Background: an optimization exercise with open tools, aiming at a short achievable clock period and few clock cycles. Do not read the settings as production practice.
RTL that was checked went through simulation tests only; none was proved equivalent to the original.
The series may have gaps, and a smaller design here may also do less where the tests do not look.
For runs 2 and 3, only the layout was checked, not whether the RTL still works.
No activity file was given, so power comes from the tool's default toggle rates.

Run 1, path with the least slack:
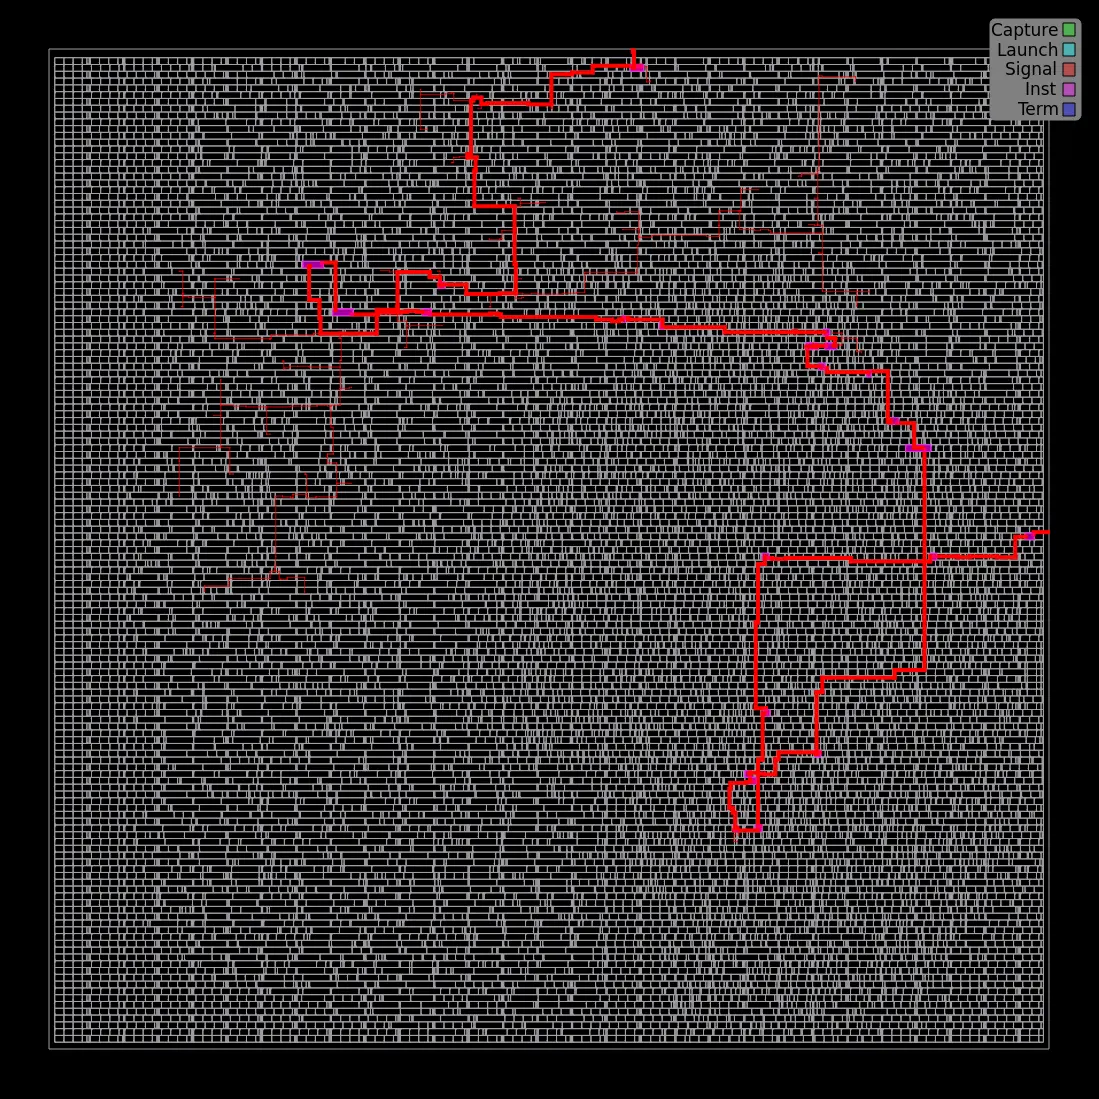
Run 1, sequential cells grouped by signal name:
Other cells in gray.
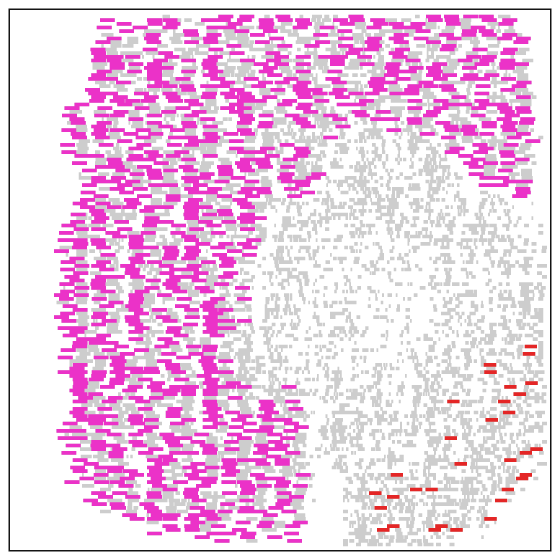
Run 1, metal layers overlaid:
Two of the layers only.
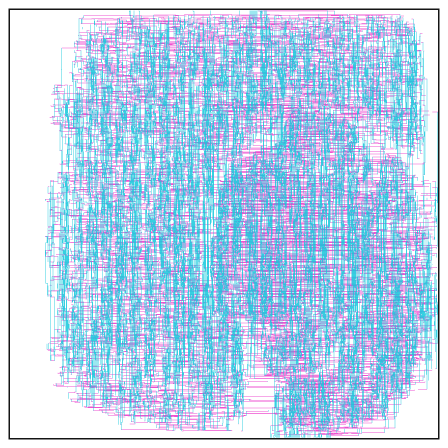
## design/flow/design.v

```verilog
module flopr(clock, reset, d, q);
    parameter WIDTH = 8;
    input clock; 
    input reset;
    input [WIDTH-1:0] d; 
    output reg [WIDTH-1:0] q;   
    always @(posedge clock, posedge reset)
        if (reset)
            q <= 0;
        else 
            q <= d;
endmodule
module adder(a, b, sum);
    input [31:0] a;
    input [31:0] b;
    output [31:0] sum;
    assign sum = a + b;
endmodule
module mux2(d0, d1, s, y);
    parameter WIDTH = 8;
    input [WIDTH-1:0] d0; 
    input [WIDTH-1:0] d1;
    input s;
    output [WIDTH-1:0] y;
    assign y = s ? d1 : d0;
endmodule
module mux3(d0, d1, d2, s, y);
    parameter WIDTH = 8;
    input [WIDTH-1:0] d0; 
    input [WIDTH-1:0] d1;
    input [WIDTH-1:0] d2;
    input [1:0] s;
    output [WIDTH-1:0] y;
    assign y = s[1] ? d2 : (s[0] ? d1 : d0);
endmodule
module mux8(d0, d1, d2, d3, d4, d5, d6, d7, s, y);
    parameter WIDTH = 8;
    input [WIDTH-1:0] d0;
    input [WIDTH-1:0] d1;
    input [WIDTH-1:0] d2;
    input [WIDTH-1:0] d3;
    input [WIDTH-1:0] d4;
    input [WIDTH-1:0] d5;
    input [WIDTH-1:0] d6;
    input [WIDTH-1:0] d7;
    input [2:0] s;
    output reg [WIDTH-1:0] y;
    always @*
        begin
            case(s)
                3'b000: y = d0;
                3'b001: y = d1;
                3'b010: y = d2;
                3'b011: y = d3;
                3'b100: y = d4;
                3'b101: y = d5;
                3'b110: y = d6;
                3'b111: y = d7;
                default: y = d0;
            endcase
        end
endmodule
module regfile(clock, write_enable, address_read_1, address_read_2, address_write, write_data, read_data_1, read_data_2);
    input clock;
    input write_enable;
    input [4:0] address_read_1;
    input [4:0] address_read_2;
    input [4:0] address_write;
    input [31:0] write_data;
    output [31:0] read_data_1;
    output [31:0] read_data_2;
    reg [31:0] registers[31:0];
    always @(posedge clock)
        begin
            if (write_enable) 
                registers[address_write] <= write_data;
        end
    assign read_data_1 = (address_read_1 != 0) ? registers[address_read_1] : 0;  
    assign read_data_2 = (address_read_2 != 0) ? registers[address_read_2] : 0;  
endmodule
module generate_immediate(instruction, immediate);
    input [31:0] instruction;
    output reg [31:0] immediate;
    always @*
        begin
            case(instruction[6:0])
                7'b0000011,                                                                                                      
                7'b0010011,                                                                                                      
                7'b1100111: immediate = {{20{instruction[31]}}, instruction[31:20]};                                             
                7'b0100011: immediate = {{20{instruction[31]}}, instruction[31:25], instruction[11:7]};                          
                7'b1100011: immediate = {{20{instruction[31]}}, instruction[7], instruction[30:25],  instruction[11:8], 1'b0};   
                7'b1101111: immediate = {{12{instruction[31]}}, instruction[19:12], instruction[20], instruction[30:21], 1'b0};  
                7'b0110111,                                                                                                      
                7'b0010111: immediate = {instruction[31:12], 12'b0};                                                             
                default: immediate = 32'bx;  
            endcase
        end
endmodule
module alu(src_A, src_B, ALU_control, ALU_result, zero);
    input [31:0] src_A;
    input [31:0] src_B;
    input [3:0] ALU_control;
    output reg [31:0] ALU_result;
    output zero;
    always @*
        case(ALU_control)
            4'b0000: ALU_result <= src_A + src_B;  
            4'b0001: ALU_result <= src_A - src_B;  
            4'b0010: ALU_result <= src_A & src_B;  
            4'b0011: ALU_result <= src_A | src_B;  
            4'b0100: ALU_result <= src_A ^ src_B;  
            4'b0101: ALU_result <= ($signed(src_A) < $signed(src_B)) ? 1 : 0;  
            4'b0110: ALU_result <= ($unsigned(src_A) < $unsigned(src_B)) ? 1 : 0;  
            4'b0111: ALU_result <= $signed(src_A) >>> src_B[4:0];  
            4'b1000: ALU_result <= $signed(src_A) >> src_B[4:0];  
            4'b1001: ALU_result <= $signed(src_A) << src_B[4:0];  
            default: ALU_result <= 32'd0;  
        endcase
    assign zero = (ALU_result == 0) ? 1 : 0;  
endmodule
module select_read(funct3, read_data_in, read_data_out);
    input [2:0] funct3;
    input [31:0] read_data_in;
    output reg [31:0] read_data_out;
    always @*
        begin
            case(funct3)
                3'b000: read_data_out = {{24{read_data_in[7]}}, read_data_in[7:0]};      
                3'b001: read_data_out = {{16{read_data_in[15]}}, read_data_in[15:0]};    
                3'b010: read_data_out = read_data_in;                                    
                3'b100: read_data_out = {24'b0, read_data_in[7:0]};                      
                3'b101: read_data_out = {16'b0, read_data_in[15:0]};                     
                default: read_data_out = 32'bx;  
            endcase
        end
endmodule
module main_decoder(opcode, funct3, reg_write, ALU_select, memory_control, result_select, branch, ALU_op, jump);
    input [6:0] opcode;
    input [2:0] funct3;
    output reg_write;
    output ALU_select;
    output [3:0] memory_control;
    output [2:0] result_select;
    output branch;
    output [1:0] ALU_op;
    output jump;
    reg [12:0] controls;
    assign {reg_write, ALU_select, memory_control, result_select, branch, ALU_op, jump} = controls;   
    always @*
        case(opcode)      
            7'b0000011:                                          
                case(funct3)
                    3'b000: controls = 13'b1_1_0010_001_0_00_0;      
                    3'b001: controls = 13'b1_1_0100_001_0_00_0;      
                    3'b010: controls = 13'b1_1_0000_001_0_00_0;      
                    3'b100: controls = 13'b1_1_1010_001_0_00_0;      
                    3'b101: controls = 13'b1_1_1100_001_0_00_0;      
                    default: controls = 13'bx_x_x_xxxx_xxx_xx_x;     
                endcase
            7'b0100011:
                case(funct3)
                    3'b000: controls = 13'b0_1_0011_000_0_00_0;      
                    3'b001: controls = 13'b0_1_0101_000_0_00_0;      
                    3'b010: controls = 13'b0_1_0001_000_0_00_0;      
                    default: controls = 13'bx_x_x_xxxx_xxx_xx_x;     
                endcase
            7'b0110011: controls = 13'b1_0_0000_000_0_10_0;          
            7'b0010111: controls = 13'b1_0_0000_100_0_00_0;          
            7'b0110111: controls = 13'b1_0_0000_011_0_00_0;          
            7'b1100011: controls = 13'b0_0_0000_000_1_01_0;          
            7'b0010011: controls = 13'b1_1_0000_000_0_10_0;          
            7'b1100111: controls = 13'b1_1_0000_010_0_00_1;          
            7'b1101111: controls = 13'b1_0_0000_010_0_00_1;          
            default:    controls = 13'bx_x_xxxx_xxx_x_xx_x;          
        endcase
endmodule
module alu_decoder(opcode_b5, funct3, funct7b5, ALU_op, ALU_control);
    input opcode_b5;
    input [2:0] funct3;
    input funct7b5;
    input [1:0] ALU_op;
    output reg [3:0] ALU_control;
    wire R_type_subtract;
    wire shift_arithemetic;
    assign R_type_subtract = funct7b5 & opcode_b5;  
    assign shift_arithemetic = funct7b5;  
    always @*
        case(ALU_op)
            2'b00: ALU_control = 3'b000;  
            2'b01:
                case(funct3)
                    3'b000: ALU_control = 4'b0001;  
                    3'b001: ALU_control = 4'b0001;  
                    3'b100: ALU_control = 4'b0101;  
                    3'b101: ALU_control = 4'b0101;  
                    3'b110: ALU_control = 4'b0110;  
                    3'b111: ALU_control = 4'b0110;  
                    default: ALU_control = 4'bxxxx;  
                endcase
            default:
                case(funct3)  
                    3'b000: 
                        begin
                            if (R_type_subtract)
                                ALU_control = 3'b001;  
                            else
                                ALU_control = 3'b000;  
                        end
                    3'b001: ALU_control = 4'b1001;  
                    3'b010: ALU_control = 4'b0101;  
                    3'b011: ALU_control = 4'b0110;  
                    3'b100: ALU_control = 4'b0100;  
                    3'b101:
                        begin
                            if(shift_arithemetic)
                                ALU_control = 4'b0111;  
                            else
                                ALU_control = 4'b1000;  
                        end
                    3'b110: ALU_control = 4'b0011;  
                    3'b111: ALU_control = 4'b0010;  
                    default: ALU_control = 4'bxxxx;  
                endcase
        endcase
endmodule
module controller(opcode, funct3, funct7b5, zero, result_select, memory_control, PC_select, ALU_select, reg_write, jump, ALU_control);
    input [6:0] opcode;
    input [2:0] funct3;  
    input funct7b5;
    input zero;
    output [2:0] result_select;
    output [3:0] memory_control;
    output reg [1:0] PC_select;
    output ALU_select;
    output reg_write;
    output jump;
    output [3:0] ALU_control;
    wire [1:0] ALU_op;
    wire branch;
    main_decoder main_decoder
    (
        opcode,              
        funct3,              
        reg_write,           
        ALU_select,          
        memory_control,      
        result_select,       
        branch,              
        ALU_op,              
        jump                 
    );
    alu_decoder alu_decoder
    (
        opcode[5],       
        funct3,          
        funct7b5,        
        ALU_op,          
        ALU_control      
    );
    always @*
        if(jump)
            case(opcode[3])
                1'b0: PC_select = 2'b10;             
                1'b1: PC_select = 2'b01;             
                default: PC_select = 2'b01;
            endcase
        else
            case(funct3)
                3'b000: PC_select = branch & zero;    
                3'b001: PC_select = branch & ~zero;   
                3'b100: PC_select = branch & ~zero;   
                3'b101: PC_select = branch & zero;    
                3'b110: PC_select = branch & ~zero;   
                3'b111: PC_select = branch & zero;    
                default: PC_select = 2'b00;
            endcase           
endmodule
module datapath(clock, reset, result_select, PC_select, ALU_select, reg_write, ALU_control, instruction, read_data, zero, PC, ALU_result, write_data);
    input clock;
    input reset;
    input [2:0] result_select;
    input [1:0] PC_select;
    input ALU_select;
    input reg_write;
    input [3:0] ALU_control;
    input [31:0] instruction;
    input [31:0] read_data;
    output zero;
    output [31:0] PC;
    output [31:0] ALU_result;
    output [31:0] write_data;
    wire [31:0] PC_next;
    wire [31:0] PC_plus4;
    wire [31:0] PC_target;
    wire [31:0] immediate;
    wire [31:0] src_A;
    wire [31:0] src_B;
    wire [31:0] read_data_out;
    wire [31:0] result;
    flopr #(32) pc_reg(clock, reset, PC_next, PC);
    adder pc_add4(PC, 32'd4, PC_plus4);
    adder pc_addbranch(PC, immediate, PC_target);
    mux3 #(32) pc_mux(PC_plus4, PC_target, ALU_result, PC_select, PC_next);
    regfile regfile(clock, reg_write, instruction[19:15], instruction[24:20], instruction[11:7], result, src_A, write_data);
    generate_immediate generate_immediate(instruction, immediate);
    mux2 #(32) src_B_mux(write_data, immediate, ALU_select, src_B);
    alu alu(src_A, src_B, ALU_control, ALU_result, zero);
    select_read select_read(instruction[14:12], read_data, read_data_out);
    mux8 #(32) result_mux(ALU_result, read_data_out, PC_plus4, immediate, PC_target, 32'hxxxxxxxx, 32'hxxxxxxxx, 32'hxxxxxxxx, result_select, result);
endmodule
module cpu(clock, reset, instruction, read_data, memory_control, PC, ALU_result, write_data);
    input clock;
    input reset;
    input [31:0] instruction;
    input [31:0] read_data;
    output [3:0] memory_control;
    output [31:0] PC;
    output [31:0] ALU_result;
    output [31:0] write_data;
    wire [1:0] PC_select;
    wire ALU_select; 
    wire reg_write;
    wire jump;
    wire zero;
    wire [2:0] result_select;
    wire [3:0] ALU_control;
    controller controller
    (
        instruction[6:0],        
        instruction[14:12],      
        instruction[30],         
        zero,                    
        result_select,           
        memory_control,          
        PC_select,               
        ALU_select,              
        reg_write,               
        jump,                    
        ALU_control              
    );
    datapath datapath
    (
        clock,                   
        reset,                   
        result_select,           
        PC_select,               
        ALU_select,              
        reg_write,               
        ALU_control,             
        instruction,             
        read_data,               
        zero,                    
        PC,                      
        ALU_result,              
        write_data               
    );
endmodule
```

## design/flow/run.sh

```bash
#!/bin/bash
# synth_recipe.tcl (not shown) runs the flow's synth.tcl, then flattens the netlist and writes it again
# the make line also repeats each setting of config.mk as NAME=value (left out here)
make -C /OpenROAD-flow-scripts/flow DESIGN_CONFIG=/design/flow/config.mk WORK_HOME=/design/flow/orfs CLKGATE_MAP_FILE= SYNTH_SCRIPT=/design/flow/synth_recipe.tcl finish
```

## design/flow/config.mk

```make
export PLATFORM = sky130hd
export DESIGN_NAME = cpu
export DESIGN_NICKNAME = cpu
export VERILOG_FILES = /design/flow/design.v
export SDC_FILE = /design/flow/constraint.sdc
export NUM_CORES = 4
export LEC_CHECK = 0
export CAP_MARGIN = 20
export CORE_MARGIN = 2
export CORE_UTILIZATION = 40
export SLEW_MARGIN = 20
```

## design/flow/constraint.sdc

```tcl
create_clock -name core_clock -period 11.0 [get_ports {clock}]
set_input_delay 2.2000 -clock core_clock [delete_from_list [all_inputs] [get_ports {clock}]]
set_output_delay 2.2000 -clock core_clock [all_outputs]
set_load 0.01 [all_outputs]
```

==> impl_results.md, run 1 <==
- Sequential share of power: 0.392
- CP endpoint kind: primary output
- Final min period: 10.78 ns
- Nets@finish: 5191
- Post-synth cell types: 119
- Avg Synthesized Cell Area: 13.8 um2
- Slew @ Worst Pin: 1.24 ns
- Synth Area in XOR/XNOR: 0.00919
- Maxcap violations: 0
- VDD IR max: 0.000113 V
- Multi-input logic area: 0.0297 mm2
- Layout area overhead: 17.1%
- PD cells: 164 mW/mm2
- Launch point of the critical path: instruction[21]
- Outcome: complete, no violations
- Met3 Wirelength: 27700 um
- HP Class: reg2reg
- Post-CTS Hold Buffers: 0
- Die Height: 401 um
- Clk Latency, worst-skew pair: 0.77 ns
- Worst path required time: 8.80 ns
- DRT iter0 DRCs: 6848
- Post-Synth Adder-Cell Area: 0.0272
- Hold depth: 1
- Ys Warns: 9
- Clk pin slew, worst setup/hold paths: 0.06 ns
- Worst Reg-to-Reg Cells: 27
- RD Place Congestion: 1.04
- Compound-gate portion of the synthesized area: 0.119
- DRC: 0
- CP dominant cell by count: buf_4
- Vias/cell: 6.76
- Most used flip-flop cell after synthesis: edfxtp_1
- Filler cell count: 13.6k
- Inst Count DP: 6939
- Largest net degree at the start of global routing: 103
- Grt total ovfl: 0
- Min-Delay Endpoint: datapath.pc_reg.q[0]
- Multi-input gate share of total cell area: 0.403
- Power share of the clock group: 0.315
- H-tree depth: 3
Testbench counts for the RTL of run 1, summed over its fixed seeds: cycles 117,387.
## Picture notes: 'path with the least slack'
PnR worst setup slack: 0.220 ns
Final Non-Filler Cells: 7139

## Picture notes: 'sequential cells grouped by signal name'
[magenta] `datapath.regfile.registers` | sequential cells: 1024 | where: all over the die
[red] `datapath.pc_reg.q` | sequential cells: 32 | where: lower right

## Picture notes: 'metal layers overlaid'
[cyan] metal 2 | wire length: 121 mm
[magenta] metal 1 | wire length: 104 mm
via count: 48.3k
GRT Util Overall: 0.326
wire per inst: 37.3 um
total wire length: 266000 um

run 1: state kept, by name, indices dropped and copies added (netlist names):
register                    count
datapath.regfile.registers   1024
datapath.pc_reg.q              32
run 1: Yosys cell counts (all sizes together), types with 11 or more instances:
cell type	instances
o21ai	163
nor2	307
ha	132
a21boi	19
or2	14
xor2	29
a211oi	52
clkbuf	182
a221oi	71
nand3	104
a21o	37
mux2i	181
a21oi	246
o22a	11
a211o	32
o31ai	15
buf	174
a22oi	22
and3	38
nor3	95
a22o	13
mux2	53
dfrtp	32
a31oi	61
o221ai	62
nand3b	12
edfxtp	1024
and2	43
inv	129
nand2b	24
o22ai	54
or3	40
nand2	234
mux4	534
o21bai	25
nor4	13
nand4	13
xnor2	37
nor2b	20
o211ai	48
o21a	22
run 1: placed cells by master, fill, tap and decap left out, types with 21 or more instances in the layout:
cell	instances
a221oi_1	52
a211oi_1	44
o21bai_1	24
buf_12	25
nand2_1	229
a21o_1	37
o221ai_1	62
mux4_2	534
a31oi_1	60
nor2_4	40
o21a_1	22
a22oi_1	22
mux2_2	48
a211o_1	32
and3_1	38
inv_1	116
and2_1	42
nor3_1	88
o22ai_1	54
clkinv_1	26
o211ai_1	48
xnor2_1	37
clkdlybuf4s50_1	155
nand3_1	102
ha_1	132
buf_4	473
dfrtp_1	32
nor2_1	252
o21ai_0	134
xor2_1	29
mux2i_1	177
clkbuf_16	108
o21ai_1	21
or3_1	37
clkinv_2	22
a21oi_1	230
edfxtp_1	1024
nand2b_1	23
run 1: power groups by stage:
stage / clock network, W / registers [W] / logic, W
finish: 0.00382 / 0.00475 / 0.00354
global route: 0.00400 / 0.00476 / 0.00371
CTS: 0.00385 / 0.00474 / 0.00346
global placement: 0 / 0.00483 / 0.00344
detailed placement: 0 / 0.00483 / 0.00344
floorplan: 0 / 0.00481 / 0.00189
run 1: through the flow:
| stage | setup slack (ns) | total power [W] | setup TNS (ns) | hold slack [ns] | cell area (um2) |
|---|---|---|---|---|---|
| final | 0.220 | 0.0121 | 0 | 0.643 | 73700 |
| after global routing | 0.0132 | 0.0125 | 0 | 0.668 | 73600 |
| after CTS | 0.0792 | 0.0121 | 0 | 0.643 | 73600 |
| after detailed placement | -0.140 | 0.00827 | -0.140 | 0.631 | 69900 |
| after global placement | -0.0729 | 0.00827 | -0.0729 | 0.630 | 69900 |
| after floorplan | 0.516 | 0.00669 | 0 | 0.638 | 62900 |
Run 1, nets reached from selected ports:
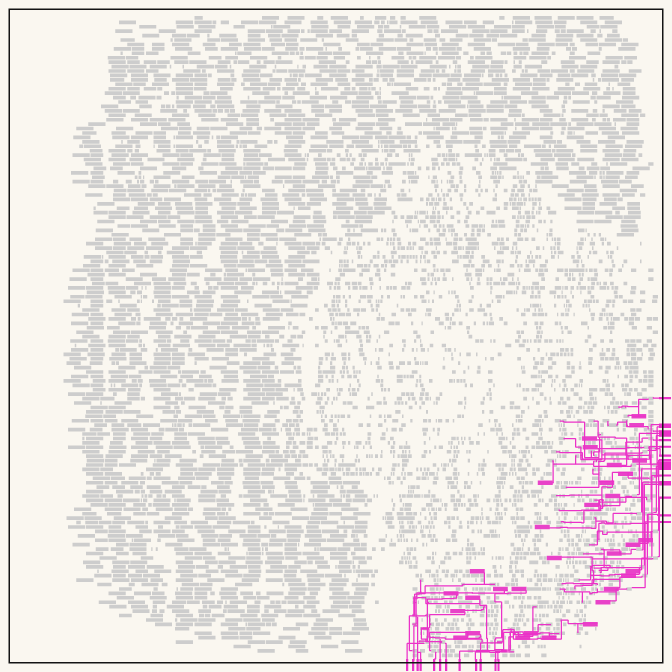

==> run 2: changes to the inputs <==
--- a/design/flow/design.v
+++ b/design/flow/design.v
@@ -317,41 +317,230 @@
     output [31:0] PC;
     output [31:0] ALU_result;
     output [31:0] write_data;
-    wire [1:0] PC_select;
-    wire ALU_select; 
-    wire reg_write;
-    wire jump;
-    wire zero;
-    wire [2:0] result_select;
-    wire [3:0] ALU_control;
-    controller controller
-    (
-        instruction[6:0],        
-        instruction[14:12],      
-        instruction[30],         
-        zero,                    
-        result_select,           
-        memory_control,          
-        PC_select,               
-        ALU_select,              
-        reg_write,               
-        jump,                    
-        ALU_control              
-    );
-    datapath datapath
-    (
-        clock,                   
-        reset,                   
-        result_select,           
-        PC_select,               
-        ALU_select,              
-        reg_write,               
-        ALU_control,             
-        instruction,             
-        read_data,               
-        zero,                    
-        PC,                      
-        ALU_result,              
-        write_data               
-    );
+    reg [31:0] pc_f;
+    reg        btb_v;
+    reg [31:0] btb_pc;
+    reg [31:0] btb_tgt;
+    reg        valid_d;
+    reg [31:0] ir_d;
+    reg [31:0] pc_d;
+    reg        pred_d;
+    reg        valid_x;
+    reg [31:0] a_x, b_x, sd_x, c_x;
+    reg        fa_x, fb_x, fs_x;
+    reg        s_add_x, s_sub_x, s_and_x, s_or_x, s_xor_x, s_slt_x, s_sltu_x;
+    reg        s_sll_x, s_srl_x, s_sra_x, s_c_x;
+    reg        br_x, jal_x, jalr_x, ld_x, st_x, wen_x;
+    reg [2:0]  f3_x;
+    reg [4:0]  rd_x;
+    reg        pred_x;
+    reg [31:0] tgt_x, pcp4_x;
+    reg        valid_m;
+    reg [31:0] res_m, sd_m, tgt_m;
+    reg        st_m, ld_m, wen_m, jalr_m;
+    reg [2:0]  f3_m;
+    reg [4:0]  rd_m;
+    reg        valid_w;
+    reg [31:0] res_w;
+    reg        wen_w;
+    reg [4:0]  rd_w;
+    reg [31:0] rf [1:31];
+    wire        mem_redir;
+    wire        ex_redir;
+    wire        id_redir;
+    wire        stall;
+    wire [31:0] ex_tgt;
+    wire [31:0] id_tgt;
+    wire btb_hit = btb_v & (btb_pc == pc_f);
+    wire [31:0] pc_next =
+        mem_redir ? tgt_m :
+        ex_redir  ? ex_tgt :
+        stall     ? pc_f :
+        id_redir  ? id_tgt :
+        btb_hit   ? btb_tgt :
+                    pc_f + 32'd4;
+    always @(posedge clock, posedge reset)
+        if (reset)
+            pc_f <= 32'd0;
+        else
+            pc_f <= pc_next;
+    wire [6:0] op  = ir_d[6:0];
+    wire [4:0] rd  = ir_d[11:7];
+    wire [2:0] f3  = ir_d[14:12];
+    wire [4:0] rs1 = ir_d[19:15];
+    wire [4:0] rs2 = ir_d[24:20];
+    wire       f7b5 = ir_d[30];
+    wire is_lui   = (op == 7'b0110111);
+    wire is_auipc = (op == 7'b0010111);
+    wire is_jal   = (op == 7'b1101111);
+    wire is_jalr  = (op == 7'b1100111);
+    wire is_br    = (op == 7'b1100011);
+    wire is_ld    = (op == 7'b0000011);
+    wire is_st    = (op == 7'b0100011);
+    wire is_opi   = (op == 7'b0010011);
+    wire is_op    = (op == 7'b0110011);
+    wire writes   = is_lui | is_auipc | is_jal | is_jalr | is_ld | is_opi | is_op;
+    wire wen_d    = writes & (rd != 5'd0);
+    wire use_rs1  = is_jalr | is_br | is_ld | is_st | is_opi | is_op;
+    wire use_rs2  = is_br | is_st | is_op;
+    wire [31:0] imm_i = {{20{ir_d[31]}}, ir_d[31:20]};
+    wire [31:0] imm_s = {{20{ir_d[31]}}, ir_d[31:25], ir_d[11:7]};
+    wire [31:0] imm_b = {{20{ir_d[31]}}, ir_d[7], ir_d[30:25], ir_d[11:8], 1'b0};
+    wire [31:0] imm_j = {{12{ir_d[31]}}, ir_d[19:12], ir_d[20], ir_d[30:21], 1'b0};
+    wire [31:0] imm_u = {ir_d[31:12], 12'b0};
+    wire [31:0] tgt_b = pc_d + imm_b;
+    wire [31:0] tgt_j = pc_d + imm_j;
+    wire [31:0] pcp4_d = pc_d + 32'd4;
+    assign id_tgt = is_jal ? tgt_j : tgt_b;
+    wire [31:0] rf1 = (rs1 == 5'd0) ? 32'd0 : rf[rs1];
+    wire [31:0] rf2 = (rs2 == 5'd0) ? 32'd0 : rf[rs2];
+    wire m1 = valid_m & wen_m & (rd_m == rs1);
+    wire m2 = valid_m & wen_m & (rd_m == rs2);
+    wire w1 = valid_w & wen_w & (rd_w == rs1);
+    wire w2 = valid_w & wen_w & (rd_w == rs2);
+    wire [31:0] rv1 = m1 ? res_m : w1 ? res_w : rf1;
+    wire [31:0] rv2 = m2 ? res_m : w2 ? res_w : rf2;
+    wire x1 = valid_x & wen_x & (rd_x == rs1);
+    wire x2 = valid_x & wen_x & (rd_x == rs2);
+    assign stall = valid_d & (
+        (use_rs1 & ((x1 & ld_x) | (m1 & ld_m))) |
+        (use_rs2 & ((x2 & ld_x) | (m2 & ld_m))));
+    wire pred_taken_d = pred_d | is_jal | (is_br & ir_d[31]);
+    assign id_redir = valid_d & ~stall & ~pred_d & (is_jal | (is_br & ir_d[31]));
+    always @(posedge clock, posedge reset)
+        if (reset)
+            btb_v <= 1'b0;
+        else if (id_redir & is_br & ~ex_redir & ~mem_redir)
+            btb_v <= 1'b1;
+    always @(posedge clock)
+        if (id_redir & is_br & ~ex_redir & ~mem_redir) begin
+            btb_pc <= pc_d;
+            btb_tgt <= tgt_b;
+        end
+    always @(posedge clock, posedge reset)
+        if (reset)
+            valid_d <= 1'b0;
+        else if (ex_redir | mem_redir)
+            valid_d <= 1'b0;
+        else if (~stall)
+            valid_d <= ~id_redir;
+    always @(posedge clock)
+        if (~stall | ex_redir | mem_redir) begin
+            ir_d <= instruction;
+            pc_d <= pc_f;
+            pred_d <= btb_hit;
+        end
+    always @(posedge clock, posedge reset)
+        if (reset)
+            valid_x <= 1'b0;
+        else
+            valid_x <= valid_d & ~stall & ~ex_redir & ~mem_redir;
+    always @(posedge clock) begin
+        a_x   <= is_auipc ? pc_d : is_lui ? 32'd0 : rv1;
+        b_x   <= (is_op | is_br) ? rv2 : is_st ? imm_s : (is_lui | is_auipc) ? imm_u : imm_i;
+        sd_x  <= rv2;
+        c_x   <= is_lui ? imm_u : pcp4_d;
+        fa_x  <= x1 & use_rs1;
+        fb_x  <= x2 & (is_op | is_br);
+        fs_x  <= x2;
+        s_add_x  <= is_ld | is_st | is_auipc | ((is_opi | is_op) & (f3 == 3'b000) & ~(is_op & f7b5));
+        s_sub_x  <= is_op & (f3 == 3'b000) & f7b5;
+        s_sll_x  <= (is_opi | is_op) & (f3 == 3'b001);
+        s_slt_x  <= (is_opi | is_op) & (f3 == 3'b010);
+        s_sltu_x <= (is_opi | is_op) & (f3 == 3'b011);
+        s_xor_x  <= (is_opi | is_op) & (f3 == 3'b100);
+        s_srl_x  <= (is_opi | is_op) & (f3 == 3'b101) & ~f7b5;
+        s_sra_x  <= (is_opi | is_op) & (f3 == 3'b101) & f7b5;
+        s_or_x   <= (is_opi | is_op) & (f3 == 3'b110);
+        s_and_x  <= (is_opi | is_op) & (f3 == 3'b111);
+        s_c_x    <= is_lui | is_jal | is_jalr;
+        br_x  <= is_br;
+        jal_x <= is_jal;
+        jalr_x <= is_jalr;
+        ld_x  <= is_ld;
+        st_x  <= is_st;
+        wen_x <= wen_d;
+        f3_x  <= f3;
+        rd_x  <= rd;
+        pred_x <= pred_taken_d;
+        tgt_x <= id_tgt;
+        pcp4_x <= pcp4_d;
+    end
+    wire [31:0] A  = fa_x ? res_m : a_x;
+    wire [31:0] B  = fb_x ? res_m : b_x;
+    wire [31:0] SD = fs_x ? res_m : sd_x;
+    wire [31:0] sum = A + B;
+    wire [31:0] dif = A - B;
+    wire ltu = A < B;
+    wire lts = $signed(A) < $signed(B);
+    wire eq  = (A == B);
+    wire [31:0] sll = A << B[4:0];
+    wire [31:0] srl = A >> B[4:0];
+    wire [31:0] sra = $signed(A) >>> B[4:0];
+    wire [31:0] res_x =
+        ({32{s_add_x}}  & sum) |
+        ({32{s_sub_x}}  & dif) |
+        ({32{s_and_x}}  & (A & B)) |
+        ({32{s_or_x}}   & (A | B)) |
+        ({32{s_xor_x}}  & (A ^ B)) |
+        ({32{s_slt_x}}  & {31'd0, lts}) |
+        ({32{s_sltu_x}} & {31'd0, ltu}) |
+        ({32{s_sll_x}}  & sll) |
+        ({32{s_srl_x}}  & srl) |
+        ({32{s_sra_x}}  & sra) |
+        ({32{s_c_x}}    & c_x);
+    reg cond;
+    always @*
+        case (f3_x)
+            3'b000: cond = eq;
+            3'b001: cond = ~eq;
+            3'b100: cond = lts;
+            3'b101: cond = ~lts;
+            3'b110: cond = ltu;
+            3'b111: cond = ~ltu;
+            default: cond = 1'b0;
+        endcase
+    wire taken = (br_x & cond) | jal_x;
+    assign ex_redir = valid_x & (taken != pred_x);
+    assign ex_tgt = taken ? tgt_x : pcp4_x;
+    always @(posedge clock, posedge reset)
+        if (reset) begin
+            valid_m <= 1'b0;
+            st_m <= 1'b0;
+        end else begin
+            valid_m <= valid_x & ~mem_redir;
+            st_m <= valid_x & st_x & ~mem_redir;
+        end
+    always @(posedge clock) begin
+        res_m  <= res_x;
+        sd_m   <= SD;
+        tgt_m  <= sum;
+        ld_m   <= ld_x;
+        wen_m  <= wen_x;
+        jalr_m <= jalr_x;
+        f3_m   <= f3_x;
+        rd_m   <= rd_x;
+    end
+    assign mem_redir = valid_m & jalr_m;
+    assign PC = pc_f;
+    assign ALU_result = res_m;
+    assign write_data = sd_m;
+    assign memory_control = {f3_m[2], f3_m[1:0] == 2'b01, f3_m[1:0] == 2'b00, st_m};
+    wire [31:0] ld_val =
+        (f3_m == 3'b000) ? {{24{read_data[7]}}, read_data[7:0]} :
+        (f3_m == 3'b001) ? {{16{read_data[15]}}, read_data[15:0]} :
+                           read_data;
+    always @(posedge clock, posedge reset)
+        if (reset)
+            valid_w <= 1'b0;
+        else
+            valid_w <= valid_m;
+    always @(posedge clock) begin
+        res_w <= ld_m ? ld_val : res_m;
+        wen_w <= wen_m;
+        rd_w  <= rd_m;
+    end
+    always @(posedge clock)
+        if (valid_w & wen_w)
+            rf[rd_w] <= res_w;
 endmodule
--- a/design/flow/config.mk
+++ b/design/flow/config.mk
@@ -5,7 +5,9 @@
 export SDC_FILE = /design/flow/constraint.sdc
 export NUM_CORES = 4
 export LEC_CHECK = 0
+export ABC_CLOCK_PERIOD_IN_PS = 3000
 export CAP_MARGIN = 20
 export CORE_MARGIN = 2
 export CORE_UTILIZATION = 40
+export SETUP_SLACK_MARGIN = 5
 export SLEW_MARGIN = 20
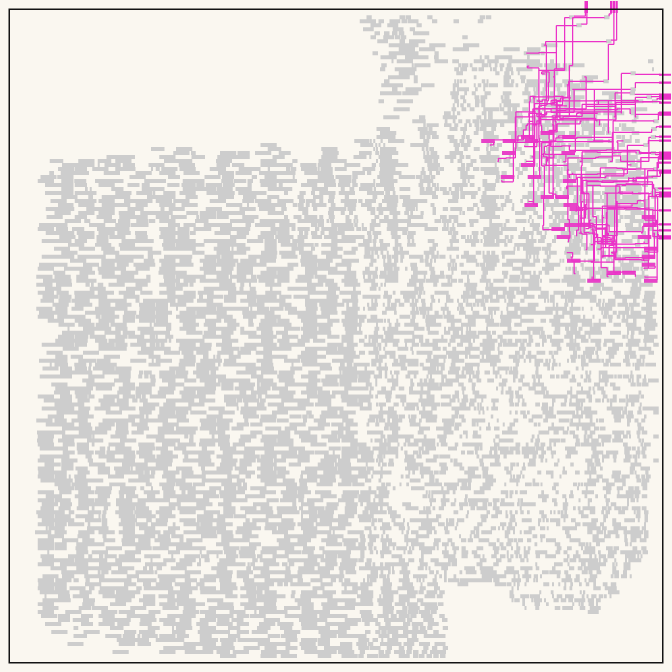
Run 2: nets reached from selected ports
[magenta] `PC` | bits: 32 | direction: output | end cells: 32 | buffers: 32 | wire: 4920 um

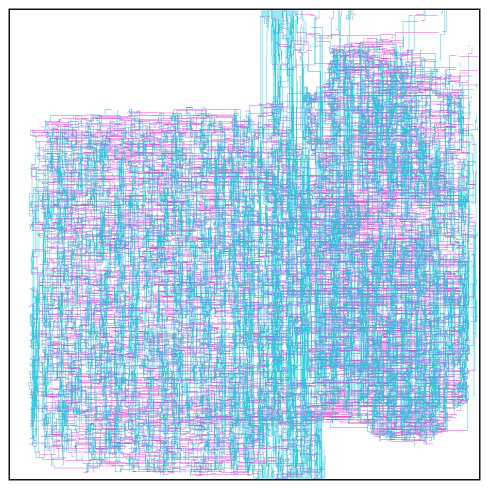
Run 2: metal layers overlaid
Two of the layers only.
[cyan] metal 2 | wire length: 135 mm
[magenta] metal 1 | wire length: 109 mm
total wire length: 290000 um
GRT Util Overall: 0.289
via count: 53.7k
wire per inst: 34.2 um

==> run 2 against run 1 <==
  * Combinational power is 2% higher
  * Area after synthesis increased by 23%
  * Utilization decreased by 1.6 points
  * Sequential share of layout area grew 5.2 points
  * Register-to-register slack improved by 2.7 ns
  * Clock-buffer cell count rose by 84
  * Synthesized cell count grew 26%
  * Worst hold slack got worse by 0.28 ns
  * Critical path depth fell by 9
  * Worst setup slack gained 4.8 ns
  * Maximum frequency increased by 81%
==> impl_results.md, run 2 <==
- Worst Reg-to-Reg Cells: 15
- DRC: 0
- PnR worst setup slack: 5.06 ns
- Grt total ovfl: 0
- Largest net degree at the start of global routing: 125
- Die Height: 444 um
- Total power: 0.0166 W
- Avg Synthesized Cell Area: 13.4 um2
- Setup TNS: 0 ns
- Outcome: complete, no violations
- Hold depth: 0
- Slew @ Worst Pin: 1.23 ns
- Commonest cells after routing, fill and taps aside: 1120 x edfxtp_1, 553 x mux4_2, 457 x nor2_1
- Top-count cell post-synth: edfxtp_1
- Worst path required time: 11.72 ns
- CP dominant cell by count: nor2_1
- RD Place Congestion: 0.988
- DRT iter0 DRCs: 6442
- Most used flip-flop cell after synthesis: edfxtp_1
- Nets@finish: 6031
- Max reg flops: 992
- HP Class: reg2reg
- Inst Count DP: 8177
- Vias/cell: 6.34
- Final Non-Filler Cells: 8477
- Top reg by flops: rf
- Clk Latency, worst-skew pair: 0.85 ns
- Layout area overhead: 13.1%
- Pre-CTS WS: 3.94 ns
- PD cells: 189 mW/mm2
- Final min period: 5.94 ns
- Leading post-synthesis cells by instance count: 1120 x edfxtp_1, 553 x mux4_2, 489 x nor2_1
- Min Hold Slack: 0.365 ns
- Maxcap violations: 0
- Commonest non-fill, non-tap cell in the layout: edfxtp_1
- VDD IR max: 0.000179 V
## run 2: worst paths after layout
| path | startpoint | end |
|---|---|---|
| worst max-delay path | fb_x | pc_f[25] |
| worst min-delay path | jalr_x | jalr_m |
| worst max register to register | fb_x | pc_f[25] |
| worst min register to register | jalr_x | jalr_m |
| max in group asynchronous | reset | pc_f[15] |
| min in group asynchronous | reset | pc_f[9] |
## run 2: power by group
part           internal [W]  leakage [nW]  switching, W  total, W
sequential          0.00674          14.0      0.000789   0.00753
clock               0.00303          2.55       0.00240   0.00544
combinational       0.00141          13.9       0.00220   0.00361
## run 2: repair_timing
action | CTS | global route
cloned | 1 | 0
pin swaps | 1 | 0
endpoints found under the setup margin | 177 | 47
endpoints found under the hold margin | 0 | 0
resized for setup | 9 | 4
## run 2: routing by layer
metal / part of all wire / vias to the layer above
li1: - / 22605
met1: 0.37 / 27584
met2: 0.46 / 2915
met3: 0.088 / 636
met4: 0.072 / 0
met5: 0 / -
## run 2: area by class of cell
type | instances | area [um2] | share of cell area
inverter | 164 | 617 | 0.00703
tap | 2526 | 3160 | 0.0360
multi-input combinational | 3661 | 33800 | 0.385
sequential | 1533 | 42200 | 0.481
timing repair buffer | 295 | 2730 | 0.0312
clock buffer | 206 | 4420 | 0.0504
clock inverter | 86 | 841 | 0.00959
antenna | 6 | 15.0 | 0.000171
## run 2: logic make-up (layout without fill, tap and decap cells)
kind of cell | Yosys count | after routing | synth area share
adder cells (fa/ha/maj) | 146 | 146 | 0.0239
AO/OA/AOI/OAI | 1197 | 1197 | 0.101
other | 0 | 6 | 0
buffers and inverters | 583 | 751 | 0.0295
flip-flops | 1533 | 1533 | 0.543
AND/OR/NAND/NOR | 1188 | 1189 | 0.0699
XOR/XNOR | 214 | 214 | 0.0242
multiplexers | 915 | 915 | 0.209
## run 2: through the flow
step | instance area (um2) | utilization
3_5_place_dp | 82300 | 0.427
3_3_place_gp | 82300 | 0.427
5_1_grt | 87700 | 0.455
6_report | 87700 | 0.455
4_1_cts | 87600 | 0.455
2_1_floorplan | 78000 | -
Run 2, the metal 3 layer:
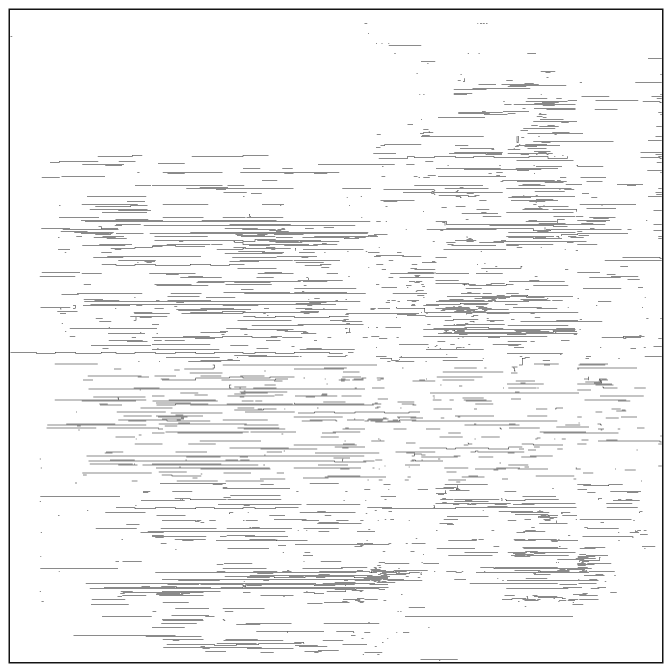

==> run 3: changes to the inputs <==
--- a/design/flow/design.v
+++ b/design/flow/design.v
@@ -330,14 +330,14 @@
     reg        fa_x, fb_x, fs_x;
     reg        s_add_x, s_sub_x, s_and_x, s_or_x, s_xor_x, s_slt_x, s_sltu_x;
     reg        s_sll_x, s_srl_x, s_sra_x, s_c_x;
-    reg        br_x, jal_x, jalr_x, ld_x, st_x, wen_x;
+    reg        jalr_x, ld_x, st_x, wen_x;
     reg [2:0]  f3_x;
     reg [4:0]  rd_x;
-    reg        pred_x;
-    reg [31:0] tgt_x, pcp4_x;
+    reg        r_eq_x, r_ne_x, r_lt_x, r_ge_x, r_ltu_x, r_geu_x, r_all_x;
+    reg [31:0] alt_x;
     reg        valid_m;
-    reg [31:0] res_m, sd_m, tgt_m;
-    reg        st_m, ld_m, wen_m, jalr_m;
+    reg [31:0] res_m, sd_m;
+    reg        st_m, ld_m, wen_m;
     reg [2:0]  f3_m;
     reg [4:0]  rd_m;
     reg        valid_w;
@@ -345,7 +345,6 @@
     reg        wen_w;
     reg [4:0]  rd_w;
     reg [31:0] rf [1:31];
-    wire        mem_redir;
     wire        ex_redir;
     wire        id_redir;
     wire        stall;
@@ -353,7 +352,6 @@
     wire [31:0] id_tgt;
     wire btb_hit = btb_v & (btb_pc == pc_f);
     wire [31:0] pc_next =
-        mem_redir ? tgt_m :
         ex_redir  ? ex_tgt :
         stall     ? pc_f :
         id_redir  ? id_tgt :
@@ -410,22 +408,22 @@
     always @(posedge clock, posedge reset)
         if (reset)
             btb_v <= 1'b0;
-        else if (id_redir & is_br & ~ex_redir & ~mem_redir)
+        else if (id_redir & is_br)
             btb_v <= 1'b1;
     always @(posedge clock)
-        if (id_redir & is_br & ~ex_redir & ~mem_redir) begin
+        if (id_redir & is_br) begin
             btb_pc <= pc_d;
             btb_tgt <= tgt_b;
         end
     always @(posedge clock, posedge reset)
         if (reset)
             valid_d <= 1'b0;
-        else if (ex_redir | mem_redir)
+        else if (ex_redir)
             valid_d <= 1'b0;
         else if (~stall)
             valid_d <= ~id_redir;
     always @(posedge clock)
-        if (~stall | ex_redir | mem_redir) begin
+        if (~stall) begin
             ir_d <= instruction;
             pc_d <= pc_f;
             pred_d <= btb_hit;
@@ -434,7 +432,7 @@
         if (reset)
             valid_x <= 1'b0;
         else
-            valid_x <= valid_d & ~stall & ~ex_redir & ~mem_redir;
+            valid_x <= valid_d & ~stall & ~ex_redir;
     always @(posedge clock) begin
         a_x   <= is_auipc ? pc_d : is_lui ? 32'd0 : rv1;
         b_x   <= (is_op | is_br) ? rv2 : is_st ? imm_s : (is_lui | is_auipc) ? imm_u : imm_i;
@@ -454,17 +452,20 @@
         s_or_x   <= (is_opi | is_op) & (f3 == 3'b110);
         s_and_x  <= (is_opi | is_op) & (f3 == 3'b111);
         s_c_x    <= is_lui | is_jal | is_jalr;
-        br_x  <= is_br;
-        jal_x <= is_jal;
         jalr_x <= is_jalr;
         ld_x  <= is_ld;
         st_x  <= is_st;
         wen_x <= wen_d;
         f3_x  <= f3;
         rd_x  <= rd;
-        pred_x <= pred_taken_d;
-        tgt_x <= id_tgt;
-        pcp4_x <= pcp4_d;
+        r_eq_x  <= is_br & ((f3 == 3'b000) & ~pred_taken_d | (f3 == 3'b001) & pred_taken_d);
+        r_ne_x  <= is_br & ((f3 == 3'b001) & ~pred_taken_d | (f3 == 3'b000) & pred_taken_d);
+        r_lt_x  <= is_br & ((f3 == 3'b100) & ~pred_taken_d | (f3 == 3'b101) & pred_taken_d);
+        r_ge_x  <= is_br & ((f3 == 3'b101) & ~pred_taken_d | (f3 == 3'b100) & pred_taken_d);
+        r_ltu_x <= is_br & ((f3 == 3'b110) & ~pred_taken_d | (f3 == 3'b111) & pred_taken_d);
+        r_geu_x <= is_br & ((f3 == 3'b111) & ~pred_taken_d | (f3 == 3'b110) & pred_taken_d);
+        r_all_x <= pred_taken_d & ~is_br & ~is_jal;
+        alt_x <= pred_taken_d ? pcp4_d : id_tgt;
     end
     wire [31:0] A  = fa_x ? res_m : a_x;
     wire [31:0] B  = fb_x ? res_m : b_x;
@@ -489,39 +490,26 @@
         ({32{s_srl_x}}  & srl) |
         ({32{s_sra_x}}  & sra) |
         ({32{s_c_x}}    & c_x);
-    reg cond;
-    always @*
-        case (f3_x)
-            3'b000: cond = eq;
-            3'b001: cond = ~eq;
-            3'b100: cond = lts;
-            3'b101: cond = ~lts;
-            3'b110: cond = ltu;
-            3'b111: cond = ~ltu;
-            default: cond = 1'b0;
-        endcase
-    wire taken = (br_x & cond) | jal_x;
-    assign ex_redir = valid_x & (taken != pred_x);
-    assign ex_tgt = taken ? tgt_x : pcp4_x;
+    wire mispredict = (r_eq_x & eq) | (r_ne_x & ~eq) | (r_lt_x & lts) | (r_ge_x & ~lts) |
+                      (r_ltu_x & ltu) | (r_geu_x & ~ltu) | r_all_x;
+    assign ex_redir = valid_x & (jalr_x | mispredict);
+    assign ex_tgt = jalr_x ? sum : alt_x;
     always @(posedge clock, posedge reset)
         if (reset) begin
             valid_m <= 1'b0;
             st_m <= 1'b0;
         end else begin
-            valid_m <= valid_x & ~mem_redir;
-            st_m <= valid_x & st_x & ~mem_redir;
+            valid_m <= valid_x;
+            st_m <= valid_x & st_x;
         end
     always @(posedge clock) begin
         res_m  <= res_x;
         sd_m   <= SD;
-        tgt_m  <= sum;
         ld_m   <= ld_x;
         wen_m  <= wen_x;
-        jalr_m <= jalr_x;
         f3_m   <= f3_x;
         rd_m   <= rd_x;
     end
-    assign mem_redir = valid_m & jalr_m;
     assign PC = pc_f;
     assign ALU_result = res_m;
     assign write_data = sd_m;
==> design/flow/flow/run.sh (new file) <==
#!/bin/bash
# Standard ORFS layout (standard.sh) with a larger setup repair margin, so that
# repair_timing keeps improving paths well past the 11 ns clock.
set -euo pipefail
bash standard.sh SETUP_SLACK_MARGIN=7.5 finish > standard.log 2>&1
==> design/flow/standard.sh (new file) <==
#!/bin/bash
# synth_recipe.tcl (not shown) runs the flow's synth.tcl, then flattens the netlist and writes it again
# the make line also repeats each setting of config.mk as NAME=value (left out here)
make -C /OpenROAD-flow-scripts/flow DESIGN_CONFIG=/design/flow/config.mk WORK_HOME=/design/flow/orfs CLKGATE_MAP_FILE= SYNTH_SCRIPT=/design/flow/synth_recipe.tcl "${@:-finish}"
--- a/design/flow/config.mk
+++ b/design/flow/config.mk
@@ -9,5 +9,4 @@
 export CAP_MARGIN = 20
 export CORE_MARGIN = 2
 export CORE_UTILIZATION = 40
-export SETUP_SLACK_MARGIN = 5
 export SLEW_MARGIN = 20
removed: design/flow/run.sh
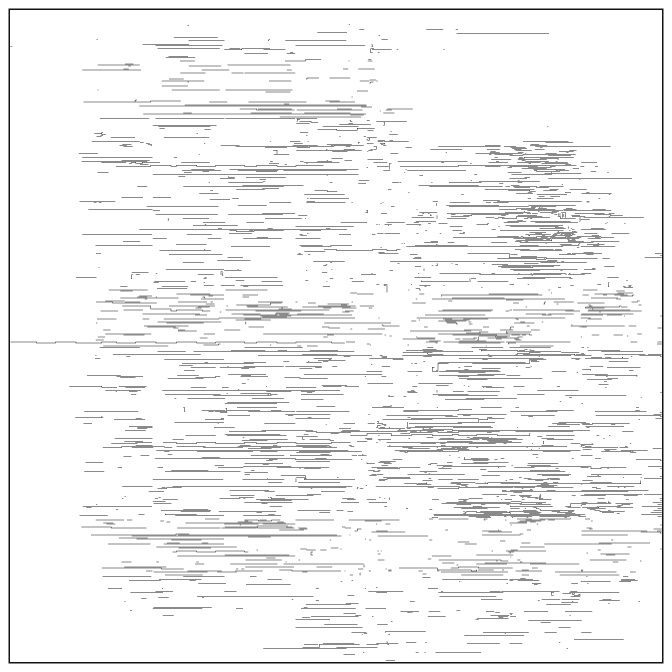
Run 3: the metal 3 layer
nets with wire on the layer: 962
wire length on this layer: 28.1 mm
share of all routed wire: 9.2%
longest straight run: 154 um
main direction: horizontal

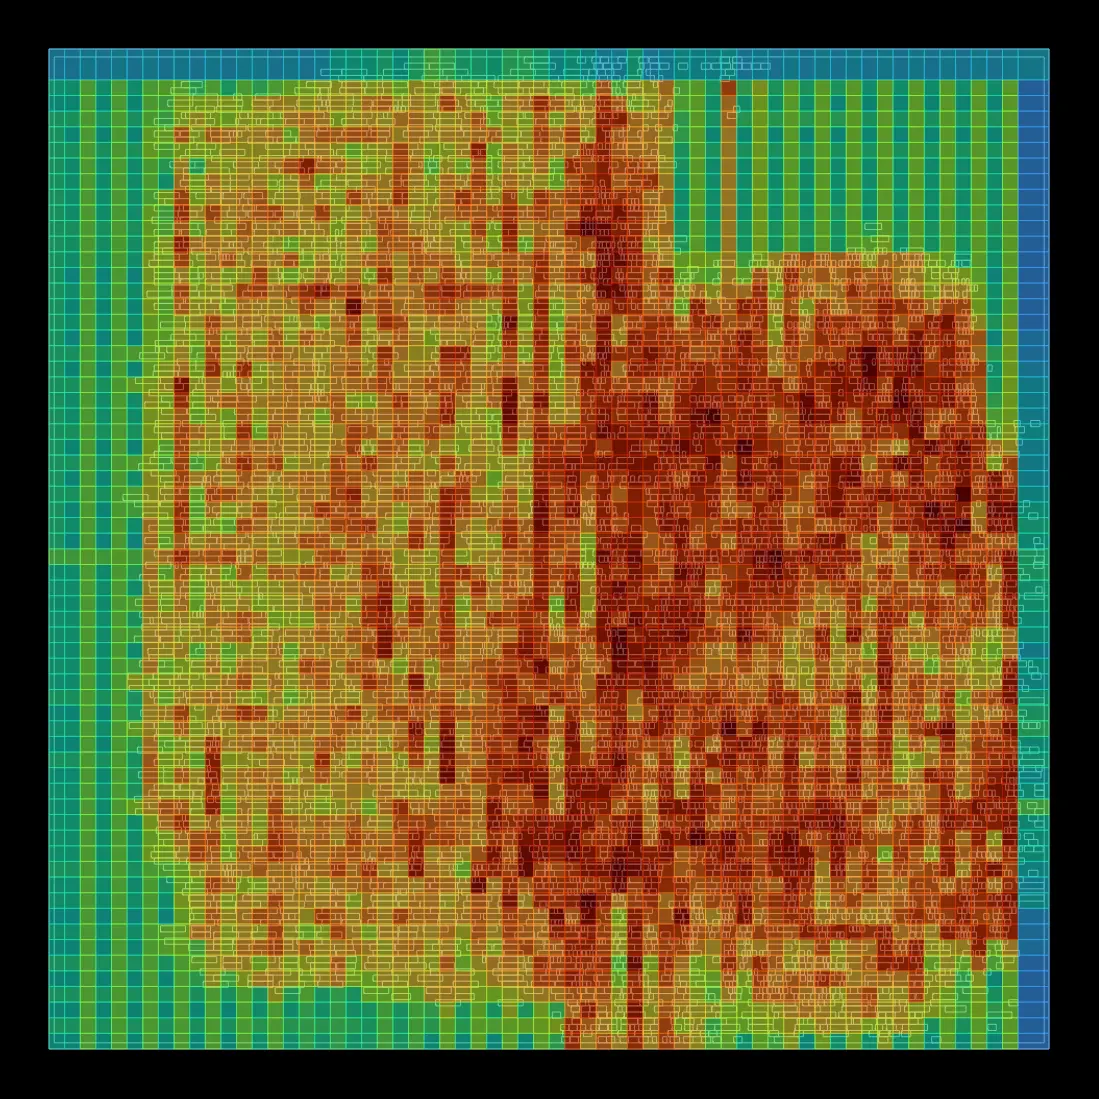
Run 3: track usage over the die
wire per inst: 35.0 um
Finished Core Util: 0.486
met3 Track Usage GR: 0.0623
GRT Util Overall: 0.310
GR Layer Usage met2: 0.493

==> run 3 against run 2 <==
  * Utilization rose by 3.0 points
  * Critical endpoint is now res_m[18]
  * Design area rose by 5.3%
  * Sequential share of layout area fell by 3.6 points
  * First-iteration DRC count rose by 10%
  * Cell count rose by 3.2%
  * Combinational power rose by 36%
  * Critical path depth rose by 1
  * Area after synthesis fell by 1.3%
  * Worst hold slack got worse by 0.040 ns
  * Synthesized cell count fell by 0.47%
  * Largest power group unchanged
  * Still clean
  * Highest routed layer is now met5
  * Critical path type unchanged
  * Sequential cell count fell by 60
  * Clock power fell by 0.9%
==> impl_results.md, run 3 <==
- Outcome: complete, no violations
- Sequential cell area share: 0.445
- Vias/cell: 6.49
- Most used flip-flop cell after synthesis: edfxtp_1
- Seq Cell Count: 1473
- #MultiIn Comb: 3702
- Top-count cell post-synth: edfxtp_1
- Post-synth cell types: 97
- Avg Synthesized Cell Area: 13.3 um2
- PD cells: 187 mW/mm2
- Setup TNS: 0 ns
- RD Place Congestion: 0.996
- Clock-cell share of area: 0.0559
- Commonest cells after routing, fill and taps aside: 1120 x edfxtp_1, 549 x mux4_2, 454 x nor2_1
- Min Hold Slack: 0.325 ns
- PnR worst setup slack: 6.83 ns
- Tapcell count: 2511
- Layout area overhead: 20.7%
- Non-clock buffer count: 610
- Maxcap violations: 0
- Largest cell class: registers
- Nets@finish: 6314
- Multi-input gate share of total cell area: 0.387
- VDD IR max: 0.000168 V
- Filler cell count: 16.4k
- Inverters: 157
- Largest net degree at the start of global routing: 83
- Post-CTS Hold Buffers: 0
- DRC: 0
- Pre-CTS WS: 5.69 ns
- Total wire length: 307000 um
- Worst Reg-to-Reg Cells: 16
- Grt total ovfl: 0
- Max reg flops: 992
- Die Height: 441 um
- Leading post-synthesis cells by instance count: 1120 x edfxtp_1, 549 x mux4_2, 494 x nor2_1
- Sequential cell area: 0.0411 mm2
- Ant diodes: 7
- Ys Warns: 1
- Worst path required time: 11.66 ns
- DRT iter0 DRCs: 7117
- Non-clock buffering overhead: 0.0716
- Clock buffer cells: 189
- Final Cell Area: 0.0924 mm2
- Hold depth: 0
[run 3: worst max path at each step]
stage | startpoint | slack [ns] | endpoint
2_1_floorplan | fb_x | 7.10 | pc_f[23]
3_3_place_gp | fb_x | 5.76 | pc_f[28]
3_5_place_dp | fb_x | 5.69 | res_m[27]
4_1_cts | fa_x | 6.98 | pc_f[21]
5_1_grt | fa_x | 6.84 | pc_f[21]
6_report | fa_x | 6.83 | res_m[18]
[run 3: critical path, cell delays in order (launching register included)]
cell and delay (ns):
dfxtp_4 0.43, buf_12 0.18, mux2i_4 0.34, ha_4 0.19
inv_2 0.04, fa_2 0.33, nor2b_4 0.13, o311a_1 0.31
o31a_1 0.34, buf_4 0.15, buf_4 0.13, nor3_4 0.23
o21ai_1 0.12, a21oi_2 0.19, xnor2_2 0.14, a222oi_1 0.57
nand4_1 0.17
[run 3: what timing repair did]
action                                  4_1_cts  5_1_grt
resized for setup                           951      134
cloned                                       30        2
pin swaps                                    65       54
setup buffers                               227       50
endpoints found under the setup margin      355      217
[run 3: cells by family (layout without fill, tap and decap cells)]
| logic type | after synthesis | after routing | synth area share |
|---|---|---|---|
| DFF | 1473 | 1473 | 0.534 |
| AOI/OAI and AO/OA | 1206 | 1208 | 0.102 |
| and+or+nand+nor | 1191 | 1191 | 0.0707 |
| muxes | 948 | 948 | 0.215 |
| buffers and inverters | 576 | 1057 | 0.0304 |
| xor gates and xnor gates | 209 | 209 | 0.0239 |
| adders and majority gates | 146 | 146 | 0.0243 |
| other | 0 | 7 | 0 |
[run 3: per-stage QoR]
step,util,cells
global placement,0.428,8142
CTS,0.480,8690
floorplan,-,5749
finish,0.486,8750
global route,0.486,8745
detailed placement,0.428,8143
[run 3: where the power goes]
part           internal [W]  total [W]  leakage [nW]  switching, W
logic               0.00199    0.00490          16.2       0.00291
registers           0.00646    0.00700          13.5      0.000539
clock network       0.00309    0.00539          2.52       0.00230
total                0.0115     0.0173          32.2       0.00574
[run 3: per-layer routing]
metal  global-route usage  part of all wire
met1                0.380              0.36
met3               0.0623             0.092
met2                0.493              0.46
met5                    0           0.00049
met4                0.217             0.086
Run 3, path with the least slack:
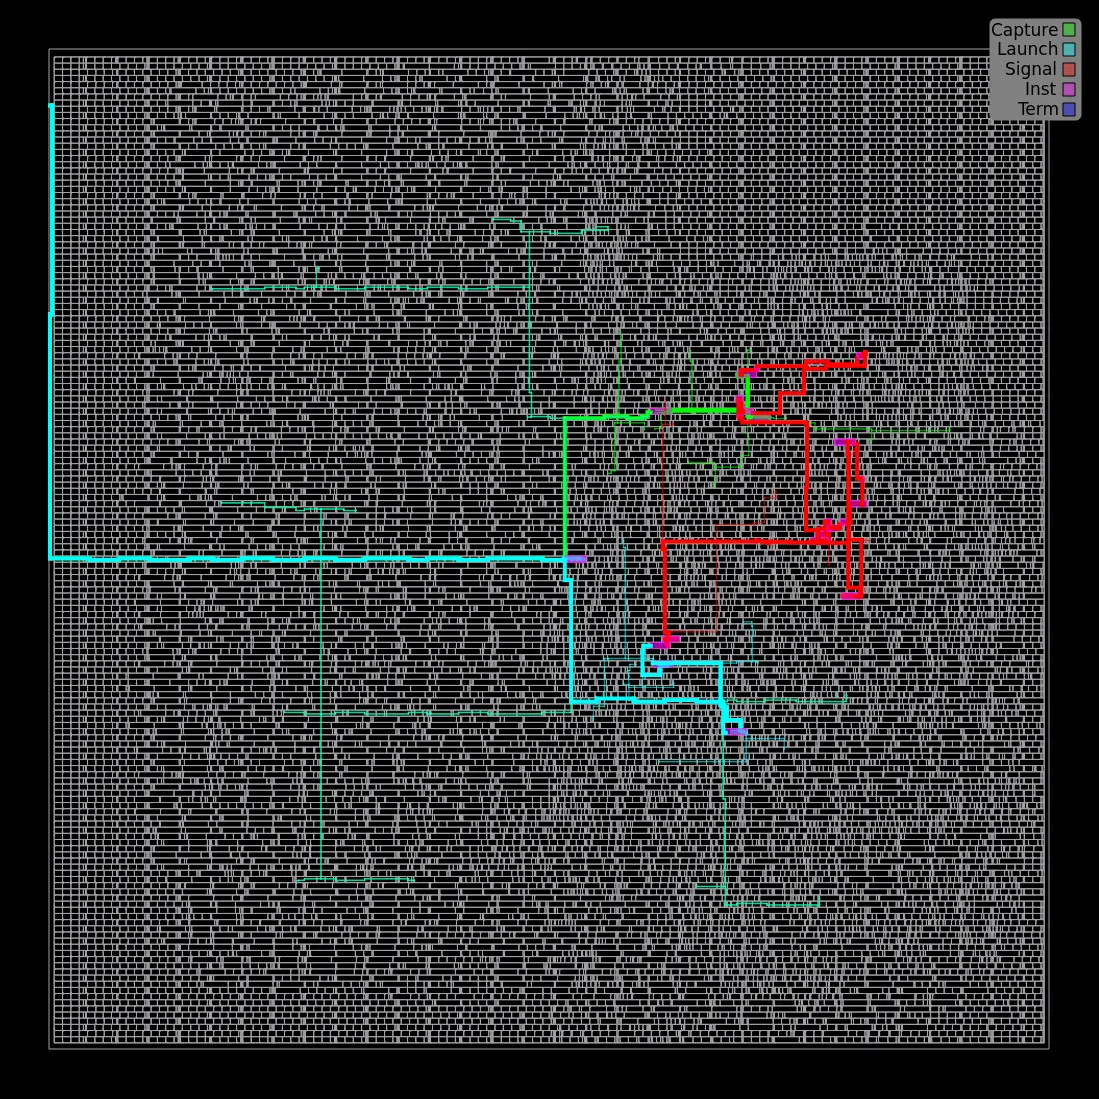

==> run 4: changes to the inputs <==
--- a/design/flow/design.v
+++ b/design/flow/design.v
@@ -327,7 +327,6 @@
     reg        pred_d;
     reg        valid_x;
     reg [31:0] a_x, b_x, sd_x, c_x;
-    reg        fa_x, fb_x, fs_x;
     reg        s_add_x, s_sub_x, s_and_x, s_or_x, s_xor_x, s_slt_x, s_sltu_x;
     reg        s_sll_x, s_srl_x, s_sra_x, s_c_x;
     reg        jalr_x, ld_x, st_x, wen_x;
@@ -433,14 +432,15 @@
             valid_x <= 1'b0;
         else
             valid_x <= valid_d & ~stall & ~ex_redir;
+    wire fa = x1 & use_rs1;
+    wire fb = x2 & (is_op | is_br);
+    wire fs = x2;
+    wire [31:0] res_x;
     always @(posedge clock) begin
-        a_x   <= is_auipc ? pc_d : is_lui ? 32'd0 : rv1;
-        b_x   <= (is_op | is_br) ? rv2 : is_st ? imm_s : (is_lui | is_auipc) ? imm_u : imm_i;
-        sd_x  <= rv2;
+        a_x   <= fa ? res_x : is_auipc ? pc_d : is_lui ? 32'd0 : rv1;
+        b_x   <= fb ? res_x : (is_op | is_br) ? rv2 : is_st ? imm_s : (is_lui | is_auipc) ? imm_u : imm_i;
+        sd_x  <= fs ? res_x : rv2;
         c_x   <= is_lui ? imm_u : pcp4_d;
-        fa_x  <= x1 & use_rs1;
-        fb_x  <= x2 & (is_op | is_br);
-        fs_x  <= x2;
         s_add_x  <= is_ld | is_st | is_auipc | ((is_opi | is_op) & (f3 == 3'b000) & ~(is_op & f7b5));
         s_sub_x  <= is_op & (f3 == 3'b000) & f7b5;
         s_sll_x  <= (is_opi | is_op) & (f3 == 3'b001);
@@ -467,9 +467,9 @@
         r_all_x <= pred_taken_d & ~is_br & ~is_jal;
         alt_x <= pred_taken_d ? pcp4_d : id_tgt;
     end
-    wire [31:0] A  = fa_x ? res_m : a_x;
-    wire [31:0] B  = fb_x ? res_m : b_x;
-    wire [31:0] SD = fs_x ? res_m : sd_x;
+    wire [31:0] A  = a_x;
+    wire [31:0] B  = b_x;
+    wire [31:0] SD = sd_x;
     wire [31:0] sum = A + B;
     wire [31:0] dif = A - B;
     wire ltu = A < B;
@@ -478,7 +478,7 @@
     wire [31:0] sll = A << B[4:0];
     wire [31:0] srl = A >> B[4:0];
     wire [31:0] sra = $signed(A) >>> B[4:0];
-    wire [31:0] res_x =
+    assign res_x =
         ({32{s_add_x}}  & sum) |
         ({32{s_sub_x}}  & dif) |
         ({32{s_and_x}}  & (A & B)) |
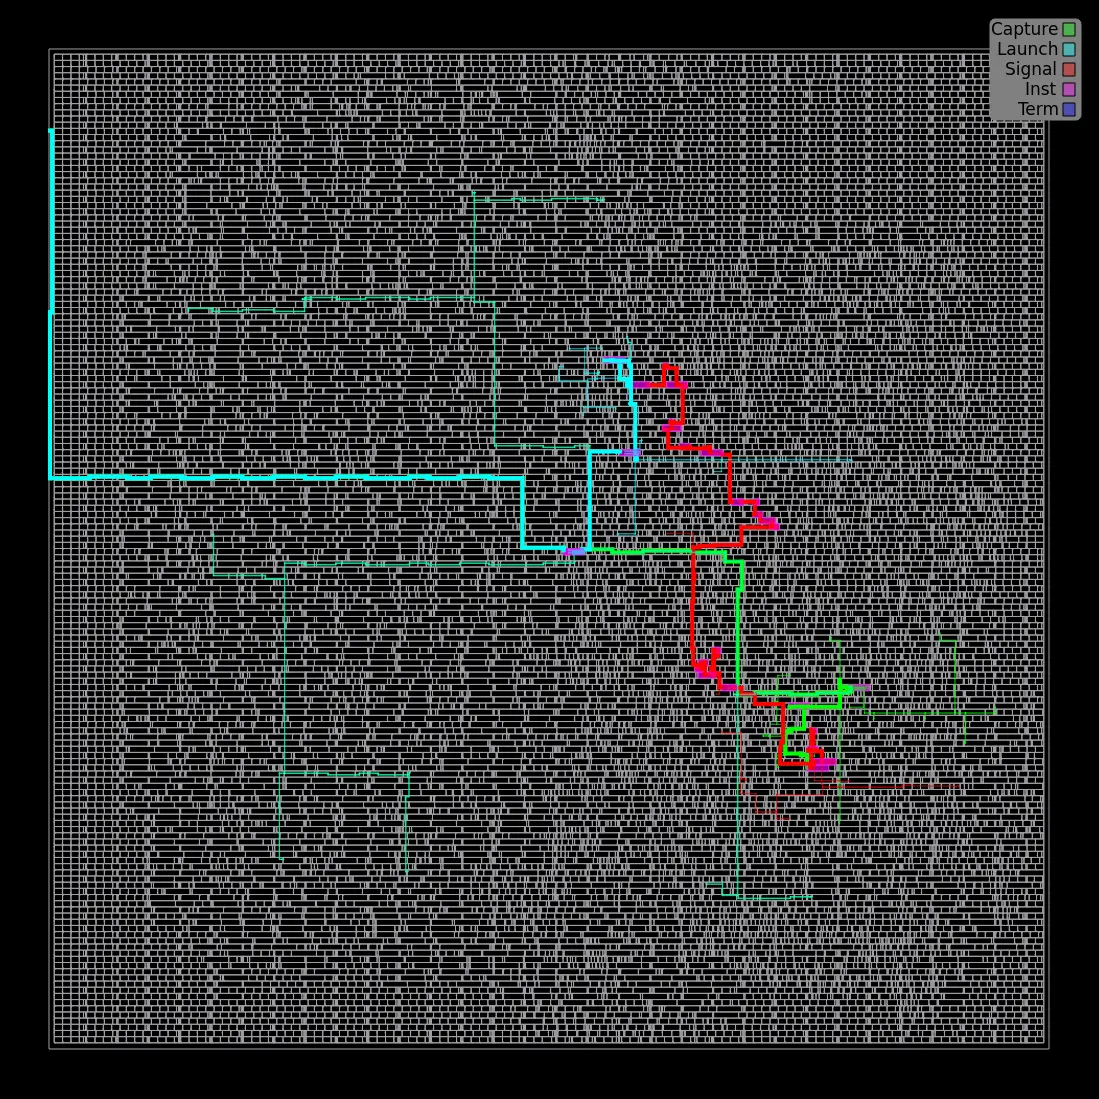
Run 4: path with the least slack
setup TNS: 0 ns
PnR worst setup slack: 7.29 ns
Finished Core Util: 0.479

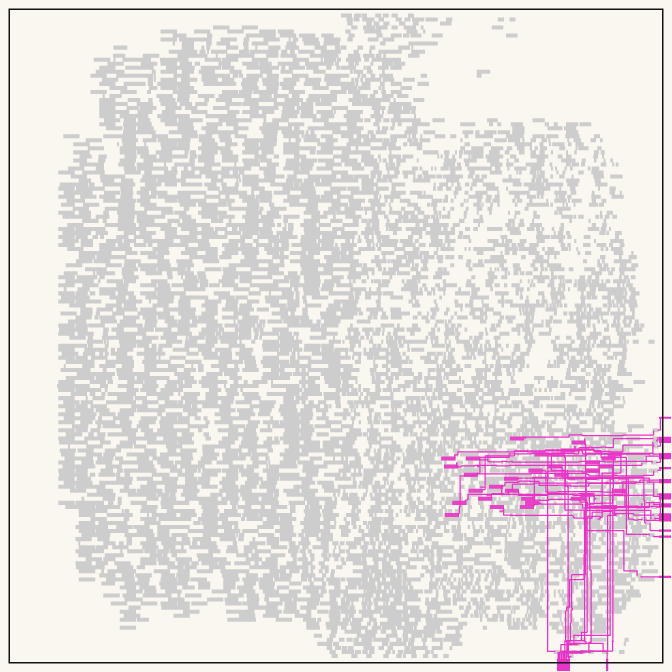
Run 4: nets reached from selected ports
[magenta] `PC` | bits: 32 | direction: output | end cells: 32 | buffers: 32 | wire: 4330 um
I/O pins: 166
number of port buffers: 165

==> run 4 against run 3 <==
  * Clock-buffer cell count rose by 10
  * Combinational power fell by 8.6%
  * Sequential power rose by 1%
  * Design area fell by 1.8%
  * Critical path depth rose by 3
  * Largest power group unchanged
==> impl_results.md, run 4 <==
- Multi-input gate share of total cell area: 0.385
- DRC: 0
- Worst path required time: 11.72 ns
- Startpoint types: register
- Max Clk Rate: 0.270 GHz
- Clock buffer cells: 199
- Grt total ovfl: 0
- Hold_sp: sd_x[3]
- Maxcap violations: 0
- Seq Cell Count: 1470
- PD cells: 186 mW/mm2
- Worst Reg-to-Reg Cells: 19
- Top reg by flops: rf
- Hold depth: 0
- Launch point of the critical path: a_x[0]
- Via count: 56.7k
- Worst reg2reg endpoint: pc_f[12]
- RD Place Congestion: 0.995
- Post-synth cell types: 90
- Largest cell class: registers
- H-tree depth: 4
- HP Class: reg2reg
- Total wire length: 310000 um
- Min Hold Slack: 0.324 ns
- Nets@finish: 6167
- Non-clock buffer count: 531
- Ys Warns: 1
- Sequential cell area share: 0.454
- Top-count cell post-synth: edfxtp_1
- Inverters: 157
- Die Height: 440 um
- Layout area overhead: 19.2%
- CP dominant cell by count: buf_6
- Slowest CP cell: dfxtp_4
- Clock-cell share of area: 0.0559
- Clk pin slew, worst setup/hold paths: 0.06 ns
- CP cell instances: inv_4 -> ha_4 -> inv_2 -> fa_2 -> nor2b_4 -> o311ai_4 -> a311oi_2 -> buf_4 -> or3_4 -> a211oi_4 -> buf_6 -> mux2i_1 -> o22ai_2 -> o31ai_4 -> buf_6 -> buf_12 -> buf_16 -> a211oi_2 -> a21oi_1
- #MultiIn Comb: 3637
- Sequential cell area: 0.0412 mm2
- Largest net degree at the start of global routing: 65
- Largest stage delay, worst path: 0.36 ns
- Ant diodes: 16
- Worst Setup EP: pc_f[12]
- Pre-CTS WS: 5.73 ns
- Most used flip-flop cell after synthesis: edfxtp_1
- VDD IR max: 0.000165 V
- Post-CTS Hold Buffers: 0
- Avg Synthesized Cell Area: 13.4 um2
- Commonest cells after routing, fill and taps aside: 1120 x edfxtp_1, 575 x mux4_2, 438 x nor2_1
- Multi-input logic area: 0.0349 mm2
- Max reg flops: 992
- Vias/cell: 6.59
- Filler cell count: 16.4k
- Slew @ Worst Pin: 1.09 ns
- Non-clock buffering overhead: 0.0631
- Tapcell count: 2511
- DRT iter0 DRCs: 7552
- Critical register-to-register path startpoint: a_x[0]
- CP endpoint kind: register
- Outcome: complete, no violations
Testbench counts for the RTL of run 4, summed over its fixed seeds: cycles 132,933.
run 4: cell types whose count changed in the layout (fill, tap and decap cells not counted), moves of 25 or more:
cell      change
mux2i_1      -36
buf_12       -25
mux2_2       -44
dfxtp_4      +28
mux2i_4      -28
a211oi_1     +53
mux4_2       +26
a21oi_1      -27
buf_4        -35
dfxtp_1      -55
run 4: cell families (layout without fill, tap and decap cells):
family                   after synthesis  in the layout  share of synthesized area
adder cells (fa/ha/maj)              146            146                     0.0244
AND/OR/NAND/NOR                     1115           1119                     0.0656
buffers and inverters                583            973                     0.0310
AO/OA/AOI/OAI                       1319           1319                      0.113
XOR/XNOR                             213            213                     0.0245
multiplexers                         840            840                      0.205
flip-flops                          1470           1470                      0.536
other                                  0             16                          0
run 4: how the worst min path moves through the flow:
stage | end | slack (ns)
detailed placement | sd_m[12] | 0.31
global route | sd_m[6] | 0.33
finish | sd_m[3] | 0.32
CTS | sd_m[3] | 0.33
floorplan | f3_m[0] | 0.31
global placement | f3_m[2] | 0.31
run 4: metrics by stage:
step / instance area [um2] / instances / total power [W]
2_1_floorplan: 76200 / 5686 / 0.00913
3_3_place_gp: 80600 / 8071 / 0.0107
3_5_place_dp: 80600 / 8073 / 0.0108
4_1_cts: 89300 / 8533 / 0.0166
5_1_grt: 90700 / 8596 / 0.0173
6_report: 90700 / 8607 / 0.0169
run 4: report_power, final:
group	switching, W	leakage [nW]	total, W	internal [W]
sequential	0.000654	13.5	0.00708	0.00643
combinational	0.00268	15.6	0.00448	0.00180
clock	0.00234	2.45	0.00531	0.00297
total	0.00567	31.6	0.0169	0.0112
run 4: metal layers:
layer / vias to the layer above / track usage / routed length [um]
met1: 28932 / 0.382 / 109000
met3: 1013 / 0.0696 / 30900
met2: 3800 / 0.491 / 143000
met5: - / 0 / 115
met4: 16 / 0.241 / 28100
li1: 22988 / - / -
run 4: worst max-delay path: cells and delay by family (launching register included):
kind | cells | cell delay (ns)
simple gates | 2 | 0.48
fa+ha+maj | 2 | 0.49
compound gates | 7 | 1.20
buf+inv | 7 | 0.85
flops | 1 | 0.36
mux | 1 | 0.22
run 4: timing repair:
item,in CTS,in global routing
endpoints found under the hold margin,0,0
cloned,26,4
pin swaps,43,43
gates resized for setup,952,175
endpoints found under the setup margin,418,290
buffers inserted,149,54
Run 4, track usage over the die:
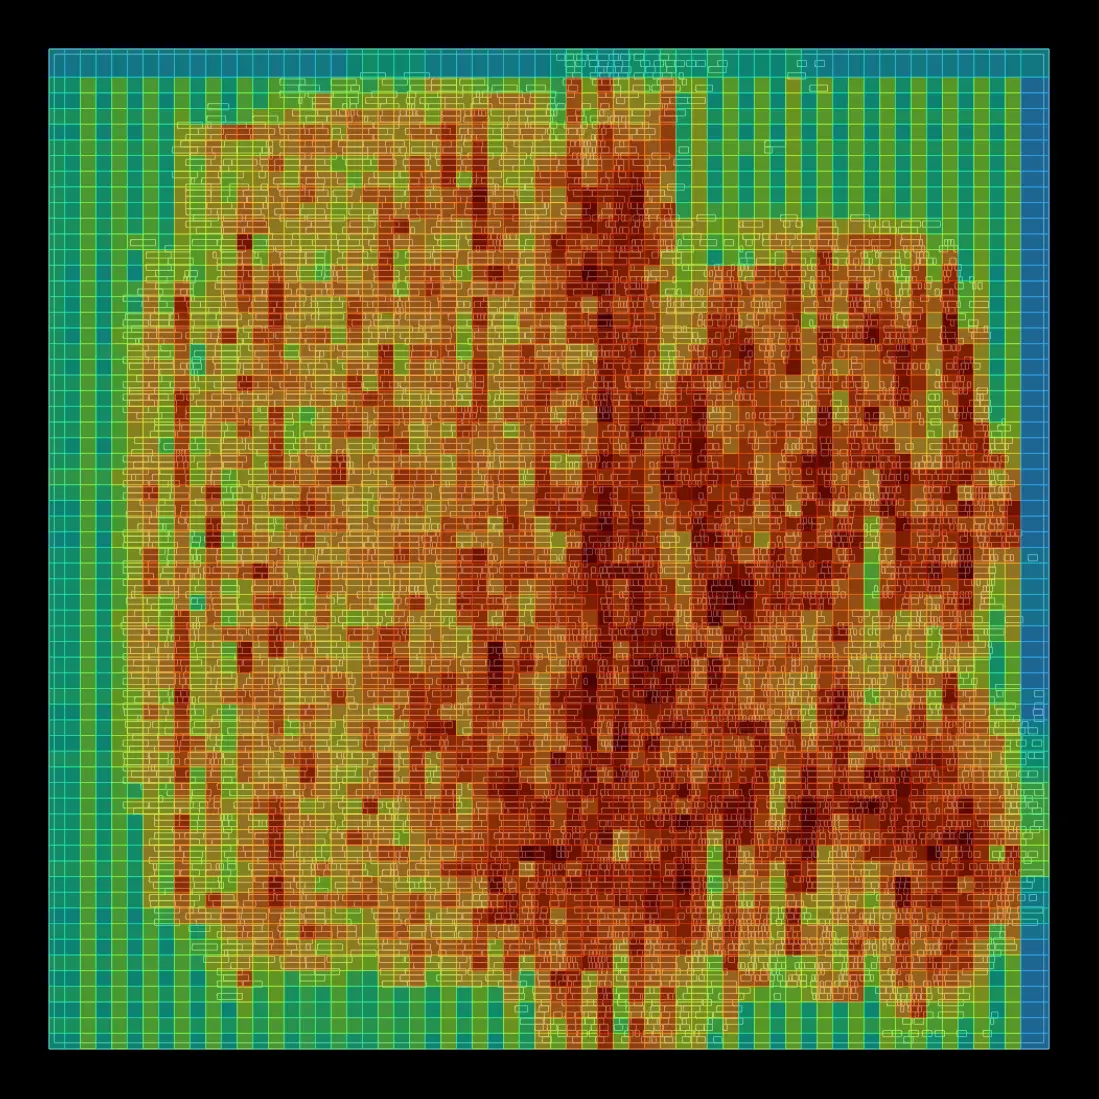

==> run 5: changes to the inputs <==
--- a/design/flow/design.v
+++ b/design/flow/design.v
@@ -317,7 +317,9 @@
     output [31:0] PC;
     output [31:0] ALU_result;
     output [31:0] write_data;
-    reg [31:0] pc_f;
+    reg [31:0] pc_o;
+    reg [31:0] pc_n;
+    wire [31:0] pc_f = ~pc_n;
     reg        btb_v;
     reg [31:0] btb_pc;
     reg [31:0] btb_tgt;
@@ -335,8 +337,8 @@
     reg        r_eq_x, r_ne_x, r_lt_x, r_ge_x, r_ltu_x, r_geu_x, r_all_x;
     reg [31:0] alt_x;
     reg        valid_m;
-    reg [31:0] res_m, sd_m;
-    reg        st_m, ld_m, wen_m;
+    reg [31:0] res_m, sd_m, addr_m;
+    reg        st_m, ld_m, wen_m, mcb_m, mch_m, mcu_m;
     reg [2:0]  f3_m;
     reg [4:0]  rd_m;
     reg        valid_w;
@@ -358,9 +360,14 @@
                     pc_f + 32'd4;
     always @(posedge clock, posedge reset)
         if (reset)
-            pc_f <= 32'd0;
+            pc_o <= 32'd0;
         else
-            pc_f <= pc_next;
+            pc_o <= pc_next;
+    always @(posedge clock, posedge reset)
+        if (reset)
+            pc_n <= 32'hFFFFFFFF;
+        else
+            pc_n <= ~pc_next;
     wire [6:0] op  = ir_d[6:0];
     wire [4:0] rd  = ir_d[11:7];
     wire [2:0] f3  = ir_d[14:12];
@@ -472,9 +479,29 @@
     wire [31:0] SD = sd_x;
     wire [31:0] sum = A + B;
     wire [31:0] dif = A - B;
-    wire ltu = A < B;
-    wire lts = $signed(A) < $signed(B);
-    wire eq  = (A == B);
+    wire [30:0] lt0 = ~A[30:0] & B[30:0];
+    wire [30:0] eq0 = ~(A[30:0] ^ B[30:0]);
+    wire [31:0] ltt [0:5];
+    wire [31:0] eqt [0:5];
+    assign ltt[0] = {1'b0, lt0};
+    assign eqt[0] = {1'b1, eq0};
+    genvar gl, gi;
+    generate
+        for (gl = 1; gl <= 5; gl = gl + 1) begin : cmp_level
+            for (gi = 0; gi < (32 >> gl); gi = gi + 1) begin : cmp_node
+                assign ltt[gl][gi] = ltt[gl-1][2*gi+1] | (eqt[gl-1][2*gi+1] & ltt[gl-1][2*gi]);
+                assign eqt[gl][gi] = eqt[gl-1][2*gi+1] & eqt[gl-1][2*gi];
+            end
+            assign ltt[gl][31:(32 >> gl)] = 0;
+            assign eqt[gl][31:(32 >> gl)] = 0;
+        end
+    endgenerate
+    wire lt_lo = ltt[5][0];
+    wire eq_lo = eqt[5][0];
+    wire eq31 = ~(A[31] ^ B[31]);
+    wire eq  = eq31 & eq_lo;
+    wire ltu = (~A[31] & B[31]) | (eq31 & lt_lo);
+    wire lts = (A[31] & ~B[31]) | (eq31 & lt_lo);
     wire [31:0] sll = A << B[4:0];
     wire [31:0] srl = A >> B[4:0];
     wire [31:0] sra = $signed(A) >>> B[4:0];
@@ -504,16 +531,20 @@
         end
     always @(posedge clock) begin
         res_m  <= res_x;
+        addr_m <= sum;
         sd_m   <= SD;
         ld_m   <= ld_x;
         wen_m  <= wen_x;
         f3_m   <= f3_x;
+        mcb_m  <= (f3_x[1:0] == 2'b00);
+        mch_m  <= (f3_x[1:0] == 2'b01);
+        mcu_m  <= f3_x[2] & (ld_x | st_x);
         rd_m   <= rd_x;
     end
-    assign PC = pc_f;
-    assign ALU_result = res_m;
+    assign PC = pc_o;
+    assign ALU_result = addr_m;
     assign write_data = sd_m;
-    assign memory_control = {f3_m[2], f3_m[1:0] == 2'b01, f3_m[1:0] == 2'b00, st_m};
+    assign memory_control = {mcu_m, mch_m, mcb_m, st_m};
     wire [31:0] ld_val =
         (f3_m == 3'b000) ? {{24{read_data[7]}}, read_data[7:0]} :
         (f3_m == 3'b001) ? {{16{read_data[15]}}, read_data[15:0]} :
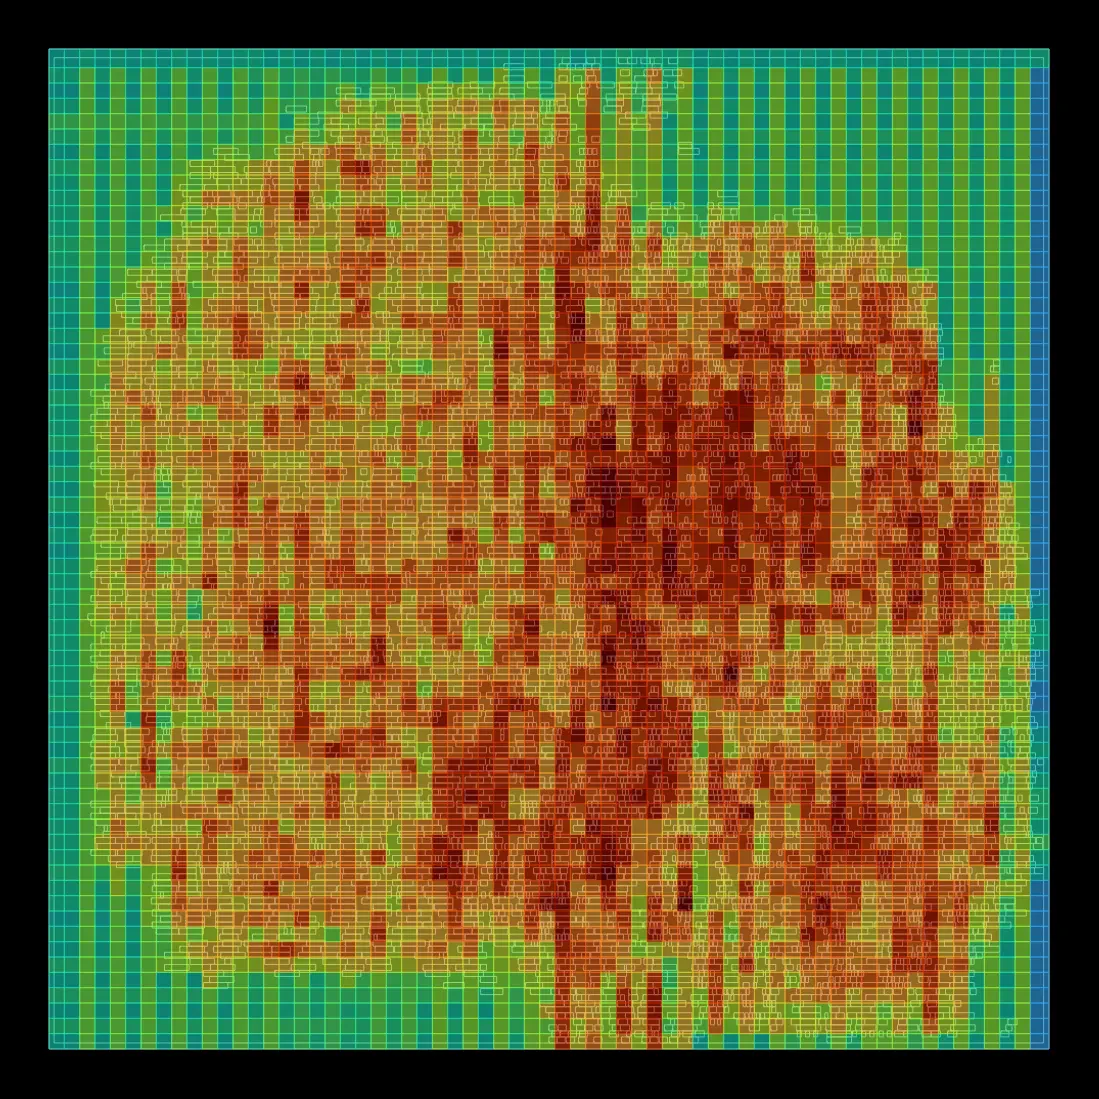
Run 5: track usage over the die
GRT busiest layer: met2
met3 Track Usage GR: 0.0579
GRT Util Overall: 0.298
wire per inst: 34.3 um
Finished Core Util: 0.484

==> run 5 against run 4 <==
  * Cell count grew 5.4%
  * Register-to-register slack better by 0.05 ns
  * Sequential power up 7.8%
  * Sequential cell count up 67
  * Worst setup slack better by 0.050 ns
  * Clock-buffer cell count increased by 18
  * Critical path depth down 4
  * Area after synthesis grew 4.5%
  * Non-clock buffer count grew 97
  * Combinational power increased by 18%
  * Maximum frequency increased by 1.4%
  * Critical path type unchanged
  * Critical endpoint is now pc_n[18]
==> impl_results.md, run 5 <==
- Outcome: complete, no violations
- Vias/cell: 6.43
- RD Place Congestion: 0.989
- Largest net degree at the start of global routing: 105
- Post-CTS Hold Buffers: 0
- Slew @ Worst Pin: 1.20 ns
- Ys Warns: 1
- H-tree depth: 4
- Total power: 0.0187 W
- Critical register-to-register path startpoint: a_x[22]
- Max reg flops: 992
- Maxcap violations: 0
- Commonest cells after routing, fill and taps aside: 1120 x edfxtp_1, 593 x mux4_2, 388 x nor2_1
- Worst path required time: 11.76 ns
- Nets@finish: 6535
- Startpoint types: register
- DRT iter0 DRCs: 7756
- Top-count cell post-synth: edfxtp_1
- Cell family with most CP delay: compound AO/OA/AOI/OAI gates
- Bufs and invs on worst path: 5
- Clk pin slew, worst setup/hold paths: 0.06 ns
- HP Class: reg2reg
- Die Height: 450 um
- Largest stage delay, worst path: 0.35 ns
- PD cells: 195 mW/mm2
- Max Clk Rate: 0.273 GHz
- Top reg by flops: rf
- Final min period: 3.66 ns
Testbench counts for the RTL of run 5, summed over its fixed seeds: cycles 132,933.
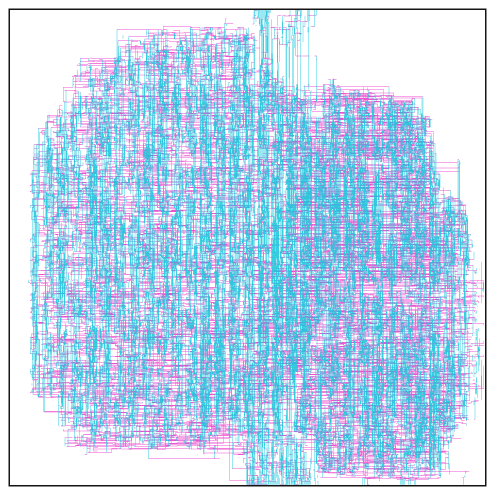
Run 5: metal layers overlaid
Two of the layers only.
[cyan] metal 2 | wire length: 142 mm
[magenta] metal 1 | wire length: 115 mm
via count: 58.3k
total wire length: 311000 um

==> run 5: cell types whose count changed after synthesis, moves of 30 or more <==
cell | before | now
a2bb2oi_1 | 6 | 36
dfxtp_1 | 312 | 347
mux2_2 | 23 | 69
o21ai_0 | 219 | 255
o211ai_1 | 93 | 49
nor2_1 | 477 | 433
dfstp_2 | 0 | 32
inv_1 | 152 | 182
ha_1 | 142 | 185
==> run 5: cell families (layout without fill, tap and decap cells) <==
group                      Yosys count  in the layout  synth area share
AOI/OAI and AO/OA                 1360           1360             0.111
xor gates and xnor gates           205            205            0.0226
adders and majority gates          189            189            0.0301
buffers and inverters              629           1122            0.0316
DFF                               1537           1537             0.533
muxes                              903            903             0.208
other                                0              8                 0
and+or+nand+nor                   1103           1104            0.0644
==> run 5: worst paths after layout <==
path / cells past startpoint / to / slack (ns)
setup / recovery: 15 / pc_n[18] / 7.34
hold / removal: 0 / sd_m[28] / 0.32
setup reg to reg: 15 / pc_n[18] / 7.34
hold reg to reg: 0 / sd_m[28] / 0.32
max in group asynchronous: 3 / pc_o[31] / 8.52
min in group asynchronous: 3 / pc_o[19] / 1.94
==> run 5: area by class of cell <==
class,instances,area (um2),share of cell area
Sequential cell,1537,42600,0.446
Multi-Input combinational cell,3761,37100,0.388
Timing Repair Buffer,628,6210,0.0649
Clock buffer,217,4590,0.0480
Tap cell,2640,3300,0.0346
Clock inverter,91,981,0.0103
Inverter,186,742,0.00776
Antenna cell,8,20.0,0.000209
==> run 5: timing repair <==
| item | CTS | global route |
|---|---|---|
| pin swaps | 80 | 56 |
| setup buffers | 199 | 83 |
| gates cloned | 16 | 9 |
| endpoints found under the setup margin | 436 | 236 |
| resized for setup | 899 | 192 |
==> run 5: stage by stage <==
step                      hold slack, ns  worst slack [ns]  cell area [um2]  std cells
after floorplan                    0.310              7.50            79700       5926
after global placement             0.314              5.45            84400       8445
after detailed placement           0.312              5.81            84400       8445
after CTS                          0.321              7.30            93900       8968
after global routing               0.329              7.22            95600       9062
final                              0.315              7.34            95600       9068
==> run 5: where the power goes <==
group / switching [W] / internal [W]
combinational: 0.00326 / 0.00205
clock: 0.00243 / 0.00328
sequential: 0.000707 / 0.00693
total: 0.00640 / 0.0123
==> run 5: layer usage <==
layer,vias up,global-route usage,share of wire
met3,807,0.0579,0.096
li1,24026,-,-
met4,10,0.200,0.078
met5,-,0,0.00022
met2,3674,0.459,0.46
met1,29755,0.383,0.37
Run 5, nets reached from selected ports:
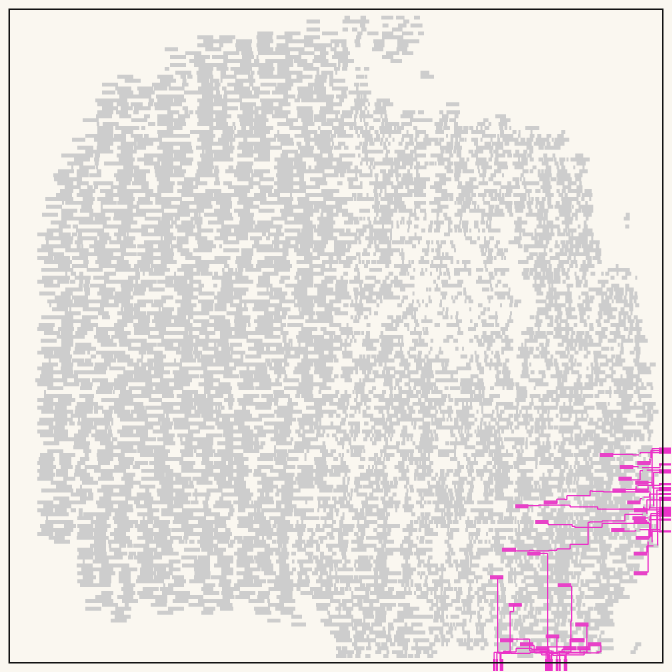

==> run 6: changes to the inputs <==
--- a/design/flow/design.v
+++ b/design/flow/design.v
@@ -320,9 +320,6 @@
     reg [31:0] pc_o;
     reg [31:0] pc_n;
     wire [31:0] pc_f = ~pc_n;
-    reg        btb_v;
-    reg [31:0] btb_pc;
-    reg [31:0] btb_tgt;
     reg        valid_d;
     reg [31:0] ir_d;
     reg [31:0] pc_d;
@@ -331,10 +328,10 @@
     reg [31:0] a_x, b_x, sd_x, c_x;
     reg        s_add_x, s_sub_x, s_and_x, s_or_x, s_xor_x, s_slt_x, s_sltu_x;
     reg        s_sll_x, s_srl_x, s_sra_x, s_c_x;
-    reg        jalr_x, ld_x, st_x, wen_x;
+    reg        jalr_x, ld_x, st_x, wen_x, p_add_x;
     reg [2:0]  f3_x;
     reg [4:0]  rd_x;
-    reg        r_eq_x, r_ne_x, r_lt_x, r_ge_x, r_ltu_x, r_geu_x, r_all_x;
+    reg        r_eq_x, r_ne_x, r_lt_x, r_ge_x, r_ltu_x, r_geu_x, r_jal_x;
     reg [31:0] alt_x;
     reg        valid_m;
     reg [31:0] res_m, sd_m, addr_m;
@@ -351,13 +348,28 @@
     wire        stall;
     wire [31:0] ex_tgt;
     wire [31:0] id_tgt;
-    wire btb_hit = btb_v & (btb_pc == pc_f);
-    wire [31:0] pc_next =
-        ex_redir  ? ex_tgt :
-        stall     ? pc_f :
-        id_redir  ? id_tgt :
-        btb_hit   ? btb_tgt :
-                    pc_f + 32'd4;
+    wire [20:0] f_imm_j = {instruction[31], instruction[19:12], instruction[20], instruction[30:21], 1'b0};
+    wire [12:0] f_imm_b = {instruction[31], instruction[7], instruction[30:25], instruction[11:8], 1'b0};
+    wire [13:0] f_lo_j;
+    wire [13:0] f_lo_b;
+    add13 add_j(pc_f[12:0], f_imm_j[12:0], f_lo_j);
+    add13 add_b(pc_f[12:0], f_imm_b, f_lo_b);
+    wire [18:0] f_hi   = pc_f[31:13];
+    wire [18:0] f_hi_p = pc_f[31:13] + 19'd1;
+    wire [18:0] f_hi_m = pc_f[31:13] - 19'd1;
+    wire [31:0] pc_other = stall ? pc_f : pc_f + 32'd4;
+    wire        f_pred, f_jal, sel_j, sel_b;
+    wire [18:0] up1, up0;
+    fetch_select fetch_select(instruction, stall, f_hi, f_hi_p, f_hi_m, pc_other[31:13],
+                              f_pred, f_jal, sel_j, sel_b, up1, up0);
+    wire [18:0] p1 = id_redir ? id_tgt[31:13] : up1;
+    wire [18:0] p0 = id_redir ? id_tgt[31:13] : up0;
+    wire [12:0] q_lo = id_redir ? id_tgt[12:0] : pc_other[12:0];
+    wire [31:0] pc_next;
+    wire [31:0] pc_next_n;
+    pc_final pc_final(ex_redir, ex_tgt, f_jal, f_lo_j[13], f_lo_b[13], p1, p0,
+                      sel_j & ~id_redir, sel_b & ~id_redir, f_lo_j[12:0], f_lo_b[12:0], q_lo,
+                      pc_next, pc_next_n);
     always @(posedge clock, posedge reset)
         if (reset)
             pc_o <= 32'd0;
@@ -367,7 +379,7 @@
         if (reset)
             pc_n <= 32'hFFFFFFFF;
         else
-            pc_n <= ~pc_next;
+            pc_n <= pc_next_n;
     wire [6:0] op  = ir_d[6:0];
     wire [4:0] rd  = ir_d[11:7];
     wire [2:0] f3  = ir_d[14:12];
@@ -390,12 +402,12 @@
     wire [31:0] imm_i = {{20{ir_d[31]}}, ir_d[31:20]};
     wire [31:0] imm_s = {{20{ir_d[31]}}, ir_d[31:25], ir_d[11:7]};
     wire [31:0] imm_b = {{20{ir_d[31]}}, ir_d[7], ir_d[30:25], ir_d[11:8], 1'b0};
-    wire [31:0] imm_j = {{12{ir_d[31]}}, ir_d[19:12], ir_d[20], ir_d[30:21], 1'b0};
     wire [31:0] imm_u = {ir_d[31:12], 12'b0};
+    wire [31:0] imm_j = {{12{ir_d[31]}}, ir_d[19:12], ir_d[20], ir_d[30:21], 1'b0};
     wire [31:0] tgt_b = pc_d + imm_b;
     wire [31:0] tgt_j = pc_d + imm_j;
     wire [31:0] pcp4_d = pc_d + 32'd4;
-    assign id_tgt = is_jal ? tgt_j : tgt_b;
+    wire [31:0] auipc_d = pc_d + imm_u;
     wire [31:0] rf1 = (rs1 == 5'd0) ? 32'd0 : rf[rs1];
     wire [31:0] rf2 = (rs2 == 5'd0) ? 32'd0 : rf[rs2];
     wire m1 = valid_m & wen_m & (rd_m == rs1);
@@ -409,18 +421,18 @@
     assign stall = valid_d & (
         (use_rs1 & ((x1 & ld_x) | (m1 & ld_m))) |
         (use_rs2 & ((x2 & ld_x) | (m2 & ld_m))));
-    wire pred_taken_d = pred_d | is_jal | (is_br & ir_d[31]);
-    assign id_redir = valid_d & ~stall & ~pred_d & (is_jal | (is_br & ir_d[31]));
-    always @(posedge clock, posedge reset)
-        if (reset)
-            btb_v <= 1'b0;
-        else if (id_redir & is_br)
-            btb_v <= 1'b1;
-    always @(posedge clock)
-        if (id_redir & is_br) begin
-            btb_pc <= pc_d;
-            btb_tgt <= tgt_b;
-        end
+    wire jalr_c = x1 & s_c_x;
+    wire jalr_z = (rs1 == 5'd0);
+    wire jalr_fast = is_jalr & (jalr_c | jalr_z);
+    wire [31:0] id_tgt_c = c_x + imm_i;
+    wire [31:0] zx = (a_x ^ b_x) ^ {a_x[30:0] | b_x[30:0], 1'b0};
+    wire sum_zero = ~|zx;
+    wire br_on_sum = is_br & pred_d & (f3[2:1] == 2'b00) & valid_x & wen_x & p_add_x &
+                     (((rs2 == 5'd0) & (rd_x == rs1)) | ((rs1 == 5'd0) & (rd_x == rs2)));
+    wire br_fall = br_on_sum & (f3[0] ? sum_zero : ~sum_zero);
+    assign id_redir = valid_d & ~stall & (jalr_fast | br_fall);
+    assign id_tgt = jalr_fast ? (jalr_c ? id_tgt_c : imm_i) : pcp4_d;
+    wire pred_e = pred_d & ~br_fall;
     always @(posedge clock, posedge reset)
         if (reset)
             valid_d <= 1'b0;
@@ -432,7 +444,7 @@
         if (~stall) begin
             ir_d <= instruction;
             pc_d <= pc_f;
-            pred_d <= btb_hit;
+            pred_d <= f_pred;
         end
     always @(posedge clock, posedge reset)
         if (reset)
@@ -444,11 +456,12 @@
     wire fs = x2;
     wire [31:0] res_x;
     always @(posedge clock) begin
-        a_x   <= fa ? res_x : is_auipc ? pc_d : is_lui ? 32'd0 : rv1;
-        b_x   <= fb ? res_x : (is_op | is_br) ? rv2 : is_st ? imm_s : (is_lui | is_auipc) ? imm_u : imm_i;
+        a_x   <= fa ? res_x : rv1;
+        b_x   <= fb ? res_x : (is_op | is_br) ? rv2 : is_st ? imm_s : imm_i;
         sd_x  <= fs ? res_x : rv2;
-        c_x   <= is_lui ? imm_u : pcp4_d;
-        s_add_x  <= is_ld | is_st | is_auipc | ((is_opi | is_op) & (f3 == 3'b000) & ~(is_op & f7b5));
+        c_x   <= is_lui ? imm_u : is_auipc ? auipc_d : pcp4_d;
+        s_add_x  <= is_ld | is_st | ((is_opi | is_op) & (f3 == 3'b000) & ~(is_op & f7b5));
+        p_add_x  <= (is_opi | is_op) & (f3 == 3'b000) & ~(is_op & f7b5);
         s_sub_x  <= is_op & (f3 == 3'b000) & f7b5;
         s_sll_x  <= (is_opi | is_op) & (f3 == 3'b001);
         s_slt_x  <= (is_opi | is_op) & (f3 == 3'b010);
@@ -458,21 +471,22 @@
         s_sra_x  <= (is_opi | is_op) & (f3 == 3'b101) & f7b5;
         s_or_x   <= (is_opi | is_op) & (f3 == 3'b110);
         s_and_x  <= (is_opi | is_op) & (f3 == 3'b111);
-        s_c_x    <= is_lui | is_jal | is_jalr;
-        jalr_x <= is_jalr;
+        s_c_x    <= is_lui | is_auipc | is_jal | is_jalr;
+        jalr_x <= is_jalr & ~jalr_fast;
         ld_x  <= is_ld;
         st_x  <= is_st;
         wen_x <= wen_d;
         f3_x  <= f3;
         rd_x  <= rd;
-        r_eq_x  <= is_br & ((f3 == 3'b000) & ~pred_taken_d | (f3 == 3'b001) & pred_taken_d);
-        r_ne_x  <= is_br & ((f3 == 3'b001) & ~pred_taken_d | (f3 == 3'b000) & pred_taken_d);
-        r_lt_x  <= is_br & ((f3 == 3'b100) & ~pred_taken_d | (f3 == 3'b101) & pred_taken_d);
-        r_ge_x  <= is_br & ((f3 == 3'b101) & ~pred_taken_d | (f3 == 3'b100) & pred_taken_d);
-        r_ltu_x <= is_br & ((f3 == 3'b110) & ~pred_taken_d | (f3 == 3'b111) & pred_taken_d);
-        r_geu_x <= is_br & ((f3 == 3'b111) & ~pred_taken_d | (f3 == 3'b110) & pred_taken_d);
-        r_all_x <= pred_taken_d & ~is_br & ~is_jal;
-        alt_x <= pred_taken_d ? pcp4_d : id_tgt;
+        r_eq_x  <= is_br & ((f3 == 3'b000) & ~pred_e | (f3 == 3'b001) & pred_e);
+        r_ne_x  <= is_br & ((f3 == 3'b001) & ~pred_e | (f3 == 3'b000) & pred_e);
+        r_lt_x  <= is_br & ((f3 == 3'b100) & ~pred_e | (f3 == 3'b101) & pred_e);
+        r_ge_x  <= is_br & ((f3 == 3'b101) & ~pred_e | (f3 == 3'b100) & pred_e);
+        r_ltu_x <= is_br & ((f3 == 3'b110) & ~pred_e | (f3 == 3'b111) & pred_e);
+        r_geu_x <= is_br & ((f3 == 3'b111) & ~pred_e | (f3 == 3'b110) & pred_e);
+        r_jal_x <= is_jal & ~pred_d;
+        alt_x <= ({32{pred_e}} & pcp4_d) | ({32{~pred_d & is_jal}} & tgt_j) |
+                 ({32{~pred_e & ~is_jal}} & tgt_b);
     end
     wire [31:0] A  = a_x;
     wire [31:0] B  = b_x;
@@ -518,7 +532,7 @@
         ({32{s_sra_x}}  & sra) |
         ({32{s_c_x}}    & c_x);
     wire mispredict = (r_eq_x & eq) | (r_ne_x & ~eq) | (r_lt_x & lts) | (r_ge_x & ~lts) |
-                      (r_ltu_x & ltu) | (r_geu_x & ~ltu) | r_all_x;
+                      (r_ltu_x & ltu) | (r_geu_x & ~ltu) | r_jal_x;
     assign ex_redir = valid_x & (jalr_x | mispredict);
     assign ex_tgt = jalr_x ? sum : alt_x;
     always @(posedge clock, posedge reset)
@@ -563,3 +577,68 @@
         if (valid_w & wen_w)
             rf[rd_w] <= res_w;
 endmodule
+module add13(a, b, s);
+    input [12:0] a;
+    input [12:0] b;
+    output reg [13:0] s;
+    reg [12:0] g, p, p0;
+    integer d, i;
+    always @* begin
+        g = a & b;
+        p = a ^ b;
+        p0 = p;
+        for (d = 1; d < 13; d = d * 2)
+            for (i = 12; i >= d; i = i - 1) begin
+                g[i] = g[i] | (p[i] & g[i-d]);
+                p[i] = p[i] & p[i-d];
+            end
+        s = {g[12], p0 ^ {g[11:0], 1'b0}};
+    end
+endmodule
+module fetch_select(instruction, hold, hi, hi_p, hi_m, other, pred, jal, sel_j, sel_b, up1, up0);
+    input [31:0] instruction;
+    input hold;
+    input [18:0] hi;
+    input [18:0] hi_p;
+    input [18:0] hi_m;
+    input [18:0] other;
+    output pred;
+    output jal;
+    output sel_j;
+    output sel_b;
+    output [18:0] up1;
+    output [18:0] up0;
+    wire [20:0] imm_j = {instruction[31], instruction[19:12], instruction[20], instruction[30:21], 1'b0};
+    wire [12:0] imm_b = {instruction[31], instruction[7], instruction[30:25], instruction[11:8], 1'b0};
+    assign jal = (instruction[6:0] == 7'b1101111) &
+                 ((imm_j[20:12] == 9'h000) | (imm_j[20:12] == 9'h1FF));
+    wire bbr = (instruction[6:0] == 7'b1100011) & instruction[31];
+    assign pred = jal | bbr;
+    assign sel_j = jal & ~hold;
+    assign sel_b = bbr & ~hold;
+    wire s = jal ? imm_j[12] : imm_b[12];
+    assign up1 = (sel_j | sel_b) ? (s ? hi : hi_p) : other;
+    assign up0 = (sel_j | sel_b) ? (s ? hi_m : hi) : other;
+endmodule
+module pc_final(ex_redir, ex_tgt, jal, cj, cb, up1, up0, sel_j, sel_b,
+                lo_j, lo_b, lo_other, pc_next, pc_next_n);
+    input ex_redir;
+    input [31:0] ex_tgt;
+    input jal;
+    input cj;
+    input cb;
+    input [18:0] up1;
+    input [18:0] up0;
+    input sel_j;
+    input sel_b;
+    input [12:0] lo_j;
+    input [12:0] lo_b;
+    input [12:0] lo_other;
+    output [31:0] pc_next;
+    output [31:0] pc_next_n;
+    wire c = jal ? cj : cb;
+    wire [18:0] up = c ? up1 : up0;
+    wire [12:0] lo = ({13{sel_j}} & lo_j) | ({13{sel_b}} & lo_b) | ({13{~sel_j & ~sel_b}} & lo_other);
+    assign pc_next = ex_redir ? ex_tgt : {up, lo};
+    assign pc_next_n = ~pc_next;
+endmodule
--- a/design/flow/config.mk
+++ b/design/flow/config.mk
@@ -9,4 +9,7 @@
 export CAP_MARGIN = 20
 export CORE_MARGIN = 2
 export CORE_UTILIZATION = 40
+export CTS_CLUSTER_DIAMETER = 90
+export CTS_CLUSTER_SIZE = 25
 export SLEW_MARGIN = 20
+export SYNTH_HIERARCHICAL = 1
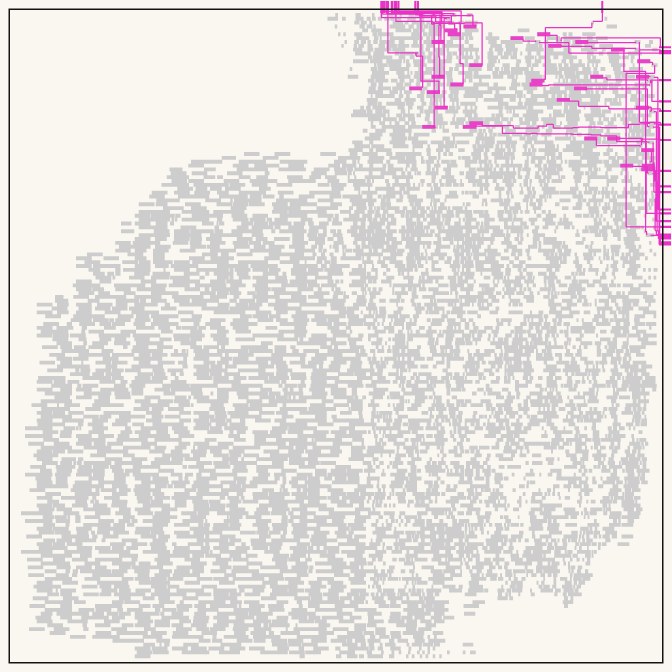
Run 6: nets reached from selected ports
[magenta] `PC` | bits: 32 | direction: output | end cells: 32 | buffers: 32 | wire: 2950 um

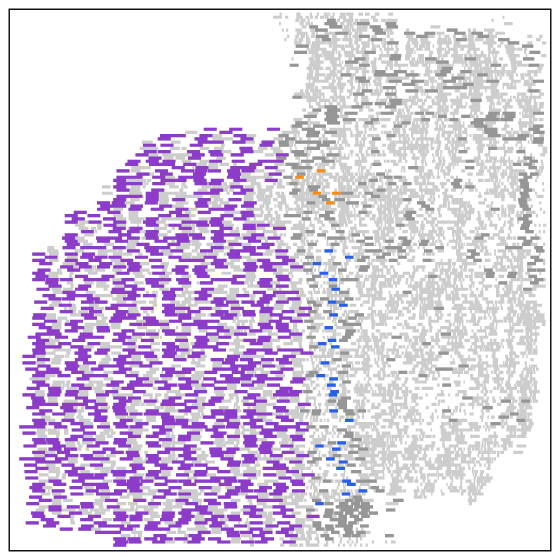
Run 6: sequential cells grouped by signal name
Other sequential cells in the stronger gray, the rest of the logic in the fainter gray.
[purple] `rf` | sequential cells: 992
[orange] `rd_x` | sequential cells: 5
[blue] `res_m` | sequential cells: 32
not colored: 445

==> run 6 against run 5 <==
  * Worst hold slack gained 0.0074 ns
  * Combinational power grew 35%
  * Clock-buffer cell count shrank 118
  * Critical path type unchanged
==> impl_results.md, run 6 <==
- Slew @ Worst Pin: 1.17 ns
- Setup TNS: 0 ns
- Combinational Power Share: 0.394
- Bufs and invs on worst path: 1
- DRT iter0 DRCs: 8566
- Commonest cells after routing, fill and taps aside: 1057 x edfxtp_1, 608 x mux4_2, 453 x nor2_1
- Inst Count DP: 9075
- I/O pins: 166
- CP cell instances: buf_4 -> mux2_2 -> mux2i_4 -> a211oi_1 -> a31oi_2 -> o21ai_2 -> a221o_1 -> a311oi_2 -> o21ai_1 -> a32o_2 -> a22o_4 -> o21a_2
- Hold depth: 0
- Post-Place Cell Area: 0.0875 mm2
- H-tree depth: 3
- Critical register-to-register path startpoint: b_x[0]
- Internal Pwr Total: 0.0114 W
- Layout area overhead: 20.1%
- Clk Latency, worst-skew pair: 0.80 ns
- Sequential share of power: 0.396
- Avg Synthesized Cell Area: 12.7 um2
- RD Place Congestion: 0.997
- Largest net degree at the start of global routing: 70
- HP Class: reg2reg
- Number of port buffers: 165
- R2R setup slack: 7.20 ns
- Top reg by flops: rf
- P_seq: 0.00718 W
- Grt total ovfl: 0
- Final Non-Filler Cells: 9684
- Total wire length: 331000 um
- Startpoint types: register
- Leading power group: registers
- Min-Delay Endpoint: sd_m[27]
- Post-synth cell types: 118
- GRT Util Overall: 0.304
- P_clk: 0.00381 W
- Vias/cell: 6.53
- Comb pwr: 0.00713 W
- Power share of the clock group: 0.210
- Worst Reg-to-Reg Cells: 12
- Outcome: complete, no violations
- Hold_sp: sd_x[27]
- PnR worst setup slack: 7.20 ns
Testbench counts for the RTL of run 6, summed over its fixed seeds: cycles 126,911.
run 6: cell types whose count changed in the layout (fill, tap and decap cells not counted), moves of 36 or more:
cell       previous run  this run
o21ai_1              19        62
clkbuf_16           179        96
a21o_1               53       101
xnor2_1             116       178
o21ai_0             224       188
ha_1                140       185
mux2i_1             222       152
mux2_2               67       120
buf_4               355       425
edfxtp_1           1120      1057
o21a_1               18        86
a211oi_1            169       122
nor2_1              388       453
nand2_1             266       358
run 6: stage by stage:
step           utilization  power, W
3_5_place_dp         0.424    0.0128
3_3_place_gp         0.424    0.0128
6_report             0.482    0.0181
4_1_cts              0.466    0.0174
5_1_grt              0.482    0.0187
2_1_floorplan            -    0.0107
run 6: how the worst max path moves through the flow:
| stage | slack (ns) | end | depth (start not counted) | from |
|---|---|---|---|---|
| final | 7.20 | b_x[26] | 12 | b_x[0] |
| after global routing | 7.16 | pc_o[31] | 17 | ir_d[20] |
| after CTS | 7.30 | b_x[28] | 13 | a_x[1] |
| after detailed placement | 5.24 | pc_o[10] | 15 | b_x[2] |
| after global placement | 5.18 | pc_o[9] | 15 | b_x[2] |
| after floorplan | 6.99 | pc_o[26] | 12 | instruction[24] |
run 6: metal layers:
metal  vias up  share of wire  track usage
met1     32260           0.37        0.383
li1      26122              -            -
met3       981          0.092       0.0550
met4         8          0.079        0.199
met5         -        0.00018            0
met2      3888           0.46        0.480
run 6: repair_timing:
| action | in CTS | in global routing |
|---|---|---|
| hold buffers | 0 | 0 |
| pin swaps | 146 | 192 |
| endpoints found under the setup margin | 433 | 204 |
| resized for setup | 1199 | 375 |
| cloned | 40 | 8 |
| setup buffers | 232 | 169 |
run 6: logic make-up (layout without fill, tap and decap cells):
logic type	count (synthesis)	count (layout)	share of synthesized area
buffers and inverters	680	1107	0.0347
and+or+nand+nor	1346	1350	0.0739
adders and majority gates	263	263	0.0405
DFF	1474	1474	0.489
other	1	14	0.0000453
muxes	946	946	0.209
AOI/OAI and AO/OA	1552	1553	0.124
xor gates and xnor gates	273	273	0.0289
run 6: final cells by class:
class | count | area [um2]
fillers | 17985 | 107000
multi-input cells | 4387 | 43800
flip-flops and latches | 1474 | 40700
repair buffers | 738 | 7600
well taps | 2704 | 3380
clock buffers | 99 | 2260
inverters | 219 | 946
clock inverters | 49 | 759
diodes | 12 | 30.0
repair inverters | 2 | 27.5
Run 6, metal layers overlaid:
Two of the layers only.
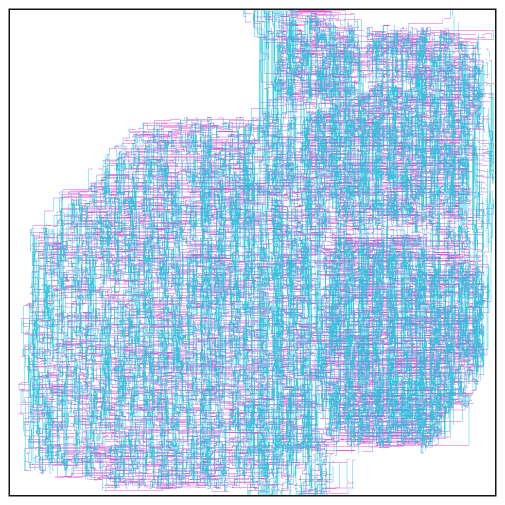

==> run 7: changes to the inputs <==
--- a/design/flow/config.mk
+++ b/design/flow/config.mk
@@ -9,7 +9,5 @@
 export CAP_MARGIN = 20
 export CORE_MARGIN = 2
 export CORE_UTILIZATION = 40
-export CTS_CLUSTER_DIAMETER = 90
-export CTS_CLUSTER_SIZE = 25
 export SLEW_MARGIN = 20
 export SYNTH_HIERARCHICAL = 1
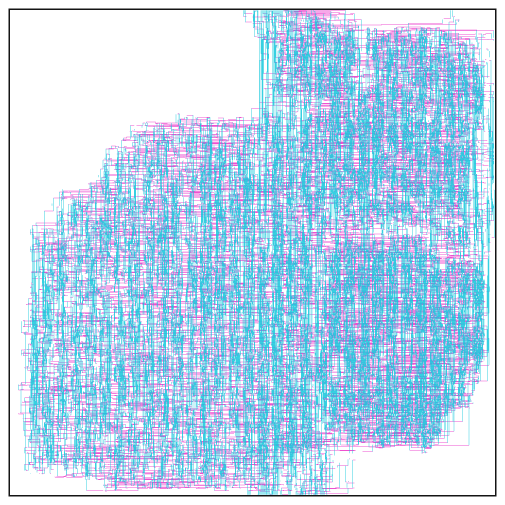
Run 7: metal layers overlaid
Two of the layers only.
[magenta] metal 1 | wire length: 120 mm
[cyan] metal 2 | wire length: 155 mm
total wire length: 335000 um
wire per inst: 34.0 um
GRT Util Overall: 0.307

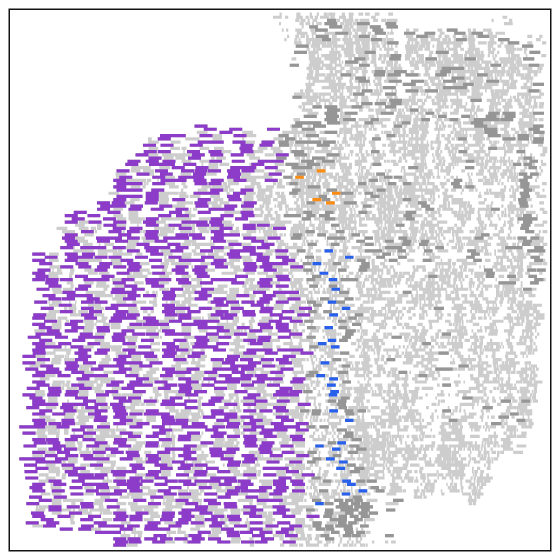
Run 7: sequential cells grouped by signal name
Other sequential cells in the stronger gray, the rest of the logic in the fainter gray.
[blue] `res_m` | sequential cells: 32
[orange] `rd_x` | sequential cells: 5
[purple] `rf` | sequential cells: 992
P_seq: 0.00721 W
sequential cell area share: 0.397
sequential cell area: 0.0407 mm2

==> run 7 against run 6 <==
  * Area after synthesis stayed put
  * Sequential power is essentially flat
  * Non-clock buffer count decreased by 7
  * Synthesized cell count unchanged
  * Sequential cell count unchanged
  * Highest routed layer unchanged
  * Worst setup slack gained 0.033 ns
  * Still clean on timing, DRC and antenna
  * Clock-buffer cell count is 115 higher
==> impl_results.md, run 7 <==
- RD Place Congestion: 0.997
- Commonest cells after routing, fill and taps aside: 1057 x edfxtp_1, 608 x mux4_2, 443 x nor2_1
- Max reg flops: 992
- Final min period: 3.76 ns
- Number of port buffers: 165
- Post-CTS Hold Buffers: 0
- Leading power group: registers
- Commonest non-fill, non-tap cell in the layout: edfxtp_1
- PD cells: 194 mW/mm2
- Vias/cell: 6.53
- Largest stage delay, worst path: 0.59 ns
- DRT iter0 DRCs: 8424
- Worst Reg-to-Reg Cells: 11
- Via count: 64.2k
- Grt total ovfl: 0
- Pre-CTS WS: 5.24 ns
- Top reg by flops: rf
- Post-synth cell types: 118
- Maxcap violations: 0
- PnR worst setup slack: 7.24 ns
- Internal Pwr Total: 0.0128 W
- Post-Place Cell Area: 0.0875 mm2
- Sequential share of power: 0.362
- Min Hold Slack: 0.285 ns
- Post-CTS setup buffer count: 261
- Comb pwr: 0.00714 W
- Most used flip-flop cell after synthesis: edfxtp_1
- Bufs and invs on worst path: 2
- Top-count cell post-synth: edfxtp_1
- Max Clk Rate: 0.266 GHz
- Clk Latency, worst-skew pair: 0.87 ns
- VDD IR max: 0.000180 V
- Avg Synthesized Cell Area: 12.7 um2
- Final Cell Area: 0.103 mm2
- Outcome: complete, no violations
- Cell family with most CP delay: compound AO/OA/AOI/OAI gates
- Largest net degree at the start of global routing: 70
- Startpoint types: register
- HP Class: reg2reg
- Clk pin slew, worst setup/hold paths: 0.07 ns
- DRC: 0
- Nets@finish: 7308
- Filler cell count: 17.6k
-- run 7: changes by cell type in the layout (fill, tap and decap cells not counted), sizes merged, moves of 3 or more --
cell / previous run / this run
diode: 12 / 8
clkinvlp: 15 / 18
dlygate4sd2: 8 / 5
clkinv: 30 / 73
buf: 657 / 653
inv: 219 / 207
bufinv: 6 / 12
clkbuf: 108 / 223
-- run 7: layout make-up --
class / count / area, um2 / area share
diodes: 8 / 20.0 / 0.000195
clock buffers: 214 / 4360 / 0.0425
clock inverters: 89 / 1090 / 0.0106
inverters: 219 / 947 / 0.00924
multi-input cells: 4388 / 44000 / 0.429
flip-flops and latches: 1474 / 40700 / 0.397
well taps: 2704 / 3380 / 0.0330
repair buffers: 731 / 8010 / 0.0781
repair inverters: 2 / 27.5 / 0.000268
-- run 7: logic make-up after synthesis --
kind of cell               count (synthesis)  share of synthesized area
adders and majority gates                263                     0.0405
buffers and inverters                    680                     0.0347
and+or+nand+nor                         1346                     0.0739
DFF                                     1474                      0.489
xor gates and xnor gates                 273                     0.0289
other                                      1                  0.0000453
AOI/OAI and AO/OA                       1552                      0.124
muxes                                    946                      0.209
-- run 7: worst paths after layout --
| check | startpoint | end | slack (ns) |
|---|---|---|---|
| worst min-delay path | sd_x[26] | sd_m[26] | 0.28 |
| worst max-delay path | b_x[1] | b_x[31] | 7.24 |
| worst min register to register | sd_x[26] | sd_m[26] | 0.28 |
| max in group asynchronous | reset | pc_o[1] | 8.43 |
| min in group asynchronous | reset | st_m | 1.94 |
| worst max register to register | b_x[1] | b_x[31] | 7.24 |
-- run 7: worst reg2reg max path, stage by stage (launching register included) --
cell and delay, ns:
dfxtp_4 0.44, buf_16 0.18, buf_4 0.17, mux4_2 0.58, mux2i_1 0.31, a211oi_1 0.12
o21ai_0 0.52, nand2_1 0.13, or4_4 0.59, a211o_1 0.29, o2bb2ai_2 0.14, o21a_1 0.20
-- run 7: per-layer routing --
layer / track usage / routed length (um) / up-vias
li1: - / - / 26366
met1: 0.383 / 120000 / 32681
met3: 0.0616 / 32500 / 1048
met4: 0.205 / 26900 / 8
met2: 0.485 / 155000 / 4093
met5: 0.00207 / 93 / -
-- run 7: modules after synthesis (local to each module, per instance) --
module,cells inside,area [um2],times used,flip-flops and latches
fetch_select,104,1110,1,0
add13,76,593,2,0
pc_final,146,992,1,0
cpu,6133,79500,1,1474

==> gallery <==
Track usage over the die.
shot_01.png
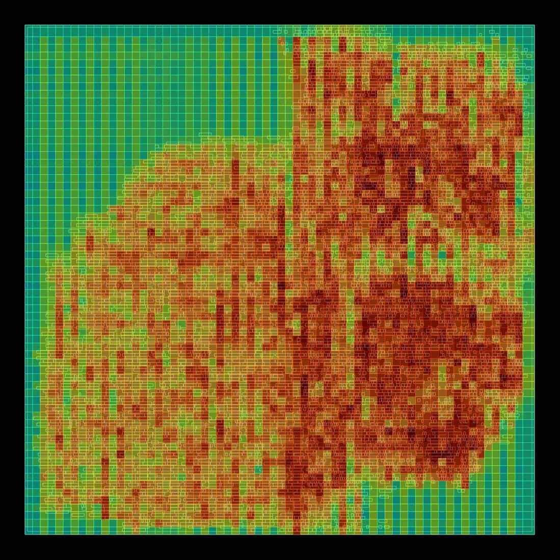
shot_02.png
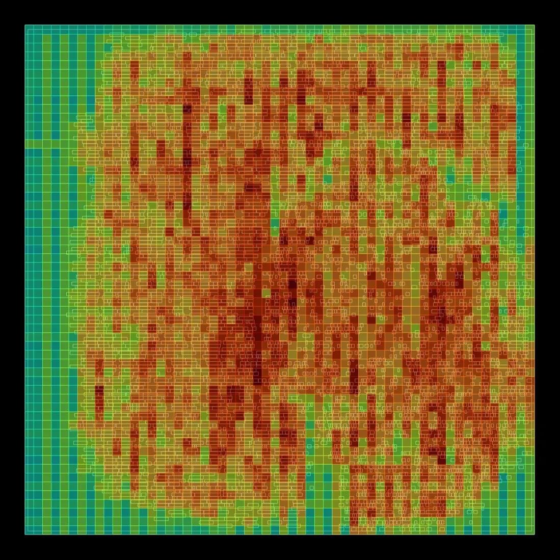
shot_02.png comes from run 1.
shot_01.png comes from run 7.


==> screenshots <==
Sequential cells grouped by signal name.
Other sequential cells in the stronger gray, the rest of the logic in the fainter gray.
picture 1
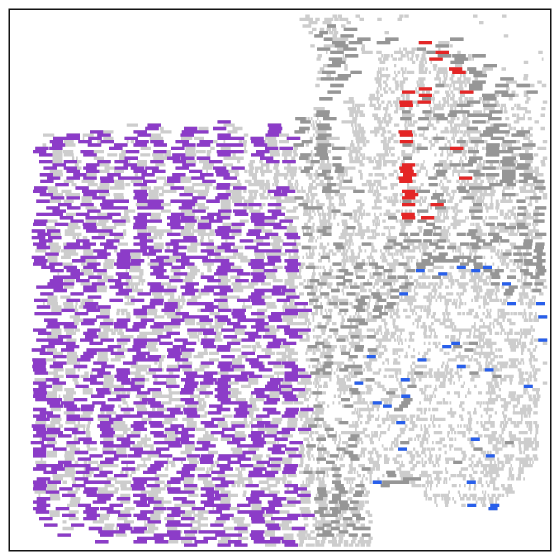
picture 2
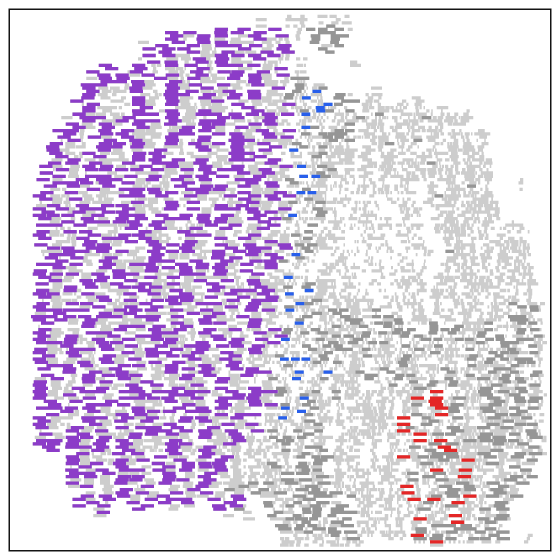
run 5 -> picture 2
run 2 -> picture 1

Key to picture 1:
[blue] `res_m` | sequential cells: 32
[red] `btb_tgt` | sequential cells: 31 | where: upper right
[purple] `rf` | sequential cells: 992
not colored: 478

## re-timing with driven ports
Ports are ideal in the flow. The routed layouts listed here were re-timed in OpenROAD. Step 1, drivers: a clkbuf_16 drives clock and a buf_2 each remaining input, both assumed. Step 2 adds t to the input delays and takes it off the output delays; t is the mean of the earliest and latest rising clock arrival at the registers after step 1. Input paths then give back, and output paths get back, about the clock's delay inside the block. Three values: no drivers, after step 1, after step 2; two values: the first two.
run | t (ns) | setup slack, ns | clock arrival spread, ns | slew at the worst register clock pin (ns) | worst data-port slew with drivers (ns)
run 1 | 0.828 | 0.220 / 0.167 / 0.101 | 0.059 / 0.059 | 0.07 / 0.07 | 0.09
run 2 | 0.900 | 5.060 / 5.060 / 5.060 | 0.065 / 0.064 | 0.07 / 0.07 | 0.10
run 3 | 0.891 | 6.831 / 6.831 / 6.652 | 0.040 / 0.040 | 0.08 / 0.08 | 0.07
run 4 | 0.890 | 7.292 / 7.286 / 6.656 | 0.045 / 0.044 | 0.07 / 0.07 | 0.06
run 5 | 0.913 | 7.341 / 7.276 / 6.535 | 0.036 / 0.035 | 0.07 / 0.07 | 0.06
run 6 | 0.846 | 7.202 / 7.202 / 6.427 | 0.071 / 0.072 | 0.11 / 0.11 | 0.06
run 7 | 0.915 | 7.235 / 7.235 / 6.457 | 0.077 / 0.077 | 0.07 / 0.07 | 0.06
After both steps setup and hold are still met in every run listed. For run 5, which loses most, drivers alone change the setup slack by -0.065 ns; drivers and shift together by -0.806 ns.
